What follows belongs to an exercise in optimizing a design on an open flow for small area; a production flow would make more cautious choices.
RTL that was checked went through simulation tests only; none was proved equivalent to the original.
The series may have gaps, and a smaller design here may also do less where the tests do not look.
Function not checked in runs 2 and 3: the RTL went through the layout flow alone.
Power and IR drop assume default switching activity.

==> flow/design.v <==
`timescale 1ns / 1ps
module rot_event(rst,clk,rot_a,rot_b,rot_event
    );
input rst;
input clk,rot_a,rot_b;
output rot_event;
reg rot_event;
always @(posedge clk) begin
	if(rst)
		rot_event <= 0;
	else begin
	if(rot_a == 1 & rot_b==1)
		rot_event <= 1;
	if(rot_a == 0 & rot_b==0)
		rot_event <= 0;
	end
end
endmodule
`timescale 1ns / 1ps
module regist(rst,z,clk,y,rot_event,first,second,cnt,inst
    );
input rst;
input clk,rot_event;
input [3:0] y;
input z;
output [127:0] first;
output [127:0] second;
output [10:0] cnt;
output [2:0] inst;
reg [2:0] inst;
reg [4:0] write_add;
reg [4:0] read_add1;
reg [4:0] read_add2;
reg [15:0] write_data;
reg prev;
reg [10:0] cnt;
reg [15:0] regist [0:31];
reg [127:0] first;
reg [127:0] second;
reg [15:0] a;
reg [15:0] b;
reg [15:0] c;
reg [3:0] shift;
always @(posedge clk) begin
	if(rst) begin
		prev <= 0;
		cnt <= 0;
	end
	else begin
	if(z==1)
		cnt<=0;
	if(prev==0 & rot_event==1) begin
		if(cnt==0)
			cnt<=1;
		if(cnt==1) begin
			inst<=y[2:0];
			cnt<=cnt+1;
		end
		if(inst==0) begin
			if(cnt==2) begin
				write_add[3:0] <= y;
				cnt<=cnt+1;
			end
			else if(cnt==3) begin
				write_add[4]<= y[0];
				cnt<=cnt+1;
			end
			else if(cnt==4) begin
				write_data[3:0]<= y;
				cnt<=cnt+1;
			end
			else if(cnt==5) begin
				write_data[7:4]<= y;
				cnt<=cnt+1;
			end
			else if(cnt==6) begin
				write_data[11:8]<= y;
				cnt<=cnt+1;
			end
			else if(cnt==7) begin
				write_data[15:12]<= y;
				cnt<=cnt+1;
			end
			else if(cnt==8) begin
				regist[write_add]<= write_data;
				first[127:120] <= write_add[4]+48;
				first[119:112] <= write_add[3]+48;
				first[111:104] <= write_add[2]+48;
				first[103:96] <= write_add[1]+48;
				first[95:88] <= write_add[0]+48;
				first[87:0] <= "           ";
				second[127:120] <= write_data[15]+48;
				second[119:112] <= write_data[14]+48;
				second[111:104] <= write_data[13]+48;
				second[103:96] <= write_data[12]+48;
				second[95:88] <= write_data[11]+48;
				second[87:80] <= write_data[10]+48;
				second[79:72] <= write_data[9]+48;
				second[71:64] <= write_data[8]+48;
				second[63:56] <= write_data[7]+48;
				second[55:48] <= write_data[6]+48;
				second[47:40] <= write_data[5]+48;
				second[39:32] <= write_data[4]+48;
				second[31:24] <= write_data[3]+48;
				second[23:16] <= write_data[2]+48;
				second[15:8] <= write_data[1]+48;
				second[7:0] <= write_data[0]+48;
				cnt <= cnt+1;
			end
			else if(cnt==9) begin
				cnt <=0;
			end	
		end
		else if(inst==1) begin
			if(cnt==2) begin
				read_add1[3:0] <= y;
				cnt<=cnt+1;
			end
			else if(cnt==3) begin
				read_add1[4]<= y[0];
				cnt<=cnt+1;
			end
			else if(cnt==4) begin
				a<=regist[read_add1];
				cnt<=cnt+1;
			end
			else if(cnt==5) begin
				first[127:120] <= read_add1[4]+48;
				first[119:112] <= read_add1[3]+48;
				first[111:104] <= read_add1[2]+48;
				first[103:96] <= read_add1[1]+48;
				first[95:88] <= read_add1[0]+48;
				first[87:0] <= "           ";
				second[127:120] <= a[15]+48;
				second[119:112] <= a[14]+48;
				second[111:104] <= a[13]+48;
				second[103:96] <= a[12]+48;
				second[95:88] <= a[11]+48;
				second[87:80] <= a[10]+48;
				second[79:72] <= a[9]+48;
				second[71:64] <= a[8]+48;
				second[63:56] <= a[7]+48;
				second[55:48] <= a[6]+48;
				second[47:40] <= a[5]+48;
				second[39:32] <= a[4]+48;
				second[31:24] <= a[3]+48;
				second[23:16] <= a[2]+48;
				second[15:8] <= a[1]+48;
				second[7:0] <= a[0]+48;
				cnt <= cnt+1;
			end
			else if(cnt==6) begin
				cnt <= 0;
			end
		end
		else if(inst==2) begin
			if(cnt==2) begin
				read_add1[3:0] <= y;
				cnt<=cnt+1;
			end
			else if(cnt==3) begin
				read_add1[4]<= y[0];
				cnt<=cnt+1;
			end
			else if(cnt==4) begin
				read_add2[3:0] <= y;
				cnt<=cnt+1;
			end
			else if(cnt==5) begin
				read_add2[4]<= y[0];
				cnt<=cnt+1;
			end
			else if(cnt==6) begin
				a<=regist[read_add1];
				b<=regist[read_add2];
				cnt<=cnt+1;
			end
			else if(cnt==7) begin
				first[127:120] <= a[15]+48;
				first[119:112] <= a[14]+48;
				first[111:104] <= a[13]+48;
				first[103:96] <= a[12]+48;
				first[95:88] <= a[11]+48;
				first[87:80] <= a[10]+48;
				first[79:72] <= a[9]+48;
				first[71:64] <= a[8]+48;
				first[63:56] <= a[7]+48;
				first[55:48] <= a[6]+48;
				first[47:40] <= a[5]+48;
				first[39:32] <= a[4]+48;
				first[31:24] <= a[3]+48;
				first[23:16] <= a[2]+48;
				first[15:8] <= a[1]+48;
				first[7:0] <= a[0]+48;
				second[127:120] <= b[15]+48;
				second[119:112] <= b[14]+48;
				second[111:104] <= b[13]+48;
				second[103:96] <= b[12]+48;
				second[95:88] <= b[11]+48;
				second[87:80] <= b[10]+48;
				second[79:72] <= b[9]+48;
				second[71:64] <= b[8]+48;
				second[63:56] <= b[7]+48;
				second[55:48] <= b[6]+48;
				second[47:40] <= b[5]+48;
				second[39:32] <= b[4]+48;
				second[31:24] <= b[3]+48;
				second[23:16] <= b[2]+48;
				second[15:8] <= b[1]+48;
				second[7:0] <= b[0]+48;
				cnt <= cnt+1;
			end
			else if(cnt==8) begin
				cnt <= 0;
			end
		end
		else if(inst==3) begin
			if(cnt==2) begin
				read_add1[3:0] <= y;
				cnt<=cnt+1;
			end
			else if(cnt==3) begin
				read_add1[4]<= y[0];
				cnt<=cnt+1;
			end
			else if(cnt==4) begin
				write_add[3:0] <= y;
				cnt<=cnt+1;
			end
			else if(cnt==5) begin
				write_add[4]<= y[0];
				a<=regist[read_add1];
				cnt<=cnt+1;
			end
			else if(cnt==6) begin
				write_data[3:0]<= y;
				cnt<=cnt+1;
			end
			else if(cnt==7) begin
				write_data[7:4]<= y;
				cnt<=cnt+1;
			end
			else if(cnt==8) begin
				write_data[11:8]<= y;
				cnt<=cnt+1;
			end
			else if(cnt==9) begin
				write_data[15:12]<= y;
				cnt<=cnt+1;
			end
			else if(cnt==10) begin
				regist[write_add]<= write_data;
				first[127:120] <= read_add1[4]+48;
				first[119:112] <= read_add1[3]+48;
				first[111:104] <= read_add1[2]+48;
				first[103:96] <= read_add1[1]+48;
				first[95:88] <= read_add1[0]+48;
				first[87:0] <= "           ";
				second[127:120] <= a[15]+48;
				second[119:112] <= a[14]+48;
				second[111:104] <= a[13]+48;
				second[103:96] <= a[12]+48;
				second[95:88] <= a[11]+48;
				second[87:80] <= a[10]+48;
				second[79:72] <= a[9]+48;
				second[71:64] <= a[8]+48;
				second[63:56] <= a[7]+48;
				second[55:48] <= a[6]+48;
				second[47:40] <= a[5]+48;
				second[39:32] <= a[4]+48;
				second[31:24] <= a[3]+48;
				second[23:16] <= a[2]+48;
				second[15:8] <= a[1]+48;
				second[7:0] <= a[0]+48;
				cnt <= cnt+1;
			end
			else if(cnt==11) begin
				cnt <= 0;
			end
		end
		else if(inst==4) begin
			if(cnt==2) begin
				read_add1[3:0] <= y;
				cnt<=cnt+1;
			end
			else if(cnt==3) begin
				read_add1[4]<= y[0];
				cnt<=cnt+1;
			end
			else if(cnt==4) begin
				read_add2[3:0] <= y;
				cnt<=cnt+1;
			end
			else if(cnt==5) begin
				read_add2[4]<= y[0];
				cnt<=cnt+1;
			end
			else if(cnt==6) begin
				write_add[3:0] <= y;
				cnt<=cnt+1;
			end
			else if(cnt==7) begin
				write_add[4]<= y[0];
				a<=regist[read_add1];
				b<=regist[read_add2];
				cnt<=cnt+1;
			end
			else if(cnt==8) begin
				write_data[3:0]<= y;
				cnt<=cnt+1;
			end
			else if(cnt==9) begin
				write_data[7:4]<= y;
				cnt<=cnt+1;
			end
			else if(cnt==10) begin
				write_data[11:8]<= y;
				cnt<=cnt+1;
			end
			else if(cnt==11) begin
				write_data[15:12]<= y;
				cnt<=cnt+1;
			end
			else if(cnt==12) begin
				regist[write_add]<= write_data;
				first[127:120] <= a[15]+48;
				first[119:112] <= a[14]+48;
				first[111:104] <= a[13]+48;
				first[103:96] <= a[12]+48;
				first[95:88] <= a[11]+48;
				first[87:80] <= a[10]+48;
				first[79:72] <= a[9]+48;
				first[71:64] <= a[8]+48;
				first[63:56] <= a[7]+48;
				first[55:48] <= a[6]+48;
				first[47:40] <= a[5]+48;
				first[39:32] <= a[4]+48;
				first[31:24] <= a[3]+48;
				first[23:16] <= a[2]+48;
				first[15:8] <= a[1]+48;
				first[7:0] <= a[0]+48;
				second[127:120] <= b[15]+48;
				second[119:112] <= b[14]+48;
				second[111:104] <= b[13]+48;
				second[103:96] <= b[12]+48;
				second[95:88] <= b[11]+48;
				second[87:80] <= b[10]+48;
				second[79:72] <= b[9]+48;
				second[71:64] <= b[8]+48;
				second[63:56] <= b[7]+48;
				second[55:48] <= b[6]+48;
				second[47:40] <= b[5]+48;
				second[39:32] <= b[4]+48;
				second[31:24] <= b[3]+48;
				second[23:16] <= b[2]+48;
				second[15:8] <= b[1]+48;
				second[7:0] <= b[0]+48;
				cnt <= cnt+1;
			end
			else if(cnt==13) begin
				cnt <= 0;
			end
		end
		else if(inst==5) begin
			if(cnt==2) begin
				read_add1[3:0] <= y;
				cnt<=cnt+1;
			end
			else if(cnt==3) begin
				read_add1[4]<= y[0];
				cnt<=cnt+1;
			end
			else if(cnt==4) begin
				read_add2[3:0] <= y;
				cnt<=cnt+1;
			end
			else if(cnt==5) begin
				read_add2[4]<= y[0];
				cnt<=cnt+1;
			end
			else if(cnt==6) begin
				write_add[3:0] <= y;
				a<=regist[read_add1];
				b<=regist[read_add2];
				cnt<=cnt+1;
			end
			else if(cnt==7) begin
				write_add[4]<= y[0];
				c<= a+b;
				cnt<=cnt+1;
			end
			else if(cnt==8) begin
				regist[write_add]<= c;
				first[127:120] <= write_add[4]+48;
				first[119:112] <= write_add[3]+48;
				first[111:104] <= write_add[2]+48;
				first[103:96] <= write_add[1]+48;
				first[95:88] <= write_add[0]+48;
				first[87:0] <= "           ";
				second[127:120] <= c[15]+48;
				second[119:112] <= c[14]+48;
				second[111:104] <= c[13]+48;
				second[103:96] <= c[12]+48;
				second[95:88] <= c[11]+48;
				second[87:80] <= c[10]+48;
				second[79:72] <= c[9]+48;
				second[71:64] <= c[8]+48;
				second[63:56] <= c[7]+48;
				second[55:48] <= c[6]+48;
				second[47:40] <= c[5]+48;
				second[39:32] <= c[4]+48;
				second[31:24] <= c[3]+48;
				second[23:16] <= c[2]+48;
				second[15:8] <= c[1]+48;
				second[7:0] <= c[0]+48;
				cnt <= cnt+1;
			end
			else if(cnt==9) begin
				cnt <= 0;
			end
		end
		else if(inst==6) begin
			if(cnt==2) begin
				read_add1[3:0] <= y;
				cnt<=cnt+1;
			end
			else if(cnt==3) begin
				read_add1[4]<= y[0];
				cnt<=cnt+1;
			end
			else if(cnt==4) begin
				read_add2[3:0] <= y;
				cnt<=cnt+1;
			end
			else if(cnt==5) begin
				read_add2[4]<= y[0];
				cnt<=cnt+1;
			end
			else if(cnt==6) begin
				write_add[3:0] <= y;
				a<=regist[read_add1];
				b<=regist[read_add2];
				cnt<=cnt+1;
			end
			else if(cnt==7) begin
				write_add[4]<= y[0];
				c<= a-b;
				cnt<=cnt+1;
			end
			else if(cnt==8) begin
				regist[write_add]<= c;
				first[127:120] <= write_add[4]+48;
				first[119:112] <= write_add[3]+48;
				first[111:104] <= write_add[2]+48;
				first[103:96] <= write_add[1]+48;
				first[95:88] <= write_add[0]+48;
				first[87:0] <= "           ";
				second[127:120] <= c[15]+48;
				second[119:112] <= c[14]+48;
				second[111:104] <= c[13]+48;
				second[103:96] <= c[12]+48;
				second[95:88] <= c[11]+48;
				second[87:80] <= c[10]+48;
				second[79:72] <= c[9]+48;
				second[71:64] <= c[8]+48;
				second[63:56] <= c[7]+48;
				second[55:48] <= c[6]+48;
				second[47:40] <= c[5]+48;
				second[39:32] <= c[4]+48;
				second[31:24] <= c[3]+48;
				second[23:16] <= c[2]+48;
				second[15:8] <= c[1]+48;
				second[7:0] <= c[0]+48;
				cnt <= cnt+1;
			end
			else if(cnt==9) begin
				cnt <= 0;
			end
		end		
		else if(inst==7) begin
			if(cnt==2) begin
				read_add1[3:0] <= y;
				cnt<=cnt+1;
			end
			else if(cnt==3) begin
				read_add1[4]<= y[0];
				cnt<=cnt+1;
			end
			else if(cnt==4) begin
				shift<=y;
				cnt<=cnt+1;
			end
			else if(cnt==5) begin
				write_add[3:0] <= y;
				a<=regist[read_add1];
				cnt<=cnt+1;
			end
			else if(cnt==6) begin
				write_add[4]<= y[0];
				c<= (a << shift);
				cnt<=cnt+1;
			end
			else if(cnt==7) begin
				regist[write_add]<= c;
				first[127:120] <= write_add[4]+48;
				first[119:112] <= write_add[3]+48;
				first[111:104] <= write_add[2]+48;
				first[103:96] <= write_add[1]+48;
				first[95:88] <= write_add[0]+48;
				first[87:0] <= "           ";
				second[127:120] <= c[15]+48;
				second[119:112] <= c[14]+48;
				second[111:104] <= c[13]+48;
				second[103:96] <= c[12]+48;
				second[95:88] <= c[11]+48;
				second[87:80] <= c[10]+48;
				second[79:72] <= c[9]+48;
				second[71:64] <= c[8]+48;
				second[63:56] <= c[7]+48;
				second[55:48] <= c[6]+48;
				second[47:40] <= c[5]+48;
				second[39:32] <= c[4]+48;
				second[31:24] <= c[3]+48;
				second[23:16] <= c[2]+48;
				second[15:8] <= c[1]+48;
				second[7:0] <= c[0]+48;
				cnt <= cnt+1;
			end
			else if(cnt==8) begin
				cnt <= 0;
			end
		end
	end
	prev <= rot_event;
	end
end
endmodule
`timescale 1ns / 1ps
module driver(rst,cnti,inst,first,second,clk,LCD_RS,LCD_W,LCD_E,data
    );
    input [2:0] inst;
	input [10:0] cnti;
input [127:0] first;
input [127:0] second;
input rst;
input clk;
output LCD_RS,LCD_W,LCD_E;
output [3:0] data;
reg LCD_RS,LCD_W,LCD_E;
reg [3:0] data;
reg [3:0] cnt;
reg [5:0] state;
reg [5:0] lstep;
reg [2:0] temp;
reg [8:0] pos;
reg [8:0] pos1;
reg [5:0] count;
always @(posedge clk) begin
	if(rst) begin
cnt <= 0;
state <= 1;
lstep <= 0;
temp <= 0;
pos <= 127;
pos1 <= 127;
count <= 0;
LCD_RS <= 0;
LCD_W <= 0;
LCD_E <= 0;
data <= 0;
	end
	else begin
	cnt <= cnt + 1;
	if( (cnti==9 && inst==0) || (cnti==6 && inst==1) || (cnti==8 && inst==2) || (cnti==11 && inst==3) || (cnti==13 && inst==4) || (cnti==9 && inst==5) || (cnti==9 && inst==6) || (cnti==8 && inst==7)) begin
	if(state == 1) begin
		if(cnt == 15) begin
			cnt <= 0;
			if(temp == 3) begin
				if(lstep == 0) begin
					LCD_E <= 0; lstep <= 1;
				end
				else if(lstep == 1) begin
					LCD_RS <= 0;LCD_W <= 0;data <= 4'b0010;
					lstep <= 2;
				end
				else if(lstep == 2) begin
					LCD_E <= 1;
					state <= 2;lstep <= 0;
				end
			end
			else begin
				if(lstep == 0) begin
					LCD_E <= 0;	lstep <= 1;
				end
				else if(lstep == 1) begin
					LCD_RS <= 0;LCD_W <= 0; data <= 4'b0011;
					lstep <= 2;
				end
				else if(lstep == 2) begin
					LCD_E <= 1; lstep <= 0;
					temp <= temp + 1;
				end
			end
		end
	end
	else if(state == 2) begin
		if(cnt == 15) begin
			cnt <= 0;
			if(lstep == 0) begin
				LCD_E <= 0;lstep <= 1;
			end
			else if(lstep == 1) begin
				LCD_RS <= 0;LCD_W <= 0; data <= 4'b0010;
				lstep <= 2;
			end
			else if(lstep == 2) begin
				LCD_E <= 1; lstep <= 3;
			end
			else if(lstep == 3) begin
				LCD_E <= 0;lstep <= 4;
			end
			else if(lstep == 4) begin
				LCD_RS <= 0;LCD_W <= 0; data <= 4'b1000;
				lstep <= 5;
			end
			else if(lstep == 5) begin
				LCD_E <= 1; lstep <= 0; state <= 3;
			end
		end
	end
	else if(state == 3) begin
		if(cnt == 15) begin
			cnt <= 0;
			if(lstep == 0) begin
				LCD_E <= 0;lstep <= 1;
			end
			else if(lstep == 1) begin
				LCD_RS <= 0;LCD_W <= 0; data <= 4'b0000;
				lstep <= 2;
			end
			else if(lstep == 2) begin
				LCD_E <= 1; lstep <= 3;
			end
			else if(lstep == 3) begin
				LCD_E <= 0;lstep <= 4;
			end
			else if(lstep == 4) begin
				LCD_RS <= 0;LCD_W <= 0; data <= 4'b0110;
				lstep <= 5;
			end
			else if(lstep == 5) begin
				LCD_E <= 1; lstep <= 0; state <= 4;
			end
		end
	end
	else if(state == 4) begin
		if(cnt == 15) begin
			cnt <= 0;
			if(lstep == 0) begin
				LCD_E <= 0;lstep <= 1;
			end
			else if(lstep == 1) begin
				LCD_RS <= 0;LCD_W <= 0; data <= 4'b0000;
				lstep <= 2;
			end
			else if(lstep == 2) begin
				LCD_E <= 1; lstep <= 3;
			end
			else if(lstep == 3) begin
				LCD_E <= 0;lstep <= 4;
			end
			else if(lstep == 4) begin
				LCD_RS <= 0;LCD_W <= 0; data <= 4'b1100;
				lstep <= 5;
			end
			else if(lstep == 5) begin
				LCD_E <= 1; lstep <= 0; state <= 5;
			end
		end
	end
	else if(state == 5) begin
		if(cnt == 15) begin
			cnt <= 0;
			if(lstep == 0) begin
				LCD_E <= 0;lstep <= 1;
			end
			else if(lstep == 1) begin
				LCD_RS <= 0;LCD_W <= 0; data <= 4'b0000;
				lstep <= 2;
			end
			else if(lstep == 2) begin
				LCD_E <= 1; lstep <= 3;
			end
			else if(lstep == 3) begin
				LCD_E <= 0;lstep <= 4;
			end
			else if(lstep == 4) begin
				LCD_RS <= 0;LCD_W <= 0; data <= 4'b0001;
				lstep <= 5;
			end
			else if(lstep == 5) begin
				LCD_E <= 1; lstep <= 0; state <= 6;
			end
		end
	end
	else if(state == 6) begin
		if(cnt == 15) begin
			cnt <= 0;
			if(lstep == 0) begin
				LCD_E <= 0;lstep <= 1;
			end
			else if(lstep == 1) begin
				LCD_RS <= 0;LCD_W <= 0; data <= 4'b1000;
				lstep <= 2;
			end
			else if(lstep == 2) begin
				LCD_E <= 1; lstep <= 3;
			end
			else if(lstep == 3) begin
				LCD_E <= 0;lstep <= 4;
			end
			else if(lstep == 4) begin
				LCD_RS <= 0;LCD_W <= 0; data <= 4'b0000;
				lstep <= 5;
			end
			else if(lstep == 5) begin
				LCD_E <= 1; lstep <= 0; state <= 7;
			end
		end
	end
	else if(state == 7) begin
		if(cnt == 15) begin
			cnt <= 0;
			if(count != 16) begin
				if(lstep == 0) begin
					LCD_E <= 0;lstep <= 1;
				end
				else if(lstep == 1) begin
					LCD_RS <= 1;LCD_W <= 0; data <= first[pos-:4];
					lstep <= 2;
				end
				else if(lstep == 2) begin
						LCD_E <= 1; lstep <= 3;pos <= pos - 4;
					end
				else if(lstep == 3) begin
					LCD_E <= 0;lstep <= 4;
				end
				else if(lstep == 4) begin
					LCD_RS <= 1;LCD_W <= 0; data <= first[pos-:4];
					lstep <= 5;
				end
				else if(lstep == 5) begin
					LCD_E <= 1; lstep <= 0; pos <= pos - 4;count <= count + 1;
				end
			end
			else begin
				pos <= 127;state <= 8; count <= 0;
			end
		end
	end
	else if(state == 8) begin
		if(cnt == 15) begin
			cnt <= 0;
			if(lstep == 0) begin
				LCD_E <= 0;lstep <= 1;
			end
			else if(lstep == 1) begin
				LCD_RS <= 0;LCD_W <= 0; data <= 4'b1100;
				lstep <= 2;
			end
			else if(lstep == 2) begin
				LCD_E <= 1; lstep <= 3;
			end
			else if(lstep == 3) begin
				LCD_E <= 0;lstep <= 4;
			end
			else if(lstep == 4) begin
				LCD_RS <= 0;LCD_W <= 0; data <= 4'b0000;
				lstep <= 5;
			end
			else if(lstep == 5) begin
				LCD_E <= 1; lstep <= 0; state <= 9;
			end
		end
	end
	else if(state == 9) begin
		if(cnt == 15) begin
			cnt <= 0;
			if(count != 16) begin
				if(lstep == 0) begin
					LCD_E <= 0;lstep <= 1;
				end
				else if(lstep == 1) begin
					LCD_RS <= 1;LCD_W <= 0; data <= second[pos1-:4];
					lstep <= 2;
				end
				else if(lstep == 2) begin
						LCD_E <= 1; lstep <= 3;pos1 <= pos1 - 4;
					end
				else if(lstep == 3) begin
					LCD_E <= 0;lstep <= 4;
				end
				else if(lstep == 4) begin
					LCD_RS <= 1;LCD_W <= 0; data <= second[pos1-:4];
					lstep <= 5;
				end
				else if(lstep == 5) begin
					LCD_E <= 1; lstep <= 0; pos1 <= pos1 - 4;count <= count + 1;
				end
			end
			else begin
				LCD_E <= 0;
				cnt <= 0;
state <= 1;
lstep <= 0;
temp <= 0;
pos <= 127;
pos1 <= 127;
count <= 0;
			end
		end
	end
	end
	end
end
endmodule
`timescale 1ns / 1ps
module top(rst,z,clk,rot_a,rot_b,y,LCD_RS,LCD_W,LCD_E,data
    );
input rst;
input clk,rot_a,rot_b;
input [3:0] y;
input z;
output LCD_RS,LCD_W,LCD_E;
output [3:0] data;
wire LCD_RS,LCD_W,LCD_E;
wire [3:0] data;
wire rot_event;
wire [127:0] first;
wire [127:0] second;
wire [10:0] cnti;
wire [2:0] inst;
rot_event u1(rst,clk,rot_a,rot_b,rot_event);
regist u2(rst,z,clk,y,rot_event,first,second,cnti,inst);
driver de(rst,cnti,inst,first,second,clk,LCD_RS,LCD_W,LCD_E,data);
endmodule
==> flow/run.sh <==
#!/bin/bash
# synth_recipe.tcl (not shown) runs the flow's synth.tcl, then flattens the netlist and writes it again
# the make line also repeats each setting of config.mk as NAME=value (left out here)
make -C /OpenROAD-flow-scripts/flow DESIGN_CONFIG=/design/flow/config.mk WORK_HOME=/design/flow/orfs CLKGATE_MAP_FILE= SYNTH_SCRIPT=/design/flow/synth_recipe.tcl finish
==> flow/config.mk <==
export PLATFORM = sky130hd
export DESIGN_NAME = top
export DESIGN_NICKNAME = top
export VERILOG_FILES = /design/flow/design.v
export SDC_FILE = /design/flow/constraint.sdc
export NUM_CORES = 4
export LEC_CHECK = 0
export CAP_MARGIN = 20
export CORE_MARGIN = 2
export CORE_UTILIZATION = 40
export SLEW_MARGIN = 20
==> flow/constraint.sdc <==
create_clock -name core_clock -period 8.0 [get_ports {clk}]
set_input_delay 1.6000 -clock core_clock [delete_from_list [all_inputs] [get_ports {clk}]]
set_output_delay 1.6000 -clock core_clock [all_outputs]
set_load 0.01 [all_outputs]
==> impl_summary.txt, run 1 <==
----------------------------------------------------
[Min path]
  Min-Delay Endpoint ... de.cnt[0]$_SDFF_PP0_
  Tightest Hold Check Type ... reg2reg
  Min-Delay Path Depth ... 1
  Worst Hold Launch ... de.cnt[0]$_SDFF_PP0_

[Place]
  Placed cells ... ~4900
  Pre-CTS worst setup slack ... approximately 2.8 ns
  Count of input and output buffers ... 15
  Instance area after placement ... 0.0514 mm^2
  GPL Wtd Cong ... 0.923
  Half-perimeter wire length of the detailed placement result ... around 84000 um

[Finish]
  Largest Register ... u2.regist
  Commonest non-fill, non-tap cell in the layout ... sky130_fd_sc_hd__edfxtp_1
  Final instance count without filler cells ... 5116
  Leading cell types in the layout, fill and taps excluded ... sky130_fd_sc_hd__edfxtp_1 (854), sky130_fd_sc_hd__mux4_2 (449), sky130_fd_sc_hd__nand2_1 (286), sky130_fd_sc_hd__nor2_1 (215), sky130_fd_sc_hd__a21oi_1 (175)
  Count of clock buffers in the final design ... 118
  Multi-input gate area ... 0.0213 mm^2
  Number of signal-net inverters in the final layout ... 57
  Registers with the most flip-flops ... u2.regist (512), u2.first (128), u2.second (128)
  Count of flip-flops and latches ... 923
  Max reg flops ... 512
  Diode insertion count for antenna repair ... 0
  Fraction of area in clock buffers and inverters ... under 10%
  Layout Area Growth over Synthesis ... 10.8%
  Share of post-route cells with drive strength above 1 ... 22.7%
  Number of multi-input combinational cells in the layout ... 2238
  Utilization after layout ... 44.8%
  Fraction of standard cell area that is sequential ... around half
  Non-clock buffering overhead ... 1.43%
  Fraction of area in multi-input gates ... 39.0%
  Count of non-CTS buffers in the layout ... 92
  Register cell area after layout ... approximately 0.027 mm^2
  Count of nets after finishing ... 3471
  Biggest area consumer among cell classes ... sequential cells
  Fill cell count ... 10700
  Final Instance Area ... ~0.055 mm^2

[Global routing]
  Overall fraction of global-route tracks in use ... 21.3%
  Remaining Overflow, GRT ... 0
  Global-route wire length before repair ... 203000 um
  Largest net degree at the start of global routing ... 129
  Number of antenna violations at the first check in global routing ... 1
  Vias in the first global route ... 30300

[Clocking]
  Number of clock sinks seen by CTS ... 923
  H-tree level count ... 3
  Clock network latency to the later pin of the worst-skew pair ... about 0.74 ns
  Maximum buffer depth of the clock tree ... 3
  Post-CTS Setup Bufs ... 0
  Clock tree from TritonCTS ... yes
  Clock buffer count from CTS ... 100
  Hold buffer count at cts ... 0
  Root Buffer Master ... sky130_fd_sc_hd__clkbuf_16
  Number of gates resized after cts ... 0
  Post-CTS clock slew at the launch and capture registers of the worst setup and hold paths ... 0.06 ns

[Setup path]
  Launch instance of the worst register-to-register path ... de.pos[0]$_SDFFE_PP1P_
  Launching element type of the critical path ... flop
  Peak fanout along the critical path ... 73
  Worst Path Required ... between 8 and 9 ns
  Category of the most critical setup path ... reg2reg
  Nature of the critical path endpoint ... flop
  Number of cells on the worst reg-to-reg path ... 9
  Start point of the critical path ... de.pos[0]$_SDFFE_PP1P_
  Critical register-to-register path endpoint ... de.data[2]$_SDFFE_PP0P_
  Critical Path AT ... 5.65 ns
  End of the critical path ... de.data[2]$_SDFFE_PP0P_
  Setup slack of the most critical reg-to-reg path ... 2.91 ns

[STA]
  Time the worst path needs with I/O delays and setup ... 5.09 ns
  Slew Limit Headroom ... 27.4%
  Total negative slack ... 0 ns
  Crit path setup slack, layout ... ~2.9 ns
  Post-route clock period utilization ... 63.6%
  Setup repair after global routing missed its margin ... false
  Clk_skew ... 0.0395 ns
  Hold violation count in the final report ... 0
  Worst Tran Pin Value ... 1.09 ns
  Maximum clock rate ... 196 MHz
  Final-report max-slew violation count ... 0
  # setup viols final ... 0
  Final Hold Slack ... 0.449 ns

[Pwr]
  Total chip power ... 10.4 mW
  Total leakage power ... 17.9 nW
  Worst supply voltage drop on vdd ... 0.244 mV
  Power per unit of standard cell area ... ~190 mW/mm^2

[Synthesis]
  Post-synthesis share of cell area spent on xor and xnor gates ... less than 1%
  Net Count, Synth ... 3538
  Number of flops mapped to enable cells by yosys ... around 850
  Unique cell type count in the Yosys netlist ... 92
  Combinational family with the most area after synthesis ... multiplexers
  Sequential area share after synthesis ... 54.7%
  Cell taking the most area after synthesis ... sky130_fd_sc_hd__edfxtp_1
  Async S/R FF share, synth ... 0%
  Syn. warnings ... 3
  Cell types occupying the most area after synthesis ... sky130_fd_sc_hd__edfxtp_1 (52%), sky130_fd_sc_hd__mux4_2 (20%), sky130_fd_sc_hd__dfxtp_1 (2.8%)
  Fraction of the mapped netlist area in simple logic gates ... about a tenth
  Post-synth top area share ... a little over 50%
  Compound-gate portion of the synthesized area ... around 7%
  Area share of fa/ha/maj cells after synthesis ... 1.30%
  Most used standard cell by instance count after synthesis ... sky130_fd_sc_hd__edfxtp_1
  Netlist area before placement ... just under 0.05 mm^2
  Count of mapped cells out of synthesis ... 3479
  Syn_area_per_cell ... 14.2 um^2
  Register bit count reported by yosys ... around 900
  Most used flip-flop cell after synthesis ... sky130_fd_sc_hd__edfxtp_1
  Commonest cells in the synthesized netlist ... sky130_fd_sc_hd__edfxtp_1 (854), sky130_fd_sc_hd__mux4_2 (449), sky130_fd_sc_hd__nand2_1 (287)
  Multiplexer area fraction after synthesis ... roughly a quarter

[Detailed routing]
  Detailed Route Iter0 Violations ... 3600
  Number of vias after detailed routing ... between 30000 and 40000
  ANT nets after route ... 0
  Detail-routed net length per standard cell ... 26.4 um
  Number of design rule violations left after detail routing ... 0
  First-pass detailed-route iteration total ... 6
  Total Wirelength ... 135000 um
  Ratio of routed vias to standard cells ... between 6 and 7

[Floorplan]
  Die boundary width ... 356 um
  Die boundary height ... ~360 um
  Overall die area ... 0.126 mm^2
  Total core area ... roughly 0.12 mm^2
  Row cnt ... 128
  Number of top-level design ports ... 16
  Well Taps ... 1625
  Starting density of the core ... 40.4%

[Run status]
  Outcome ... timing/DRC/antenna clean

[Flow run]
  Max capacitance violation total ... 0

----------------------------------------------------
[run 1: worst max-delay path, stage by stage, from the launching register on]
cell                       delay [ns]
sky130_fd_sc_hd__dfxtp_4         0.96
sky130_fd_sc_hd__ha_4            0.88
sky130_fd_sc_hd__inv_1           0.23
sky130_fd_sc_hd__ha_1            0.85
sky130_fd_sc_hd__buf_4           0.40
sky130_fd_sc_hd__mux4_2          0.36
sky130_fd_sc_hd__mux4_2          0.47
sky130_fd_sc_hd__mux2_2          0.29
sky130_fd_sc_hd__o21ai_0         0.31
sky130_fd_sc_hd__a311oi_1        0.14
[run 1: where the power goes]
group | internal (mW) | total (mW) | leakage (nW) | switching, mW
Combinational | 0.191 | 0.437 | 8.16 | 0.246
Sequential | 5.23 | 5.26 | 8.11 | 0.0321
Clock | 2.74 | 4.75 | 1.61 | 2.00
[run 1: per-layer routing]
| metal | routed length (um) | part of all wire [%] | track usage, % |
|---|---|---|---|
| met1 | 57700 | 43 | 30.8 |
| met2 | 63000 | 47 | 33.1 |
| met3 | 9170 | 6.8 | 3.03 |
| met4 | 5320 | 3.9 | 7.62 |
| met5 | 0 | 0 | 0 |
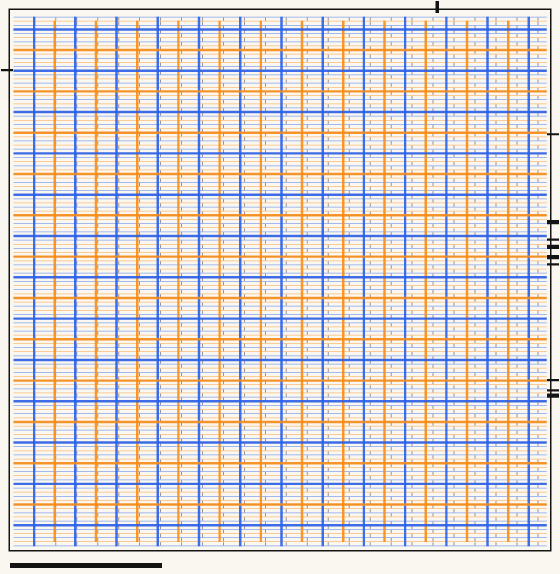
Run 1: PDN straps and rails
Bar = 100 um. Pins as bars on the die edge. Tap cells in gray.
color	net
blue	VSS
orange	VDD
signal pins	16
met4 straps	25
rows	128

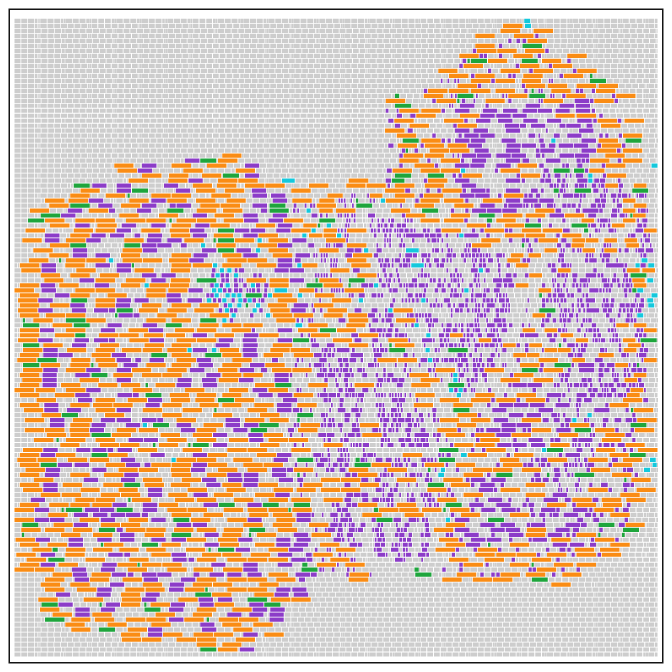
Run 1: placed cells, one color a class
Fill, decap, tap and diode cells in gray.
color	class	cells	share of their area
green	clock drivers and dummy loads	181	6.3%
orange	flip-flops	923	51%
cyan	other buffers and delay cells	92	1.5%
purple	all other logic	2295	41%

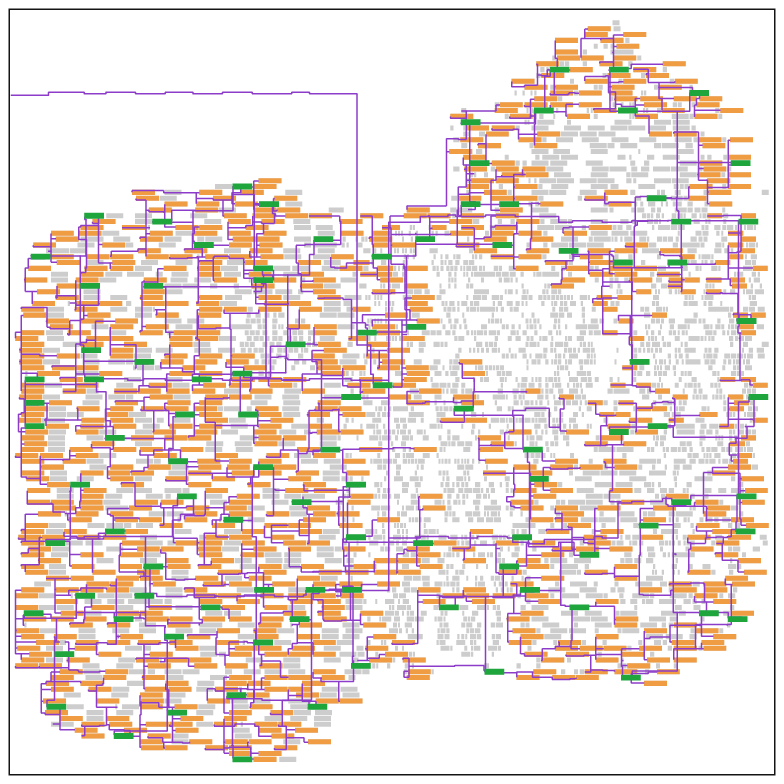
Run 1: clock network drawn from the DEF
[purple] clock wires | length: 12300 um
[green] cells driving clock nets | count: 100
[orange] flip-flops | count: 923
flops lie	spread over the die
routed clock nets	101

Run 1, worst path highlighted:
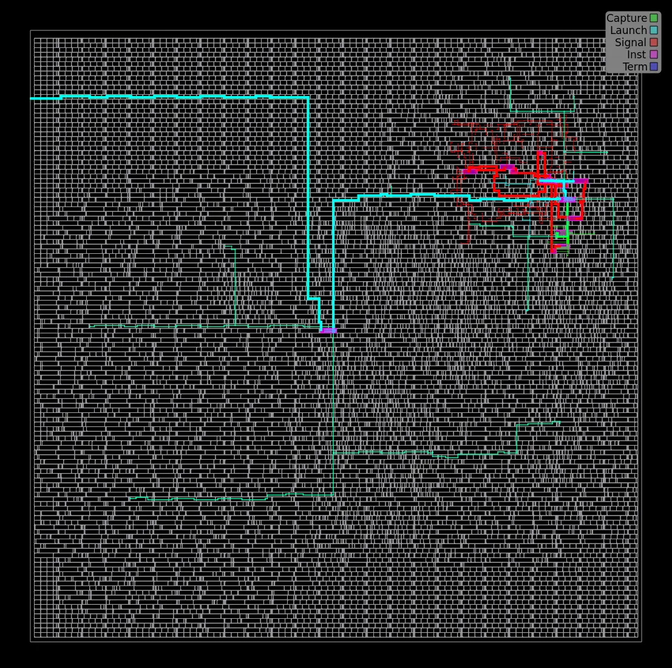

--- run 2 (changed files replaced; the others as in run 1) ---
==> flow/design.v <==
module rot_event(rst,clk,rot_a,rot_b,rot_event);
input rst;
input clk,rot_a,rot_b;
output rot_event;
reg rot_event;
always @(posedge clk) begin
	if(rst)
		rot_event <= 0;
	else begin
		if(rot_a & rot_b)
			rot_event <= 1;
		if(~rot_a & ~rot_b)
			rot_event <= 0;
	end
end
endmodule
module regist(rst,z,clk,y,rot_event,cidx,line2,run,tbit,tspace);
input rst;
input clk,rot_event;
input [3:0] y;
input z;
input [3:0] cidx;
input line2;
output run;
output tbit;
output tspace;
reg prev;
reg [3:0] S;
reg [2:0] op;
reg [4:0] A;
reg [4:0] Wa;
reg [15:0] F;
reg [15:0] G;
reg [15:0] W;
reg pend;
reg [4:0] ph;
reg [511:0] ring;
wire ev = rot_event & ~prev & ~rst;
reg [3:0] T;
always @* begin
	case(op)
		3'd0: T = 4'd9;
		3'd1: T = 4'd6;
		3'd2: T = 4'd8;
		3'd3: T = 4'd11;
		3'd4: T = 4'd13;
		3'd5: T = 4'd9;
		3'd6: T = 4'd9;
		default: T = 4'd8;
	endcase
end
wire done = (S == T);
wire last = (S == T - 4'd1);
wire op0 = (op == 3'd0);
wire op1 = (op == 3'd1);
wire op2 = (op == 3'd2);
wire op3 = (op == 3'd3);
wire op4 = (op == 3'd4);
wire op5 = (op == 3'd5);
wire op6 = (op == 3'd6);
wire op7 = (op == 3'd7);
wire two = op2 | op4 | op5 | op6;    
assign run = done;
always @(posedge clk) begin
	if(rst) begin
		prev <= 0;
		S <= 0;
	end
	else begin
		prev <= rot_event;
		if(ev)
			S <= done ? 4'd0 : S + 4'd1;
		else if(z)
			S <= 0;
	end
end
always @(posedge clk) begin
	if(ev && S == 4'd1)
		op <= y[2:0];
end
wire winA = (S == 4'd4) | (S == 4'd5);
wire winB = (S == 4'd6) | (S == 4'd7);
wire [4:0] asel = pend ? Wa : ((winB & two) ? W[4:0] : A);
wire [4:0] j = asel + ph;
wire hit4 = (j[1:0] == 2'b11);
wire hit8 = (j[2:0] == 3'b111);
wire [15:0] Rd = ring[{j[4:2], 6'd48} +: 16];
always @(posedge clk) begin
	ph <= ph + 5'd1;
end
genvar p;
generate
	for(p = 0; p < 32; p = p + 1) begin : slot
		if(p % 8 == 0) begin : wr
			wire we = pend & hit8 & (j[4:3] == (p / 8 + 3) % 4);
			always @(posedge clk)
				ring[16*p +: 16] <= we ? W : ring[16*((p+31)%32) +: 16];
		end
		else begin : sh
			always @(posedge clk)
				ring[16*p +: 16] <= ring[16*(p-1) +: 16];
		end
	end
endgenerate
always @(posedge clk) begin
	if(ev && last && !op1 && !op2)
		pend <= 1;
	else if(hit8)
		pend <= 0;
end
always @(posedge clk) begin
	if(ev && S == 4'd2)
		A[3:0] <= y;
	if(ev && S == 4'd3)
		A[4] <= y[0];
end
always @(posedge clk) begin
	if(ev) begin
		if(op0 && S == 4'd3)
			Wa <= {y[0], A[3:0]};
		if((op3 && S == 4'd4) || ((op4 | op5 | op6) && S == 4'd6) || (op7 && S == 4'd5))
			Wa[3:0] <= y;
		if((op3 && S == 4'd5) || ((op4 | op5 | op6) && S == 4'd7) || (op7 && S == 4'd6))
			Wa[4] <= y[0];
	end
end
wire winS = (S == 4'd5) | (S == 4'd6);
wire [15:0] Rs = Rd << (W[3:0] & {4{op7}});
always @(posedge clk) begin
	if(hit4 && winA && two)
		F <= Rs;
	if(hit4 && ((winA && (op1 | op3)) || (winS && op7) || (winB && two)))
		G <= Rs;
end
wire [15:0] ax = F & {16{~op7}};
wire [15:0] ay = G ^ {16{op6}};
wire [16:0] cy;
assign cy[0] = op6;
genvar b;
generate
	for(b = 0; b < 16; b = b + 1) begin : add
		assign cy[b+1] = (ax[b] & ay[b]) | (ax[b] & cy[b]) | (ay[b] & cy[b]);
	end
endgenerate
wire [15:0] sum = ax ^ ay ^ cy[15:0];
wire [1:0] ni = {S[1] ^ op3, S[0]};
always @(posedge clk) begin
	if(ev && last && (op5 | op6 | op7))
		W <= sum;
	else if(ev && S >= 4'd4 && S <= T - 4'd2)
		W[4*ni +: 4] <= y;
end
wire amode = ~(op2 | op4);
wire [3:0] ci = ~cidx;
wire [2:0] ai = 3'd4 - cidx[2:0];
wire bW = W[ci];
wire bG = G[ci];
wire bF = F[ci];
wire bA = A[ai];
wire bWa = Wa[ai];
assign tspace = ~line2 & amode & (cidx > 4'd4);
assign tbit = line2 ? ((op0 | op5 | op6 | op7) ? bW : bG) : (amode ? ((op5 | op6 | op7) ? bWa : bA) : bF);
endmodule
module driver(rst,clk,run,tbit,tspace,cidx,line2,LCD_RS,LCD_W,LCD_E,data);
input rst;
input clk;
input run;
input tbit;
input tspace;
output [3:0] cidx;
output line2;
output LCD_RS,LCD_W,LCD_E;
output [3:0] data;
reg LCD_RS;
reg [3:0] data;
reg [3:0] tmr;
reg [6:0] m;
reg [1:0] ss;
assign cidx = m[4:1];
assign line2 = m[6];
assign LCD_W = 1'b0;
assign LCD_E = (ss == 2'd3) | ((ss == 2'd0) & (m != 7'd18));
reg [3:0] nib;
always @* begin
	if(m[5])
		nib = m[0] ? {3'b000, tbit & ~tspace} : {3'b001, ~tspace};
	else begin
		case({m[6], m[4:0]})
			6'd18, 6'd19, 6'd20: nib = 4'h3;
			6'd21, 6'd22: nib = 4'h2;
			6'd23, 6'd30: nib = 4'h8;
			6'd25: nib = 4'h6;
			6'd27, 6'd62: nib = 4'hC;
			6'd29: nib = 4'h1;
			default: nib = 4'h0;
		endcase
	end
end
always @(posedge clk) begin
	if(rst) begin
		tmr <= 0;
		m <= 7'd18;
		ss <= 0;
		LCD_RS <= 0;
		data <= 0;
	end
	else begin
		tmr <= tmr + 4'd1;
		if(run && tmr == 4'd15) begin
			case(ss)
				2'd0: ss <= 2'd1;
				2'd1: begin
					ss <= 2'd2;
					LCD_RS <= m[5];
					data <= nib;
				end
				2'd2: begin
					if(m[5:0] == 6'd63)
						ss <= 2'd3;
					else begin
						ss <= 2'd0;
						m <= m + 7'd1;
					end
				end
				default: begin
					ss <= 2'd0;
					m <= m[6] ? 7'd18 : 7'd94;
				end
			endcase
		end
	end
end
endmodule
module top(rst,z,clk,rot_a,rot_b,y,LCD_RS,LCD_W,LCD_E,data);
input rst;
input clk,rot_a,rot_b;
input [3:0] y;
input z;
output LCD_RS,LCD_W,LCD_E;
output [3:0] data;
wire rot_event;
wire run, tbit, tspace, line2;
wire [3:0] cidx;
rot_event u1(rst,clk,rot_a,rot_b,rot_event);
regist u2(rst,z,clk,y,rot_event,cidx,line2,run,tbit,tspace);
driver de(rst,clk,run,tbit,tspace,cidx,line2,LCD_RS,LCD_W,LCD_E,data);
endmodule
==> flow/config.mk <==
export PLATFORM = sky130hd
export DESIGN_NAME = top
export DESIGN_NICKNAME = top
export VERILOG_FILES = /design/flow/design.v
export SDC_FILE = /design/flow/constraint.sdc
export NUM_CORES = 4
export LEC_CHECK = 0
export CAP_MARGIN = 0
export CORE_MARGIN = 2
export CORE_UTILIZATION = 40
export CTS_BUF_LIST = sky130_fd_sc_hd__clkbuf_16
export CTS_CLUSTER_DIAMETER = 60
export CTS_CLUSTER_SIZE = 30
export SLEW_MARGIN = 0
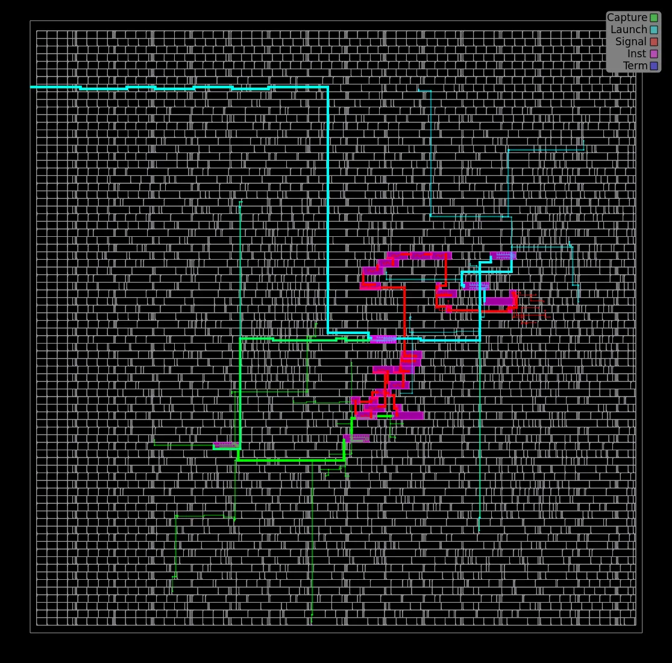
Run 2: worst path highlighted
total negative slack: 0 ns
utilization after layout: 45.4%
time the worst path needs with I/O delays and setup: 7.44 ns
crit path setup slack, layout: 0.560 ns
final instance count without filler cells: 2000

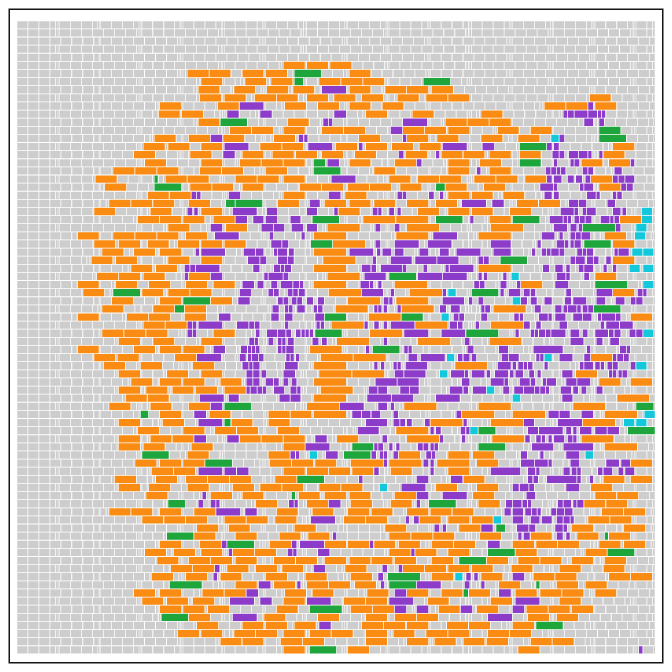
Run 2: placed cells, one color a class
Fill, decap, tap and diode cells in gray.
color	class	cells	share of their area
cyan	other buffers and delay cells	30	1.3%
green	clock drivers and dummy loads	65	6.9%
orange	flip-flops	603	64%
purple	all other logic	702	28%

==> run 2 against run 1 <==
Against the previous run:
- critical path depth up 14
- die area down 62%
- worst hold slack worse by 0.14 ns
- area after synthesis fell by 63%
- via count down 69%
- fmax shrank 32%
- global-route usage is 6.1 points lower
- clock power down 55%
- cell count shrank 61%
- setup slack worse by 2.3 ns
- power shrank 49%
- design area down 62%
- largest cell class unchanged
==> impl_summary.txt, run 2 <==
----------------------------------------------------
[STA]
  # setup viols final ... 0 (unchanged)
  Post-route clock period utilization ... 93.0% (+29 points)
  Final Hold Slack ... 0.312 ns (-0.137 ns)
  Setup repair after global routing missed its margin ... false
  Clk_skew ... 0.0334 ns (-0.00607 ns)
  Slew Limit Headroom ... 31.4% (+4.0 points)
  Hold violation count in the final report ... 0 (unchanged)
  Worst Tran Pin Value ... 1.03 ns (-0.0585 ns)
  Final-report max-slew violation count ... 0 (unchanged)
  Maximum clock rate ... 134 MHz (-32%)

[Finish]
  Multi-input gate area ... 0.00544 mm^2 (-74%)
  Count of nets after finishing ... 1423 (-59%)
  Share of post-route cells with drive strength above 1 ... 14.4% (-8.4 points)
  Biggest area consumer among cell classes ... sequential cells
  Non-clock buffering overhead ... 1.26% (-0.17 points)
  Layout Area Growth over Synthesis ... 12.0%
  Count of clock buffers in the final design ... 37 (-69%)
  Final Instance Area ... 0.0206 mm^2 (-62%)
  Fraction of area in multi-input gates ... 26.4% (-13 points)
  Commonest non-fill, non-tap cell in the layout ... sky130_fd_sc_hd__dfxtp_1
  Diode insertion count for antenna repair ... 0 (unchanged)
  Number of signal-net inverters in the final layout ... 31 (-46%)
  Largest Register ... u2.ring
  Number of multi-input combinational cells in the layout ... 671 (-70%)
  Register cell area after layout ... 0.0127 mm^2 (-53%)
  Fraction of area in clock buffers and inverters ... 6.61% (+0.54 points)
  Leading cell types in the layout, fill and taps excluded ... sky130_fd_sc_hd__dfxtp_1 (542), sky130_fd_sc_hd__nand2_1 (110), sky130_fd_sc_hd__o21ai_0 (78), sky130_fd_sc_hd__edfxtp_1 (61), sky130_fd_sc_hd__mux2_2 (59)
  Fill cell count ... 3976 (-63%)
  Max reg flops ... 512 (unchanged)
  Count of flip-flops and latches ... 603 (-35%)
  Fraction of standard cell area that is sequential ... 61.5% (+12 points)
  Count of non-CTS buffers in the layout ... 30 (-67%)

[Place]
  GPL Wtd Cong ... 0.885 (-4.2%)
  Instance area after placement ... 0.0193 mm^2 (-63%)
  Half-perimeter wire length of the detailed placement result ... 23900 um (-72%)
  Count of input and output buffers ... 14 (-1)
  Placed cells ... 1935 (-61%)
  Pre-CTS worst setup slack ... 0.619 ns (-2.13 ns)

[Pwr]
  Clk pwr ... 2.15 mW (-55%)
  Combinational cell power ... 0.0881 mW
  Total chip power ... 5.31 mW (-49%)
  Switching power as a share of total power ... 22.5% (+0.69 points)
  Power dissipated in sequential cells ... 3.08 mW (-41%)
  Power per unit of standard cell area ... 258 mW/mm^2 (+35%)
  Power dissipated by switching net loads ... 1.20 mW (-48%)
  Total leakage power ... 7.88 nW (-56%)
  Group with the largest share of power ... registers
  Combinational fraction of design power ... 1.7% (-2.5 points)
  Share of power burned in the clock network ... 40.4% (-5.1 points)
  Internal Dissipation ... 4.12 mW (-50%)
  Portion of total power attributed to sequential cells ... 58.0% (+7.6 points)
  Worst supply voltage drop on vdd ... 0.205 mV (-16%)

[Synthesis]
  Commonest cells in the synthesized netlist ... sky130_fd_sc_hd__dfxtp_1 (542), sky130_fd_sc_hd__nand2_1 (110), sky130_fd_sc_hd__o21ai_0 (78)
  Number of flops mapped to enable cells by yosys ... 61 (-93%)
  Net Count, Synth ... 1405 (-60%)
  Netlist area before placement ... 0.0184 mm^2 (-63%)
  Cell types occupying the most area after synthesis ... sky130_fd_sc_hd__dfxtp_1 (59%), sky130_fd_sc_hd__edfxtp_1 (10%), sky130_fd_sc_hd__mux4_2 (5.8%)
  Cell taking the most area after synthesis ... sky130_fd_sc_hd__dfxtp_1
  Post-synth top area share ... 59.0% (+7.1 points)
  Most used flip-flop cell after synthesis ... sky130_fd_sc_hd__dfxtp_1
  Async S/R FF share, synth ... 0% (unchanged)
  Count of mapped cells out of synthesis ... 1355 (-61%)
  Most used standard cell by instance count after synthesis ... sky130_fd_sc_hd__dfxtp_1
  Sequential area share after synthesis ... 68.9% (+14 points)
  Syn. warnings ... 3 (unchanged)
  Syn_area_per_cell ... 13.6 um^2 (-4.4%)
  Register bit count reported by yosys ... 603 (-35%)
  Unique cell type count in the Yosys netlist ... 65 (-29%)

[Global routing]
  Overall fraction of global-route tracks in use ... 15.2% (-6.1 points)
  Met3 track utilization from global routing ... 2.59% (-0.44 points)
  Number of antenna violations at the first check in global routing ... 0 (-1)
  Largest net degree at the start of global routing ... 34 (-74%)
  GR Layer Usage met1 ... 21.8% (-9.0 points)
  Remaining Overflow, GRT ... 0 (unchanged)
  Vias in the first global route ... 9466 (-69%)
  Global-route wire length before repair ... 55300 um (-73%)
  Most Crowded Layer GR ... met2
  Global routing met2 resource utilization ... 23.2% (-9.9 points)

[Detailed routing]
  Number of design rule violations left after detail routing ... 0 (unchanged)
  First-pass detailed-route iteration total ... 5 (-1)
  Ratio of routed vias to standard cells ... 4.86 (-21%)
  Sum of met3 wire segment lengths after detailed routing ... 1630 um (-82%)
  Post-route met1 wirelength ... 17400 um (-70%)
  Detail-routed net length per standard cell ... 17.7 um (-33%)
  Total Wirelength ... 35400 um (-74%)
  ANT nets after route ... 0 (unchanged)
  Detailed Route Iter0 Violations ... 779 (-78%)
  Routed wire length on met2 ... 15500 um (-75%)
  Highest Signal Layer ... met4
  Number of vias after detailed routing ... 9725 (-69%)

[Floorplan]
  Number of top-level design ports ... 16 (unchanged)
  Overall die area ... 0.0477 mm^2 (-62%)
  Die boundary height ... 218 um (-39%)
  Row cnt ... 78 (-39%)
  Starting density of the core ... 40.6% (+0.11 points)
  Die boundary width ... 218 um (-39%)
  Well Taps ... 600 (-63%)
  Total core area ... 0.0454 mm^2 (-63%)

[Setup path]
  Cell type of the slowest stage on the worst timing path ... sky130_fd_sc_hd__edfxtp_1
  Peak fanout along the critical path ... 12 (-84%)
  Worst Path Required ... 8.31 ns (-0.25 ns)
  Launching element type of the critical path ... flop
  Critical path cell sequence ... nor2b_1, nand2_1, o21ai_0, fa_1, inv_1, fa_1, fa_1, fa_1, fa_1, fa_1, fa_1, fa_1, fa_1, fa_1, fa_1, fa_1, fa_1, fa_1, xnor2_1, xnor2_1, xnor2_1, nor2_1, a21oi_1
  Most frequent cell on the critical path ... sky130_fd_sc_hd__fa_1
  Critical Path AT ... 7.75 ns (+2.10 ns)
  Category of the most critical setup path ... reg2reg
  Critical path buffers and inverters ... 1 (-1)
  Number of logic stages on the critical path including buffering ... 23 (+14)
  Number of cells on the worst reg-to-reg path ... 23 (+14)
  Stage delay of the slowest cell on the critical path ... 0.54 ns (-0.42 ns)
  Nature of the critical path endpoint ... flop
  Dominant delay contributor by cell family on the critical path ... adder cells
  Setup slack of the most critical reg-to-reg path ... 0.56 ns (-2.35 ns)

[Clocking]
  Maximum buffer depth of the clock tree ... 3 (unchanged)
  H-tree level count ... 2 (-1)
  Post-CTS Setup Bufs ... 0 (unchanged)
  Root Buffer Master ... sky130_fd_sc_hd__clkbuf_16
  Post-CTS clock slew at the launch and capture registers of the worst setup and hold paths ... 0.10 ns (+0.04 ns)
  Clock network latency to the later pin of the worst-skew pair ... 0.58 ns (-0.16 ns)
  Hold buffer count at cts ... 0 (unchanged)
  Clock buffer count from CTS ... 36 (-64%)
  Number of clock sinks seen by CTS ... 603 (-35%)
  Clock tree from TritonCTS ... yes
  Number of gates resized after cts ... 0 (unchanged)

[Min path]
  Tightest Hold Check Type ... reg2reg
  Min-Delay Path Depth ... 0 (-1)

[Run status]
  Outcome ... timing/DRC/antenna clean

[Flow run]
  Max capacitance violation total ... 0 (unchanged)

----------------------------------------------------
## run 2: cell count changes after synthesis, moves of 89 or more
cell	before	now
sky130_fd_sc_hd__nor2_1	251	56
sky130_fd_sc_hd__nand2_1	287	110
sky130_fd_sc_hd__a21oi_1	177	32
sky130_fd_sc_hd__dfxtp_1	69	542
sky130_fd_sc_hd__and2_1	100	9
sky130_fd_sc_hd__clkbuf_1	174	35
sky130_fd_sc_hd__edfxtp_1	854	61
sky130_fd_sc_hd__mux4_2	449	47
sky130_fd_sc_hd__mux2i_1	114	25
## run 2: final timing paths
check | from | end
hold reg to reg | u2.ring[204]$_DFF_P_ | u2.ring[220]$_DFF_P_
setup / recovery | u2.op[0]$_DFFE_PP_ | u2.W[15]$_DFFE_PP_
hold / removal | u2.ring[204]$_DFF_P_ | u2.ring[220]$_DFF_P_
setup reg to reg | u2.op[0]$_DFFE_PP_ | u2.W[15]$_DFFE_PP_
## run 2: kinds of logic after synthesis
group,count (synthesis),share of synthesized area (%)
simple gates,291,7.58
fa+ha+maj,41,3.40
buf+inv,81,1.83
other cells,1,0.0204
mux,132,10.8
flops,603,68.9
compound gates,167,5.50
xor+xnor,39,1.96
Run 2, signal wires by layer:
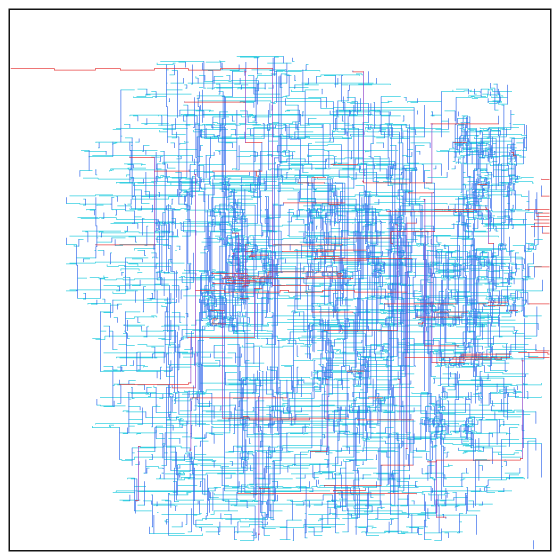

==> run 3: changes to the inputs <==
--- a/flow/config.mk
+++ b/flow/config.mk
@@ -9,6 +9,6 @@
 export CORE_MARGIN = 2
 export CORE_UTILIZATION = 40
-export CTS_BUF_LIST = sky130_fd_sc_hd__clkbuf_16
-export CTS_CLUSTER_DIAMETER = 60
-export CTS_CLUSTER_SIZE = 30
+export CTS_BUF_LIST = sky130_fd_sc_hd__clkbuf_8 sky130_fd_sc_hd__clkbuf_16
+export CTS_CLUSTER_DIAMETER = 40
+export CTS_CLUSTER_SIZE = 16
 export SLEW_MARGIN = 0
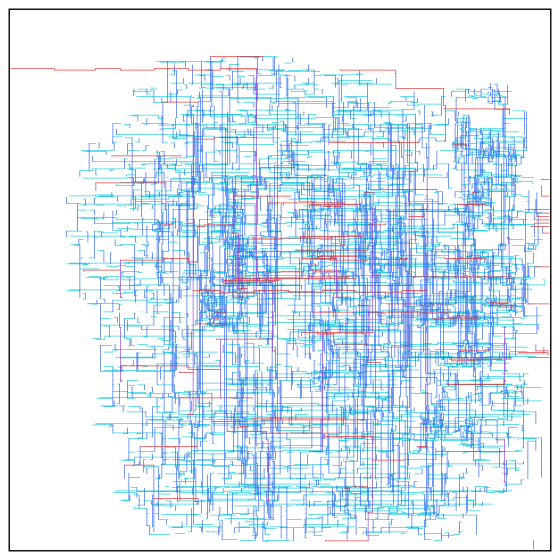
Run 3: signal wires by layer
color	layer	wire length
red	met3	2040 um
cyan	met1	17200 um
purple	met4	836 um
blue	met2	15800 um

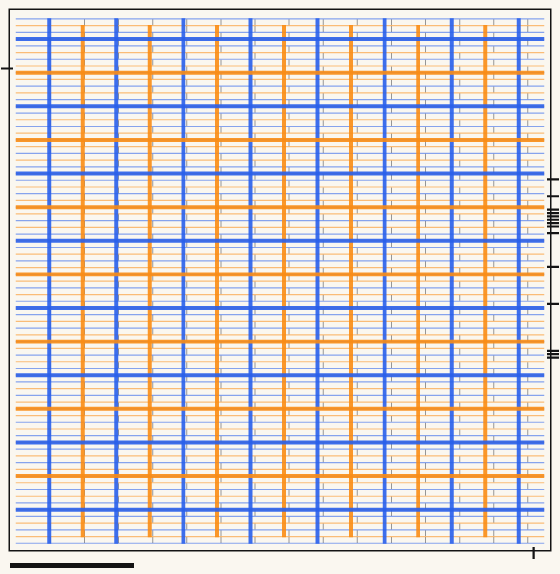
Run 3: PDN straps and rails
Bar = 50 um. Pins as bars on the die edge. Tap cells in gray.
color	net
orange	VDD
blue	VSS
signal pins	16
met4 straps	15
met5 straps	15
met1 rails	79
tap cells	600

==> run 3 against run 2 <==
Against the previous run:
- largest cell class unchanged
- die area unchanged
- sequential power barely moved
- non-clock buffer count unchanged
- worst hold slack got worse by 0.0022 ns
- largest power group is now clock
- wire length rose by 1.3%
- cell count increased by 2.6%
- still clean
- utilization rose by 2.0 points
- count of clock-buffer cells in the layout increased by 34
==> impl_summary.txt, run 3 <==
----------------------------------------------------
[Synthesis]
  Commonest cells in the synthesized netlist ... sky130_fd_sc_hd__dfxtp_1 (542), sky130_fd_sc_hd__nand2_1 (110), sky130_fd_sc_hd__o21ai_0 (78)
  Syn. warnings ... 3 (unchanged)
  Count of mapped cells out of synthesis ... 1355 (unchanged)
  Number of flops mapped to enable cells by yosys ... 61 (unchanged)
  Cell types occupying the most area after synthesis ... sky130_fd_sc_hd__dfxtp_1 (59%), sky130_fd_sc_hd__edfxtp_1 (10%), sky130_fd_sc_hd__mux4_2 (5.8%)
  Area share of fa/ha/maj cells after synthesis ... 3.40% (unchanged)
  Most used flip-flop cell after synthesis ... sky130_fd_sc_hd__dfxtp_1
  Register bit count reported by yosys ... 603 (unchanged)
  Most used standard cell by instance count after synthesis ... sky130_fd_sc_hd__dfxtp_1
  Netlist area before placement ... 0.0184 mm^2 (unchanged)
  Async S/R FF share, synth ... 0% (unchanged)
  Sequential area share after synthesis ... 68.9% (unchanged)
  Cell taking the most area after synthesis ... sky130_fd_sc_hd__dfxtp_1
  Multiplexer area fraction after synthesis ... 10.8% (unchanged)
  Compound-gate portion of the synthesized area ... 5.50% (unchanged)
  Combinational family with the most area after synthesis ... multiplexers
  Syn_area_per_cell ... 13.6 um^2 (unchanged)
  Post-synth top area share ... 59.0% (unchanged)
  Fraction of the mapped netlist area in simple logic gates ... 7.58% (unchanged)
  Post-synthesis share of cell area spent on xor and xnor gates ... 1.96% (unchanged)
  Net Count, Synth ... 1405 (unchanged)
  Unique cell type count in the Yosys netlist ... 65 (unchanged)

[Min path]
  Worst Hold Launch ... u2.ring[325]$_DFF_P_
  Tightest Hold Check Type ... reg2reg

[Pwr]
  Power dissipated in sequential cells ... 3.08 mW (about the same)
  Combinational fraction of design power ... 1.4% (-0.3 points)
  Share of power burned in the clock network ... 49.4% (+9.0 points)
  Switching power as a share of total power ... 20.7% (-1.8 points)
  Power per unit of standard cell area ... 291 mW/mm^2 (+13%)
  Clk pwr ... 3.09 mW (+44%)
  Power dissipated by switching net loads ... 1.30 mW (+8.4%)
  Total leakage power ... 8.36 nW (+6.2%)
  Combinational cell power ... 0.0878 mW (about the same)
  Group with the largest share of power ... clock
  Worst supply voltage drop on vdd ... 0.164 mV (-20%)

[STA]
  Final Hold Slack ... 0.309 ns (-0.00221 ns)
  Slew Limit Headroom ... 30.5% (-0.91 points)
  Hold violation count in the final report ... 0 (unchanged)
  Time the worst path needs with I/O delays and setup ... 7.37 ns (-0.0693 ns)
  Crit path setup slack, layout ... 0.629 ns (+0.0693 ns)
  Worst Tran Pin Value ... 1.04 ns (+0.0136 ns)
  Clk_skew ... 0.0328 ns (-0.000623 ns)
  Maximum clock rate ... 136 MHz (+0.94%)
  Total negative slack ... 0 ns (unchanged)
  Final-report max-slew violation count ... 0 (unchanged)
  Post-route clock period utilization ... 92.1% (-0.87 points)
  Setup repair after global routing missed its margin ... false
  # setup viols final ... 0 (unchanged)

[Clocking]
  H-tree level count ... 3 (+1)
  Hold buffer count at cts ... 0 (unchanged)
  Number of clock sinks seen by CTS ... 603 (unchanged)
  Post-CTS Setup Bufs ... 0 (unchanged)
  Root Buffer Master ... sky130_fd_sc_hd__clkbuf_16
  Post-CTS clock slew at the launch and capture registers of the worst setup and hold paths ... 0.06 ns (-0.04 ns)
  Clock buffer count from CTS ... 67 (+86%)
  Clock network latency to the later pin of the worst-skew pair ... 0.58 ns (about the same)
  Maximum buffer depth of the clock tree ... 3 (unchanged)

[Setup path]
  Critical path buffers and inverters ... 1 (unchanged)
  Peak fanout along the critical path ... 14 (+2)
  Cell type of the slowest stage on the worst timing path ... sky130_fd_sc_hd__edfxtp_1
  Critical Path AT ... 7.66 ns (-0.09 ns)
  Nature of the critical path endpoint ... flop
  Critical path cell sequence ... nor2b_1, nand2_1, buf_4, xor2_1, fa_1, fa_1, fa_1, fa_1, fa_1, fa_1, fa_1, fa_1, fa_1, fa_1, fa_1, fa_1, fa_1, xnor2_1, xnor2_1, xnor2_1, nor2_1, a21oi_1
  Category of the most critical setup path ... reg2reg
  Most frequent cell on the critical path ... sky130_fd_sc_hd__fa_1
  Stage delay of the slowest cell on the critical path ... 0.52 ns (-0.02 ns)
  Dominant delay contributor by cell family on the critical path ... adder cells
  Start point of the critical path ... u2.op[0]$_DFFE_PP_
  Worst Path Required ... 8.29 ns (-0.02 ns)
  Launch instance of the worst register-to-register path ... u2.op[0]$_DFFE_PP_

[Global routing]
  Overall fraction of global-route tracks in use ... 15.6% (+0.39 points)
  Vias in the first global route ... 9828 (+3.8%)
  Number of antenna violations at the first check in global routing ... 0 (unchanged)
  Largest net degree at the start of global routing ... 34 (unchanged)
  Remaining Overflow, GRT ... 0 (unchanged)
  Global-route wire length before repair ... 56700 um (+2.5%)

[Finish]
  Leading cell types in the layout, fill and taps excluded ... sky130_fd_sc_hd__dfxtp_1 (542), sky130_fd_sc_hd__nand2_1 (110), sky130_fd_sc_hd__o21ai_0 (78), sky130_fd_sc_hd__clkbuf_16 (69), sky130_fd_sc_hd__edfxtp_1 (61)
  Commonest non-fill, non-tap cell in the layout ... sky130_fd_sc_hd__dfxtp_1
  Largest Register ... u2.ring
  Multi-input gate area ... 0.00544 mm^2 (unchanged)
  Share of post-route cells with drive strength above 1 ... 17.0% (+2.7 points)
  Layout Area Growth over Synthesis ... 17.1%
  Utilization after layout ... 47.5% (+2.0 points)
  Fill cell count ... 3917 (-1.5%)
  Final Instance Area ... 0.0215 mm^2 (+4.5%)
  Register cell area after layout ... 0.0127 mm^2 (unchanged)
  Count of nets after finishing ... 1454 (+2.2%)
  Diode insertion count for antenna repair ... 0 (unchanged)
  Max reg flops ... 512 (unchanged)

[Floorplan]
  Die boundary height ... 218 um (unchanged)
  Overall die area ... 0.0477 mm^2 (unchanged)
  Row cnt ... 78 (unchanged)
  Number of top-level design ports ... 16 (unchanged)
  Die boundary width ... 218 um (unchanged)
  Total core area ... 0.0454 mm^2 (unchanged)
  Starting density of the core ... 40.6% (unchanged)

[Detailed routing]
  First-pass detailed-route iteration total ... 6 (+1)
  Ratio of routed vias to standard cells ... 4.86 (about the same)
  Total Wirelength ... 35900 um (+1.3%)
  Detail-routed net length per standard cell ... 17.5 um (-1.3%)
  Number of vias after detailed routing ... 9976 (+2.6%)
  Number of design rule violations left after detail routing ... 0 (unchanged)
  Detailed Route Iter0 Violations ... 840 (+7.8%)

[Place]
  Pre-CTS worst setup slack ... 0.619 ns (unchanged)
  GPL Wtd Cong ... 0.885 (unchanged)
  Half-perimeter wire length of the detailed placement result ... 23900 um (unchanged)
  Instance area after placement ... 0.0193 mm^2 (unchanged)
  Count of input and output buffers ... 14 (unchanged)

[Flow run]
  Max capacitance violation total ... 0 (unchanged)

[Run status]
  Outcome ... timing/DRC/antenna clean

----------------------------------------------------
## run 3: cell counts after synthesis
No cell type changed its count.
## run 3: final cells by class
type	count	share of cell area [%]
Inverter	31	0.540
Multi-Input combinational cell	671	25.3
Sequential cell	603	58.9
Clock buffer	71	8.14
Timing Repair Buffer	30	1.21
Clock inverter	46	2.50
Tap cell	600	3.48
## run 3: worst paths after layout
kind              slack, ns  cells past startpoint              endpoint
hold reg to reg        0.31                      0  u2.ring[341]$_DFF_P_
setup reg to reg       0.63                     22    u2.W[15]$_DFFE_PP_
setup / recovery       0.63                     22    u2.W[15]$_DFFE_PP_
hold / removal         0.31                      0  u2.ring[341]$_DFF_P_
## run 3: per-layer routing
layer  up-vias  global-route usage [%]  share of wire (%)
met5         -                       0                  0
met4         0                    5.80                2.3
met3        66                    3.30                5.7
met2       241                    23.5                 44
met1      4842                    22.0                 48
li1       4827                       -                  -
## run 3: through the flow
| stage | power (mW) | instances |
|---|---|---|
| floorplan | 3.21 | 1355 |
| global placement | 3.24 | 1935 |
| detailed placement | 3.24 | 1935 |
| CTS | 6.34 | 2052 |
| global route | 6.49 | 2052 |
| finish | 6.26 | 2052 |
Run 3, clock network drawn from the DEF:
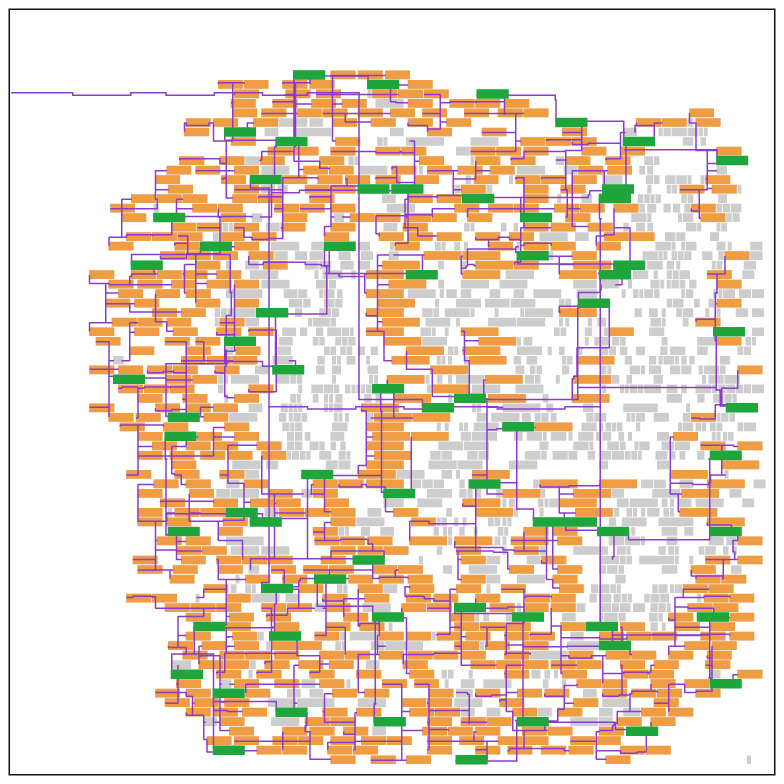

==> run 4: changes to the inputs <==
--- a/flow/design.v
+++ b/flow/design.v
@@ -109,8 +109,10 @@
 		pend <= 0;
 end
-always @(posedge clk) begin
-	if(ev && S == 4'd2)
+wire wlo = (op3 && S == 4'd4) || ((op4 | op5 | op6) && S == 4'd6) || (op7 && S == 4'd5);
+wire whi = (op3 && S == 4'd5) || ((op4 | op5 | op6) && S == 4'd7) || (op7 && S == 4'd6);
+always @(posedge clk) begin
+	if(ev && (S == 4'd2 || (wlo && (op5 | op6 | op7))))
 		A[3:0] <= y;
-	if(ev && S == 4'd3)
+	if(ev && (S == 4'd3 || (whi && (op5 | op6 | op7))))
 		A[4] <= y[0];
 end
@@ -119,20 +121,18 @@
 		if(op0 && S == 4'd3)
 			Wa <= {y[0], A[3:0]};
-		if((op3 && S == 4'd4) || ((op4 | op5 | op6) && S == 4'd6) || (op7 && S == 4'd5))
+		if(wlo)
 			Wa[3:0] <= y;
-		if((op3 && S == 4'd5) || ((op4 | op5 | op6) && S == 4'd7) || (op7 && S == 4'd6))
+		if(whi)
 			Wa[4] <= y[0];
 	end
 end
-wire winS = (S == 4'd5) | (S == 4'd6);
-wire [15:0] Rs = Rd << (W[3:0] & {4{op7}});
 always @(posedge clk) begin
 	if(hit4 && winA && two)
-		F <= Rs;
-	if(hit4 && ((winA && (op1 | op3)) || (winS && op7) || (winB && two)))
-		G <= Rs;
+		F <= Rd;
+	if(hit4 && ((winA && (op1 | op3 | op7)) || (winB && two)))
+		G <= Rd;
 end
 wire [15:0] ax = F & {16{~op7}};
-wire [15:0] ay = G ^ {16{op6}};
+wire [15:0] ay = (G << (W[3:0] & {4{op7}})) ^ {16{op6}};
 wire [16:0] cy;
 assign cy[0] = op6;
@@ -153,12 +153,11 @@
 wire amode = ~(op2 | op4);
 wire [3:0] ci = ~cidx;
-wire [2:0] ai = 3'd4 - cidx[2:0];
+wire [4:0] Ar = {A[0], A[1], A[2], A[3], A[4]};
 wire bW = W[ci];
 wire bG = G[ci];
 wire bF = F[ci];
-wire bA = A[ai];
-wire bWa = Wa[ai];
+wire bA = Ar[cidx[2:0]];
 assign tspace = ~line2 & amode & (cidx > 4'd4);
-assign tbit = line2 ? ((op0 | op5 | op6 | op7) ? bW : bG) : (amode ? ((op5 | op6 | op7) ? bWa : bA) : bF);
+assign tbit = line2 ? ((op0 | op5 | op6 | op7) ? bW : bG) : (amode ? bA : bF);
 endmodule
 module driver(rst,clk,run,tbit,tspace,cidx,line2,LCD_RS,LCD_W,LCD_E,data);
==> flow/config.mk (replaced) <==
export PLATFORM = sky130hd
export DESIGN_NAME = top
export DESIGN_NICKNAME = top
export VERILOG_FILES = /design/flow/design.v
export SDC_FILE = /design/flow/constraint.sdc
export NUM_CORES = 4
export LEC_CHECK = 0
export CAP_MARGIN = 0
export CORE_MARGIN = 2
export CORE_UTILIZATION = 60
export CTS_BUF_LIST = sky130_fd_sc_hd__clkbuf_16
export CTS_CLUSTER_DIAMETER = 60
export CTS_CLUSTER_SIZE = 40
export PLACE_DENSITY = 0.75
export SLEW_MARGIN = 0
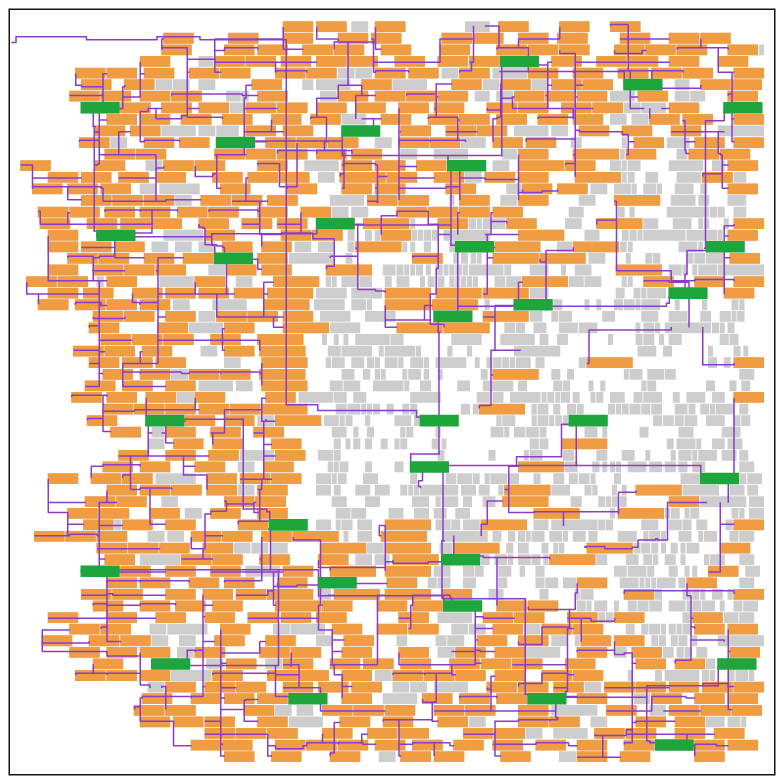
Run 4: clock network drawn from the DEF
[green] cells driving clock nets | count: 30
[orange] flip-flops | count: 603
[purple] clock wires | length: 5130 um
flops lie	spread over the die
routed clock nets	31

==> run 4 against run 3 <==
Against the previous run:
- first-iteration DRC count shrank 16%
- clock power down 37%
- critical path type unchanged
- wire length is 1.1% lower
- design area decreased by 5.7%
- synthesized cell count decreased by 1.8%
- largest cell class unchanged
- power is 18% lower
- highest routed layer unchanged
- fmax fell by 0.45%
- global-route usage increased by 7.2 points
- count of clock-buffer cells in the layout is 40 lower
- utilization grew 19 points
==> impl_summary.txt, run 4 <==
----------------------------------------------------
[Run status]
  Outcome ... timing/DRC/antenna clean

[Synthesis]
  Unique cell type count in the Yosys netlist ... 74 (+14%)
  Post-synth top area share ... 58.8% (-0.15 points)
  Sequential area share after synthesis ... 68.7% (-0.18 points)
  Cell types occupying the most area after synthesis ... sky130_fd_sc_hd__dfxtp_1 (59%), sky130_fd_sc_hd__edfxtp_1 (9.9%), sky130_fd_sc_hd__mux2_2 (5.5%)
  Count of mapped cells out of synthesis ... 1331 (-1.8%)
  Async S/R FF share, synth ... 0% (unchanged)
  Net Count, Synth ... 1379 (-1.9%)
  Netlist area before placement ... 0.0185 mm^2 (+0.26%)
  Most used flip-flop cell after synthesis ... sky130_fd_sc_hd__dfxtp_1
  Cell taking the most area after synthesis ... sky130_fd_sc_hd__dfxtp_1
  Commonest cells in the synthesized netlist ... sky130_fd_sc_hd__dfxtp_1 (542), sky130_fd_sc_hd__mux2_2 (90), sky130_fd_sc_hd__nand2_1 (75)
  Syn. warnings ... 3 (unchanged)

[Min path]
  Tightest Hold Check Type ... reg2reg
  Worst Hold Launch ... u2.ring[32]$_DFF_P_
  Min-Delay Path Depth ... 0 (unchanged)
  Min-Delay Endpoint ... u2.ring[48]$_DFF_P_

[Pwr]
  Power per unit of standard cell area ... 251 mW/mm^2 (-14%)
  Group with the largest share of power ... registers
  Clk pwr ... 1.96 mW (-37%)
  Combinational fraction of design power ... 1.4% (about the same)
  Total chip power ... 5.11 mW (-18%)
  Total leakage power ... 8.04 nW (-3.8%)
  Power dissipated by switching net loads ... 1.16 mW (-11%)
  Combinational cell power ... 0.0717 mW (-18%)
  Power dissipated in sequential cells ... 3.08 mW (about the same)

[Finish]
  Largest Register ... u2.ring
  Max reg flops ... 512 (unchanged)
  Commonest non-fill, non-tap cell in the layout ... sky130_fd_sc_hd__dfxtp_1
  Share of post-route cells with drive strength above 1 ... 16.1% (-0.90 points)
  Diode insertion count for antenna repair ... 0 (unchanged)
  Fill cell count ... 2175 (-44%)
  Final instance count without filler cells ... 1768 (-14%)
  Count of nets after finishing ... 1396 (-4.0%)
  Leading cell types in the layout, fill and taps excluded ... sky130_fd_sc_hd__dfxtp_1 (542), sky130_fd_sc_hd__mux2_2 (90), sky130_fd_sc_hd__nand2_1 (75), sky130_fd_sc_hd__nor2_1 (67), sky130_fd_sc_hd__edfxtp_1 (61)

[Global routing]
  Overall fraction of global-route tracks in use ... 22.7% (+7.2 points)
  Number of antenna violations at the first check in global routing ... 0 (unchanged)
  Global-route wire length before repair ... 55500 um (-2.2%)
  Remaining Overflow, GRT ... 0 (unchanged)
  Vias in the first global route ... 9699 (-1.3%)

[STA]
  Hold violation count in the final report ... 0 (unchanged)
  Final Hold Slack ... 0.322 ns (+0.0129 ns)
  Post-route clock period utilization ... 92.6% (+0.42 points)
  Maximum clock rate ... 135 MHz (-0.45%)
  Total negative slack ... 0 ns (unchanged)
  Time the worst path needs with I/O delays and setup ... 7.40 ns (+0.0335 ns)
  Slew Limit Headroom ... 37.4% (+6.9 points)
  Worst Tran Pin Value ... 0.937 ns (-0.104 ns)
  Final-report max-slew violation count ... 0 (unchanged)
  # setup viols final ... 0 (unchanged)
  Setup repair after global routing missed its margin ... false

[Setup path]
  Peak fanout along the critical path ... 21 (+7)
  Critical Path AT ... 7.75 ns (+0.09 ns)
  Worst Path Required ... 8.34 ns (+0.05 ns)
  Launch instance of the worst register-to-register path ... u2.op[2]$_DFFE_PP_
  Cell type of the slowest stage on the worst timing path ... sky130_fd_sc_hd__fa_1
  Number of logic stages on the critical path including buffering ... 23 (+4.5%)
  End of the critical path ... u2.W[15]$_DFFE_PP_
  Start point of the critical path ... u2.op[2]$_DFFE_PP_
  Stage delay of the slowest cell on the critical path ... 0.41 ns (-0.11 ns)
  Critical path buffers and inverters ... 2 (+1)
  Dominant delay contributor by cell family on the critical path ... adder cells
  Critical path cell sequence ... buf_4, nand4_2, buf_4, mux2i_1, mux2i_1, nor2b_1, xnor2_1, fa_1, fa_1, fa_1, fa_1, fa_1, fa_1, fa_1, fa_1, fa_1, fa_1, fa_1, fa_1, xnor2_1, xnor2_1, xnor2_1, o21ai_1
  Number of cells on the worst reg-to-reg path ... 23 (+4.5%)
  Critical register-to-register path endpoint ... u2.W[15]$_DFFE_PP_

[Floorplan]
  Row cnt ... 64 (-18%)
  Overall die area ... 0.0322 mm^2 (-33%)
  Total core area ... 0.0304 mm^2 (-33%)
  Starting density of the core ... 60.6% (+20 points)

[Clocking]
  Hold buffer count at cts ... 0 (unchanged)
  Number of clock sinks seen by CTS ... 603 (unchanged)
  Clock buffer count from CTS ... 30 (-55%)
  Clock network latency to the later pin of the worst-skew pair ... 0.60 ns (+0.02 ns)
  Maximum buffer depth of the clock tree ... 3 (unchanged)
  H-tree level count ... 1 (-2)
  Root Buffer Master ... sky130_fd_sc_hd__clkbuf_16
  Post-CTS clock slew at the launch and capture registers of the worst setup and hold paths ... 0.12 ns (+0.06 ns)
  Number of gates resized after cts ... 0
  Post-CTS Setup Bufs ... 0 (unchanged)

[Place]
  Placed cells ... 1712 (-12%)
  Count of input and output buffers ... 14 (unchanged)
  GPL Wtd Cong ... 0.910 (+2.8%)

[Flow run]
  Max capacitance violation total ... 0 (unchanged)

[Detailed routing]
  Detail-routed net length per standard cell ... 20.1 um (+15%)
  Number of vias after detailed routing ... 9714 (-2.6%)
  Detailed Route Iter0 Violations ... 709 (-16%)

----------------------------------------------------
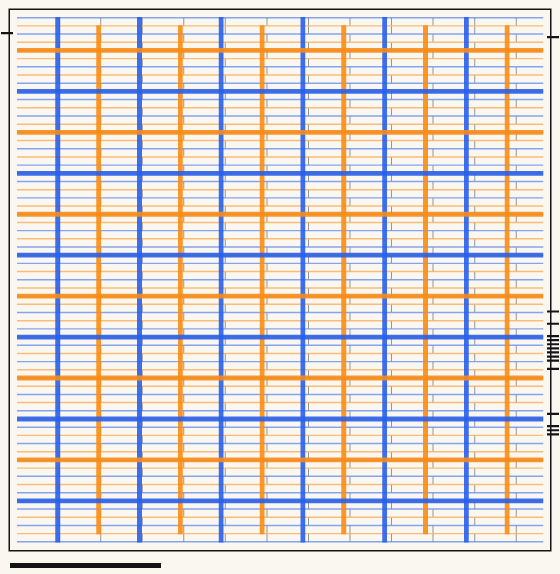
Run 4: PDN straps and rails
Bar = 50 um. Pins as bars on the die edge. Tap cells in gray.
die boundary height: 179 um
die boundary width: 179 um
worst supply voltage drop on vdd: 0.170 mV

[run 4: area by class of cell]
class,instances,area [um^2],area share (%)
flip-flops and latches,603,12700,62.4
multi-input cells,645,5460,26.9
clock buffers,31,776,3.82
well taps,396,495,2.44
clock inverters,25,484,2.38
repair buffers,37,313,1.54
inverters,31,116,0.572
[run 4: per-stage QoR]
stage	cell area [um^2]	utilization (%)	setup slack [ns]
2_1_floorplan	18500	-	0.489
3_3_place_gp	19100	62.7	0.753
3_5_place_dp	19100	62.7	0.615
4_1_cts	20300	66.8	0.623
5_1_grt	20300	66.8	0.228
6_report	20300	66.8	0.596
[run 4: cells by family (layout without fill, tap and decap cells)]
kind of cell,Yosys count,in the layout,share of synthesized area (%)
DFF,603,603,68.7
buffers and inverters,83,124,1.94
other,1,1,0.0203
adders and majority gates,39,39,3.26
and+or+nand+nor,245,245,6.68
AOI/OAI and AO/OA,149,149,4.98
xor gates and xnor gates,38,38,1.93
muxes,173,173,12.5
[run 4: routing by layer]
metal | track usage (%) | share of wire, % | vias up
met1 | 32.1 | 46 | 4743
met5 | 0 | 0 | -
met2 | 35.6 | 44 | 264
met3 | 2.97 | 5.0 | 75
met4 | 9.61 | 4.4 | 0
li1 | - | - | 4632
Run 4, signal wires by layer:
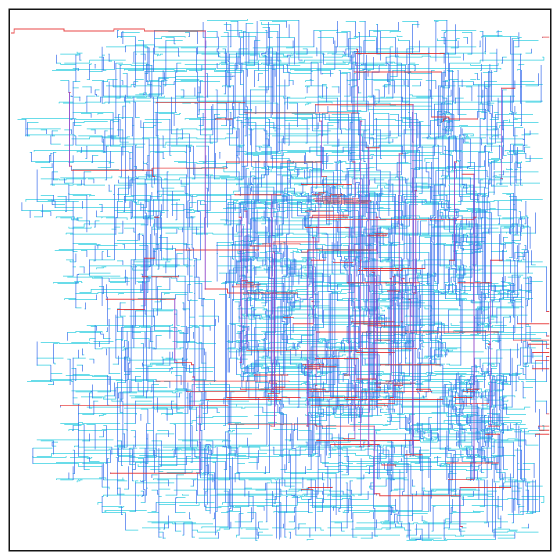

==> run 5: changes to the inputs <==
--- a/flow/design.v
+++ b/flow/design.v
@@ -81,5 +81,5 @@
 wire winA = (S == 4'd4) | (S == 4'd5);
 wire winB = (S == 4'd6) | (S == 4'd7);
-wire [4:0] asel = pend ? Wa : ((winB & two) ? W[4:0] : A);
+wire [4:0] asel = pend ? Wa : (winB ? W[4:0] : A);
 wire [4:0] j = asel + ph;
 wire hit4 = (j[1:0] == 2'b11);
@@ -109,10 +109,8 @@
 		pend <= 0;
 end
-wire wlo = (op3 && S == 4'd4) || ((op4 | op5 | op6) && S == 4'd6) || (op7 && S == 4'd5);
-wire whi = (op3 && S == 4'd5) || ((op4 | op5 | op6) && S == 4'd7) || (op7 && S == 4'd6);
-always @(posedge clk) begin
-	if(ev && (S == 4'd2 || (wlo && (op5 | op6 | op7))))
+always @(posedge clk) begin
+	if(ev && S == 4'd2)
 		A[3:0] <= y;
-	if(ev && (S == 4'd3 || (whi && (op5 | op6 | op7))))
+	if(ev && S == 4'd3)
 		A[4] <= y[0];
 end
@@ -121,7 +119,7 @@
 		if(op0 && S == 4'd3)
 			Wa <= {y[0], A[3:0]};
-		if(wlo)
+		if((op3 && S == 4'd4) || ((op4 | op5 | op6) && S == 4'd6) || (op7 && S == 4'd5))
 			Wa[3:0] <= y;
-		if(whi)
+		if((op3 && S == 4'd5) || ((op4 | op5 | op6) && S == 4'd7) || (op7 && S == 4'd6))
 			Wa[4] <= y[0];
 	end
@@ -133,15 +131,7 @@
 		G <= Rd;
 end
-wire [15:0] ax = F & {16{~op7}};
-wire [15:0] ay = (G << (W[3:0] & {4{op7}})) ^ {16{op6}};
-wire [16:0] cy;
-assign cy[0] = op6;
-genvar b;
-generate
-	for(b = 0; b < 16; b = b + 1) begin : add
-		assign cy[b+1] = (ax[b] & ay[b]) | (ax[b] & cy[b]) | (ay[b] & cy[b]);
-	end
-endgenerate
-wire [15:0] sum = ax ^ ay ^ cy[15:0];
+wire [15:0] ax = op7 ? 16'd0 : F;
+wire [15:0] ay = op7 ? (G << W[3:0]) : (op6 ? ~G : G);
+wire [15:0] sum = ax + ay + {15'd0, op6};
 wire [1:0] ni = {S[1] ^ op3, S[0]};
 always @(posedge clk) begin
@@ -152,12 +142,9 @@
 end
 wire amode = ~(op2 | op4);
+wire [4:0] adr = (op5 | op6 | op7) ? Wa : A;
+wire [15:0] l2 = (op0 | op5 | op6 | op7) ? W : G;
 wire [3:0] ci = ~cidx;
-wire [4:0] Ar = {A[0], A[1], A[2], A[3], A[4]};
-wire bW = W[ci];
-wire bG = G[ci];
-wire bF = F[ci];
-wire bA = Ar[cidx[2:0]];
 assign tspace = ~line2 & amode & (cidx > 4'd4);
-assign tbit = line2 ? ((op0 | op5 | op6 | op7) ? bW : bG) : (amode ? bA : bF);
+assign tbit = line2 ? l2[ci] : (amode ? adr[3'd4 - cidx[2:0]] : F[ci]);
 endmodule
 module driver(rst,clk,run,tbit,tspace,cidx,line2,LCD_RS,LCD_W,LCD_E,data);
==> flow/config.mk (replaced) <==
export PLATFORM = sky130hd
export DESIGN_NAME = top
export DESIGN_NICKNAME = top
export VERILOG_FILES = /design/flow/design.v
export SDC_FILE = /design/flow/constraint.sdc
export NUM_CORES = 4
export LEC_CHECK = 0
export CAP_MARGIN = 20
export CORE_MARGIN = 2
export CORE_UTILIZATION = 40
export SLEW_MARGIN = 20
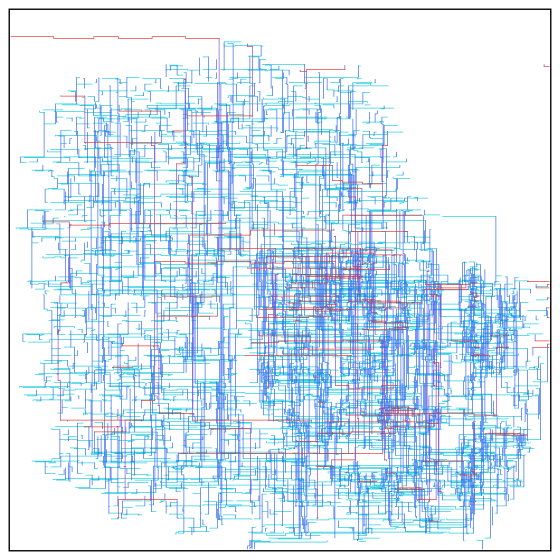
Run 5: signal wires by layer
color	layer	wire length
cyan	met1	18400 um
red	met3	2100 um
purple	met4	1500 um
blue	met2	17000 um

==> run 5 against run 4 <==
Against the previous run:
- die area rose by 53%
- sequential share of layout area fell by 4.2 points
- synthesized cell count up 4.4%
- power up 15%
- critical path type unchanged
- largest power group unchanged
- highest routed layer unchanged
==> impl_summary.txt, run 5 <==
----------------------------------------------------
[Finish]
  Fill cell count ... 4100 (+89%)
  Multi-input gate area ... 0.00597 mm^2 (+9.4%)
  Final Instance Area ... 0.0218 mm^2 (+7.1%)
  Diode insertion count for antenna repair ... 0 (unchanged)
  Share of post-route cells with drive strength above 1 ... 18.2% (+2.1 points)
  Commonest non-fill, non-tap cell in the layout ... sky130_fd_sc_hd__dfxtp_1
  Utilization after layout ... 46.6% (-20 points)
  Leading cell types in the layout, fill and taps excluded ... sky130_fd_sc_hd__dfxtp_1 (542), sky130_fd_sc_hd__mux2_2 (76), sky130_fd_sc_hd__edfxtp_1 (61), sky130_fd_sc_hd__nor2_1 (60), sky130_fd_sc_hd__clkbuf_16 (59)
  Register cell area after layout ... 0.0127 mm^2 (unchanged)
  Count of nets after finishing ... 1470 (+5.3%)
  Largest Register ... u2.ring
  Max reg flops ... 512 (unchanged)
  Layout Area Growth over Synthesis ... 14.5%

[Min path]
  Min-Delay Path Depth ... 0 (unchanged)
  Min-Delay Endpoint ... u2.ring[161]$_DFF_P_
  Worst Hold Launch ... u2.ring[145]$_DFF_P_
  Tightest Hold Check Type ... reg2reg

[Place]
  Count of input and output buffers ... 14 (unchanged)
  Placed cells ... 1966 (+15%)
  Pre-CTS worst setup slack ... 3.06 ns (+2.44 ns)
  GPL Wtd Cong ... 0.900 (-1.1%)
  Half-perimeter wire length of the detailed placement result ... between 20000 and 30000 um
  Instance area after placement ... 0.0198 mm^2 (+3.8%)

[Flow run]
  Max capacitance violation total ... 0 (unchanged)

[Clocking]
  Clock tree from TritonCTS ... yes
  Number of gates resized after cts ... 0 (unchanged)
  H-tree level count ... 2 (+1)
  Number of clock sinks seen by CTS ... 603 (unchanged)
  Post-CTS clock slew at the launch and capture registers of the worst setup and hold paths ... 0.06 ns (-0.06 ns)
  Clock buffer count from CTS ... 57 (+90%)
  Post-CTS Setup Bufs ... 0 (unchanged)
  Clock network latency to the later pin of the worst-skew pair ... 0.61 ns (about the same)
  Root Buffer Master ... sky130_fd_sc_hd__clkbuf_16
  Hold buffer count at cts ... 0 (unchanged)
  Maximum buffer depth of the clock tree ... 3 (unchanged)

[Global routing]
  Remaining Overflow, GRT ... 0 (unchanged)
  Global-route wire length before repair ... 61300 um (+10%)
  Overall fraction of global-route tracks in use ... 15.9% (-6.8 points)
  Vias in the first global route ... 10500 (+7.8%)
  Most Crowded Layer GR ... met2
  GR Layer Usage met1 ... 22.2% (-9.9 points)
  Number of antenna violations at the first check in global routing ... 0 (unchanged)
  Global routing met2 resource utilization ... 24.2% (-11 points)
  Met3 track utilization from global routing ... 2.96% (-0.019 points)
  Largest net degree at the start of global routing ... 35

[STA]
  Setup repair after global routing missed its margin ... false
  Clk_skew ... 0.0194 ns
  Maximum clock rate ... 220 MHz (+63%)
  Final-report max-slew violation count ... 0 (unchanged)
  Slew Limit Headroom ... 32.6% (-4.9 points)
  Hold violation count in the final report ... 0 (unchanged)
  Post-route clock period utilization ... 56.9% (-36 points)
  # setup viols final ... 0 (unchanged)
  Total negative slack ... 0 ns (unchanged)
  Worst Tran Pin Value ... 1.01 ns (+0.0748 ns)
  Final Hold Slack ... 0.320 ns (-0.00184 ns)

[Synthesis]
  Number of flops mapped to enable cells by yosys ... ~60
  Netlist area before placement ... 0.0190 mm^2 (+3.1%)
  Sequential area share after synthesis ... 66.7% (-2.1 points)
  Net Count, Synth ... 1442 (+4.6%)
  Commonest cells in the synthesized netlist ... sky130_fd_sc_hd__dfxtp_1 (542), sky130_fd_sc_hd__mux2_2 (76), sky130_fd_sc_hd__edfxtp_1 (61)
  Syn. warnings ... 3 (unchanged)
  Count of mapped cells out of synthesis ... 1390 (+4.4%)
  Unique cell type count in the Yosys netlist ... 70 (-5.4%)
  Cell types occupying the most area after synthesis ... sky130_fd_sc_hd__dfxtp_1 (57%), sky130_fd_sc_hd__edfxtp_1 (9.6%), sky130_fd_sc_hd__mux4_2 (6.2%)
  Most used standard cell by instance count after synthesis ... sky130_fd_sc_hd__dfxtp_1
  Post-synth top area share ... 57.0% (-1.8 points)
  Async S/R FF share, synth ... 0% (unchanged)
  Syn_area_per_cell ... approximately 14 um^2
  Most used flip-flop cell after synthesis ... sky130_fd_sc_hd__dfxtp_1
  Cell taking the most area after synthesis ... sky130_fd_sc_hd__dfxtp_1
  Register bit count reported by yosys ... 603

[Setup path]
  Peak fanout along the critical path ... 33 (+57%)
  Launching element type of the critical path ... flop
  Stage delay of the slowest cell on the critical path ... 0.68 ns (+0.27 ns)
  Number of cells on the worst reg-to-reg path ... 15 (-35%)
  Setup slack of the most critical reg-to-reg path ... 3.44 ns
  Category of the most critical setup path ... reg2reg
  Critical path buffers and inverters ... 3 (+1)
  Launch instance of the worst register-to-register path ... u2.S[0]$_SDFFE_PP0P_
  End of the critical path ... u2.ring[129]$_DFF_P_
  Start point of the critical path ... u2.S[0]$_SDFFE_PP0P_
  Cell type of the slowest stage on the worst timing path ... sky130_fd_sc_hd__and2b_2
  Worst Path Required ... 8.49 ns (+0.15 ns)
  Most frequent cell on the critical path ... sky130_fd_sc_hd__nor2_1
  Dominant delay contributor by cell family on the critical path ... simple AND/OR/NAND/NOR gates
  Critical Path AT ... 5.05 ns (-2.70 ns)
  Number of logic stages on the critical path including buffering ... 15 (-35%)
  Critical register-to-register path endpoint ... u2.ring[129]$_DFF_P_
  Nature of the critical path endpoint ... flop
  Critical path cell sequence ... inv_1, ha_1, nor2_1, nor2_1, mux2i_1, o21ai_0, ha_1, inv_1, fa_1, xor2_4, buf_4, nor2_1, nand3b_1, and2b_2, mux2_2

[Pwr]
  Total leakage power ... 8.49 nW (+5.6%)
  Total chip power ... 5.86 mW (+15%)
  Worst supply voltage drop on vdd ... 0.190 mV (+12%)
  Power per unit of standard cell area ... 269 mW/mm^2 (+7.1%)

[Detailed routing]
  Number of design rule violations left after detail routing ... 0
  First-pass detailed-route iteration total ... 5
  ANT nets after route ... 0
  Detailed Route Iter0 Violations ... 774 (+9.2%)
  Number of vias after detailed routing ... 10500 (+7.7%)
  Total Wirelength ... 39000 um
  Ratio of routed vias to standard cells ... 5.05
  Detail-routed net length per standard cell ... 18.8 um (-6.0%)

[Floorplan]
  Die boundary width ... 222 um (+24%)
  Die boundary height ... 222 um (+24%)
  Total core area ... 0.0468 mm^2 (+54%)
  Row cnt ... 79 (+23%)
  Overall die area ... 0.0493 mm^2 (+53%)
  Number of top-level design ports ... 16
  Starting density of the core ... 40.7% (-20 points)

[Run status]
  Outcome ... timing/DRC/antenna clean

----------------------------------------------------
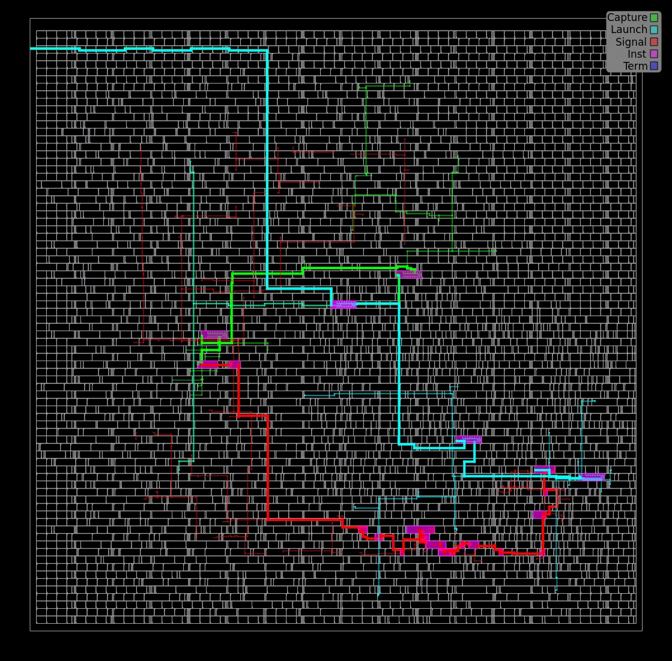
Run 5: worst path highlighted
crit path setup slack, layout: 3.44 ns
final instance count without filler cells: 2071
time the worst path needs with I/O delays and setup: 4.56 ns

-- run 5: final cells by class --
| class | count | share of cell area, % |
|---|---|---|
| clock buffer | 82 | 7.87 |
| inverter | 32 | 0.552 |
| multi-input combinational | 693 | 27.4 |
| tap | 607 | 3.49 |
| timing repair buffer | 31 | 1.23 |
| sequential | 603 | 58.2 |
| clock inverter | 23 | 1.22 |
-- run 5: logic make-up after synthesis --
family          share of synthesized area, %
xor+xnor                                2.12
fa+ha+maj                               2.95
mux                                     13.1
compound gates                          6.30
other cells                           0.0197
buf+inv                                 2.23
flops                                   66.7
simple gates                            6.64
-- run 5: report_power, final --
group	internal (mW)	total [mW]	leakage, nW	switching [mW]
clock	1.62	2.76	0.991	1.14
combinational	0.0166	0.0385	2.55	0.0219
sequential	3.06	3.06	4.95	0.00465
total	4.70	5.86	8.49	1.16
-- run 5: metal layers --
| layer | routed length, um | vias to the layer above |
|---|---|---|
| met5 | 0 | - |
| met4 | 1500 | 0 |
| met1 | 18400 | 5100 |
| li1 | - | 4991 |
| met3 | 2100 | 87 |
| met2 | 17000 | 284 |

==> separate check: timing with driven ports <==
The results above use ideal ports. As a check the final layouts listed here were re-extracted and re-timed, cells and wires unchanged.
Step 1: set_driving_cell puts a clkbuf_16 on clk and a buf_2 on each other input, an assumption about the parent block.
Step 2 times the ports against the registers' clock, not the clock port: input delays grow and output delays shrink by t, the midpoint of the rising clock arrivals with the driver on.
Slacks: no drivers / after step 1 / after step 2; pairs: no drivers / after step 1.
| run | t, ns | slack for setup (ns) | worst setup path at the end | clock arrival spread, ns | slew at the worst register clock pin (ns) |
|---|---|---|---|---|---|
| run 1 | 0.782 | 2.909 / 2.909 / 2.909 | register to register | 0.040 / 0.041 | 0.06 / 0.06 |
| run 2 | 0.619 | 0.560 / 0.560 / 0.560 | register to register | 0.034 / 0.034 | 0.11 / 0.11 |
| run 3 | 0.625 | 0.629 / 0.629 / 0.629 | register to register | 0.033 / 0.033 | 0.07 / 0.07 |
| run 4 | 0.631 | 0.596 / 0.596 / 0.596 | register to register | 0.047 / 0.047 | 0.13 / 0.13 |
| run 5 | 0.654 | 3.445 / 3.445 / 3.203 | input to register | 0.020 / 0.020 | 0.07 / 0.07 |
After both steps setup and hold are still met in every run listed. The setup slack of run 5, which loses most, moves by 0.000 ns with the drivers and by -0.242 ns with both steps.
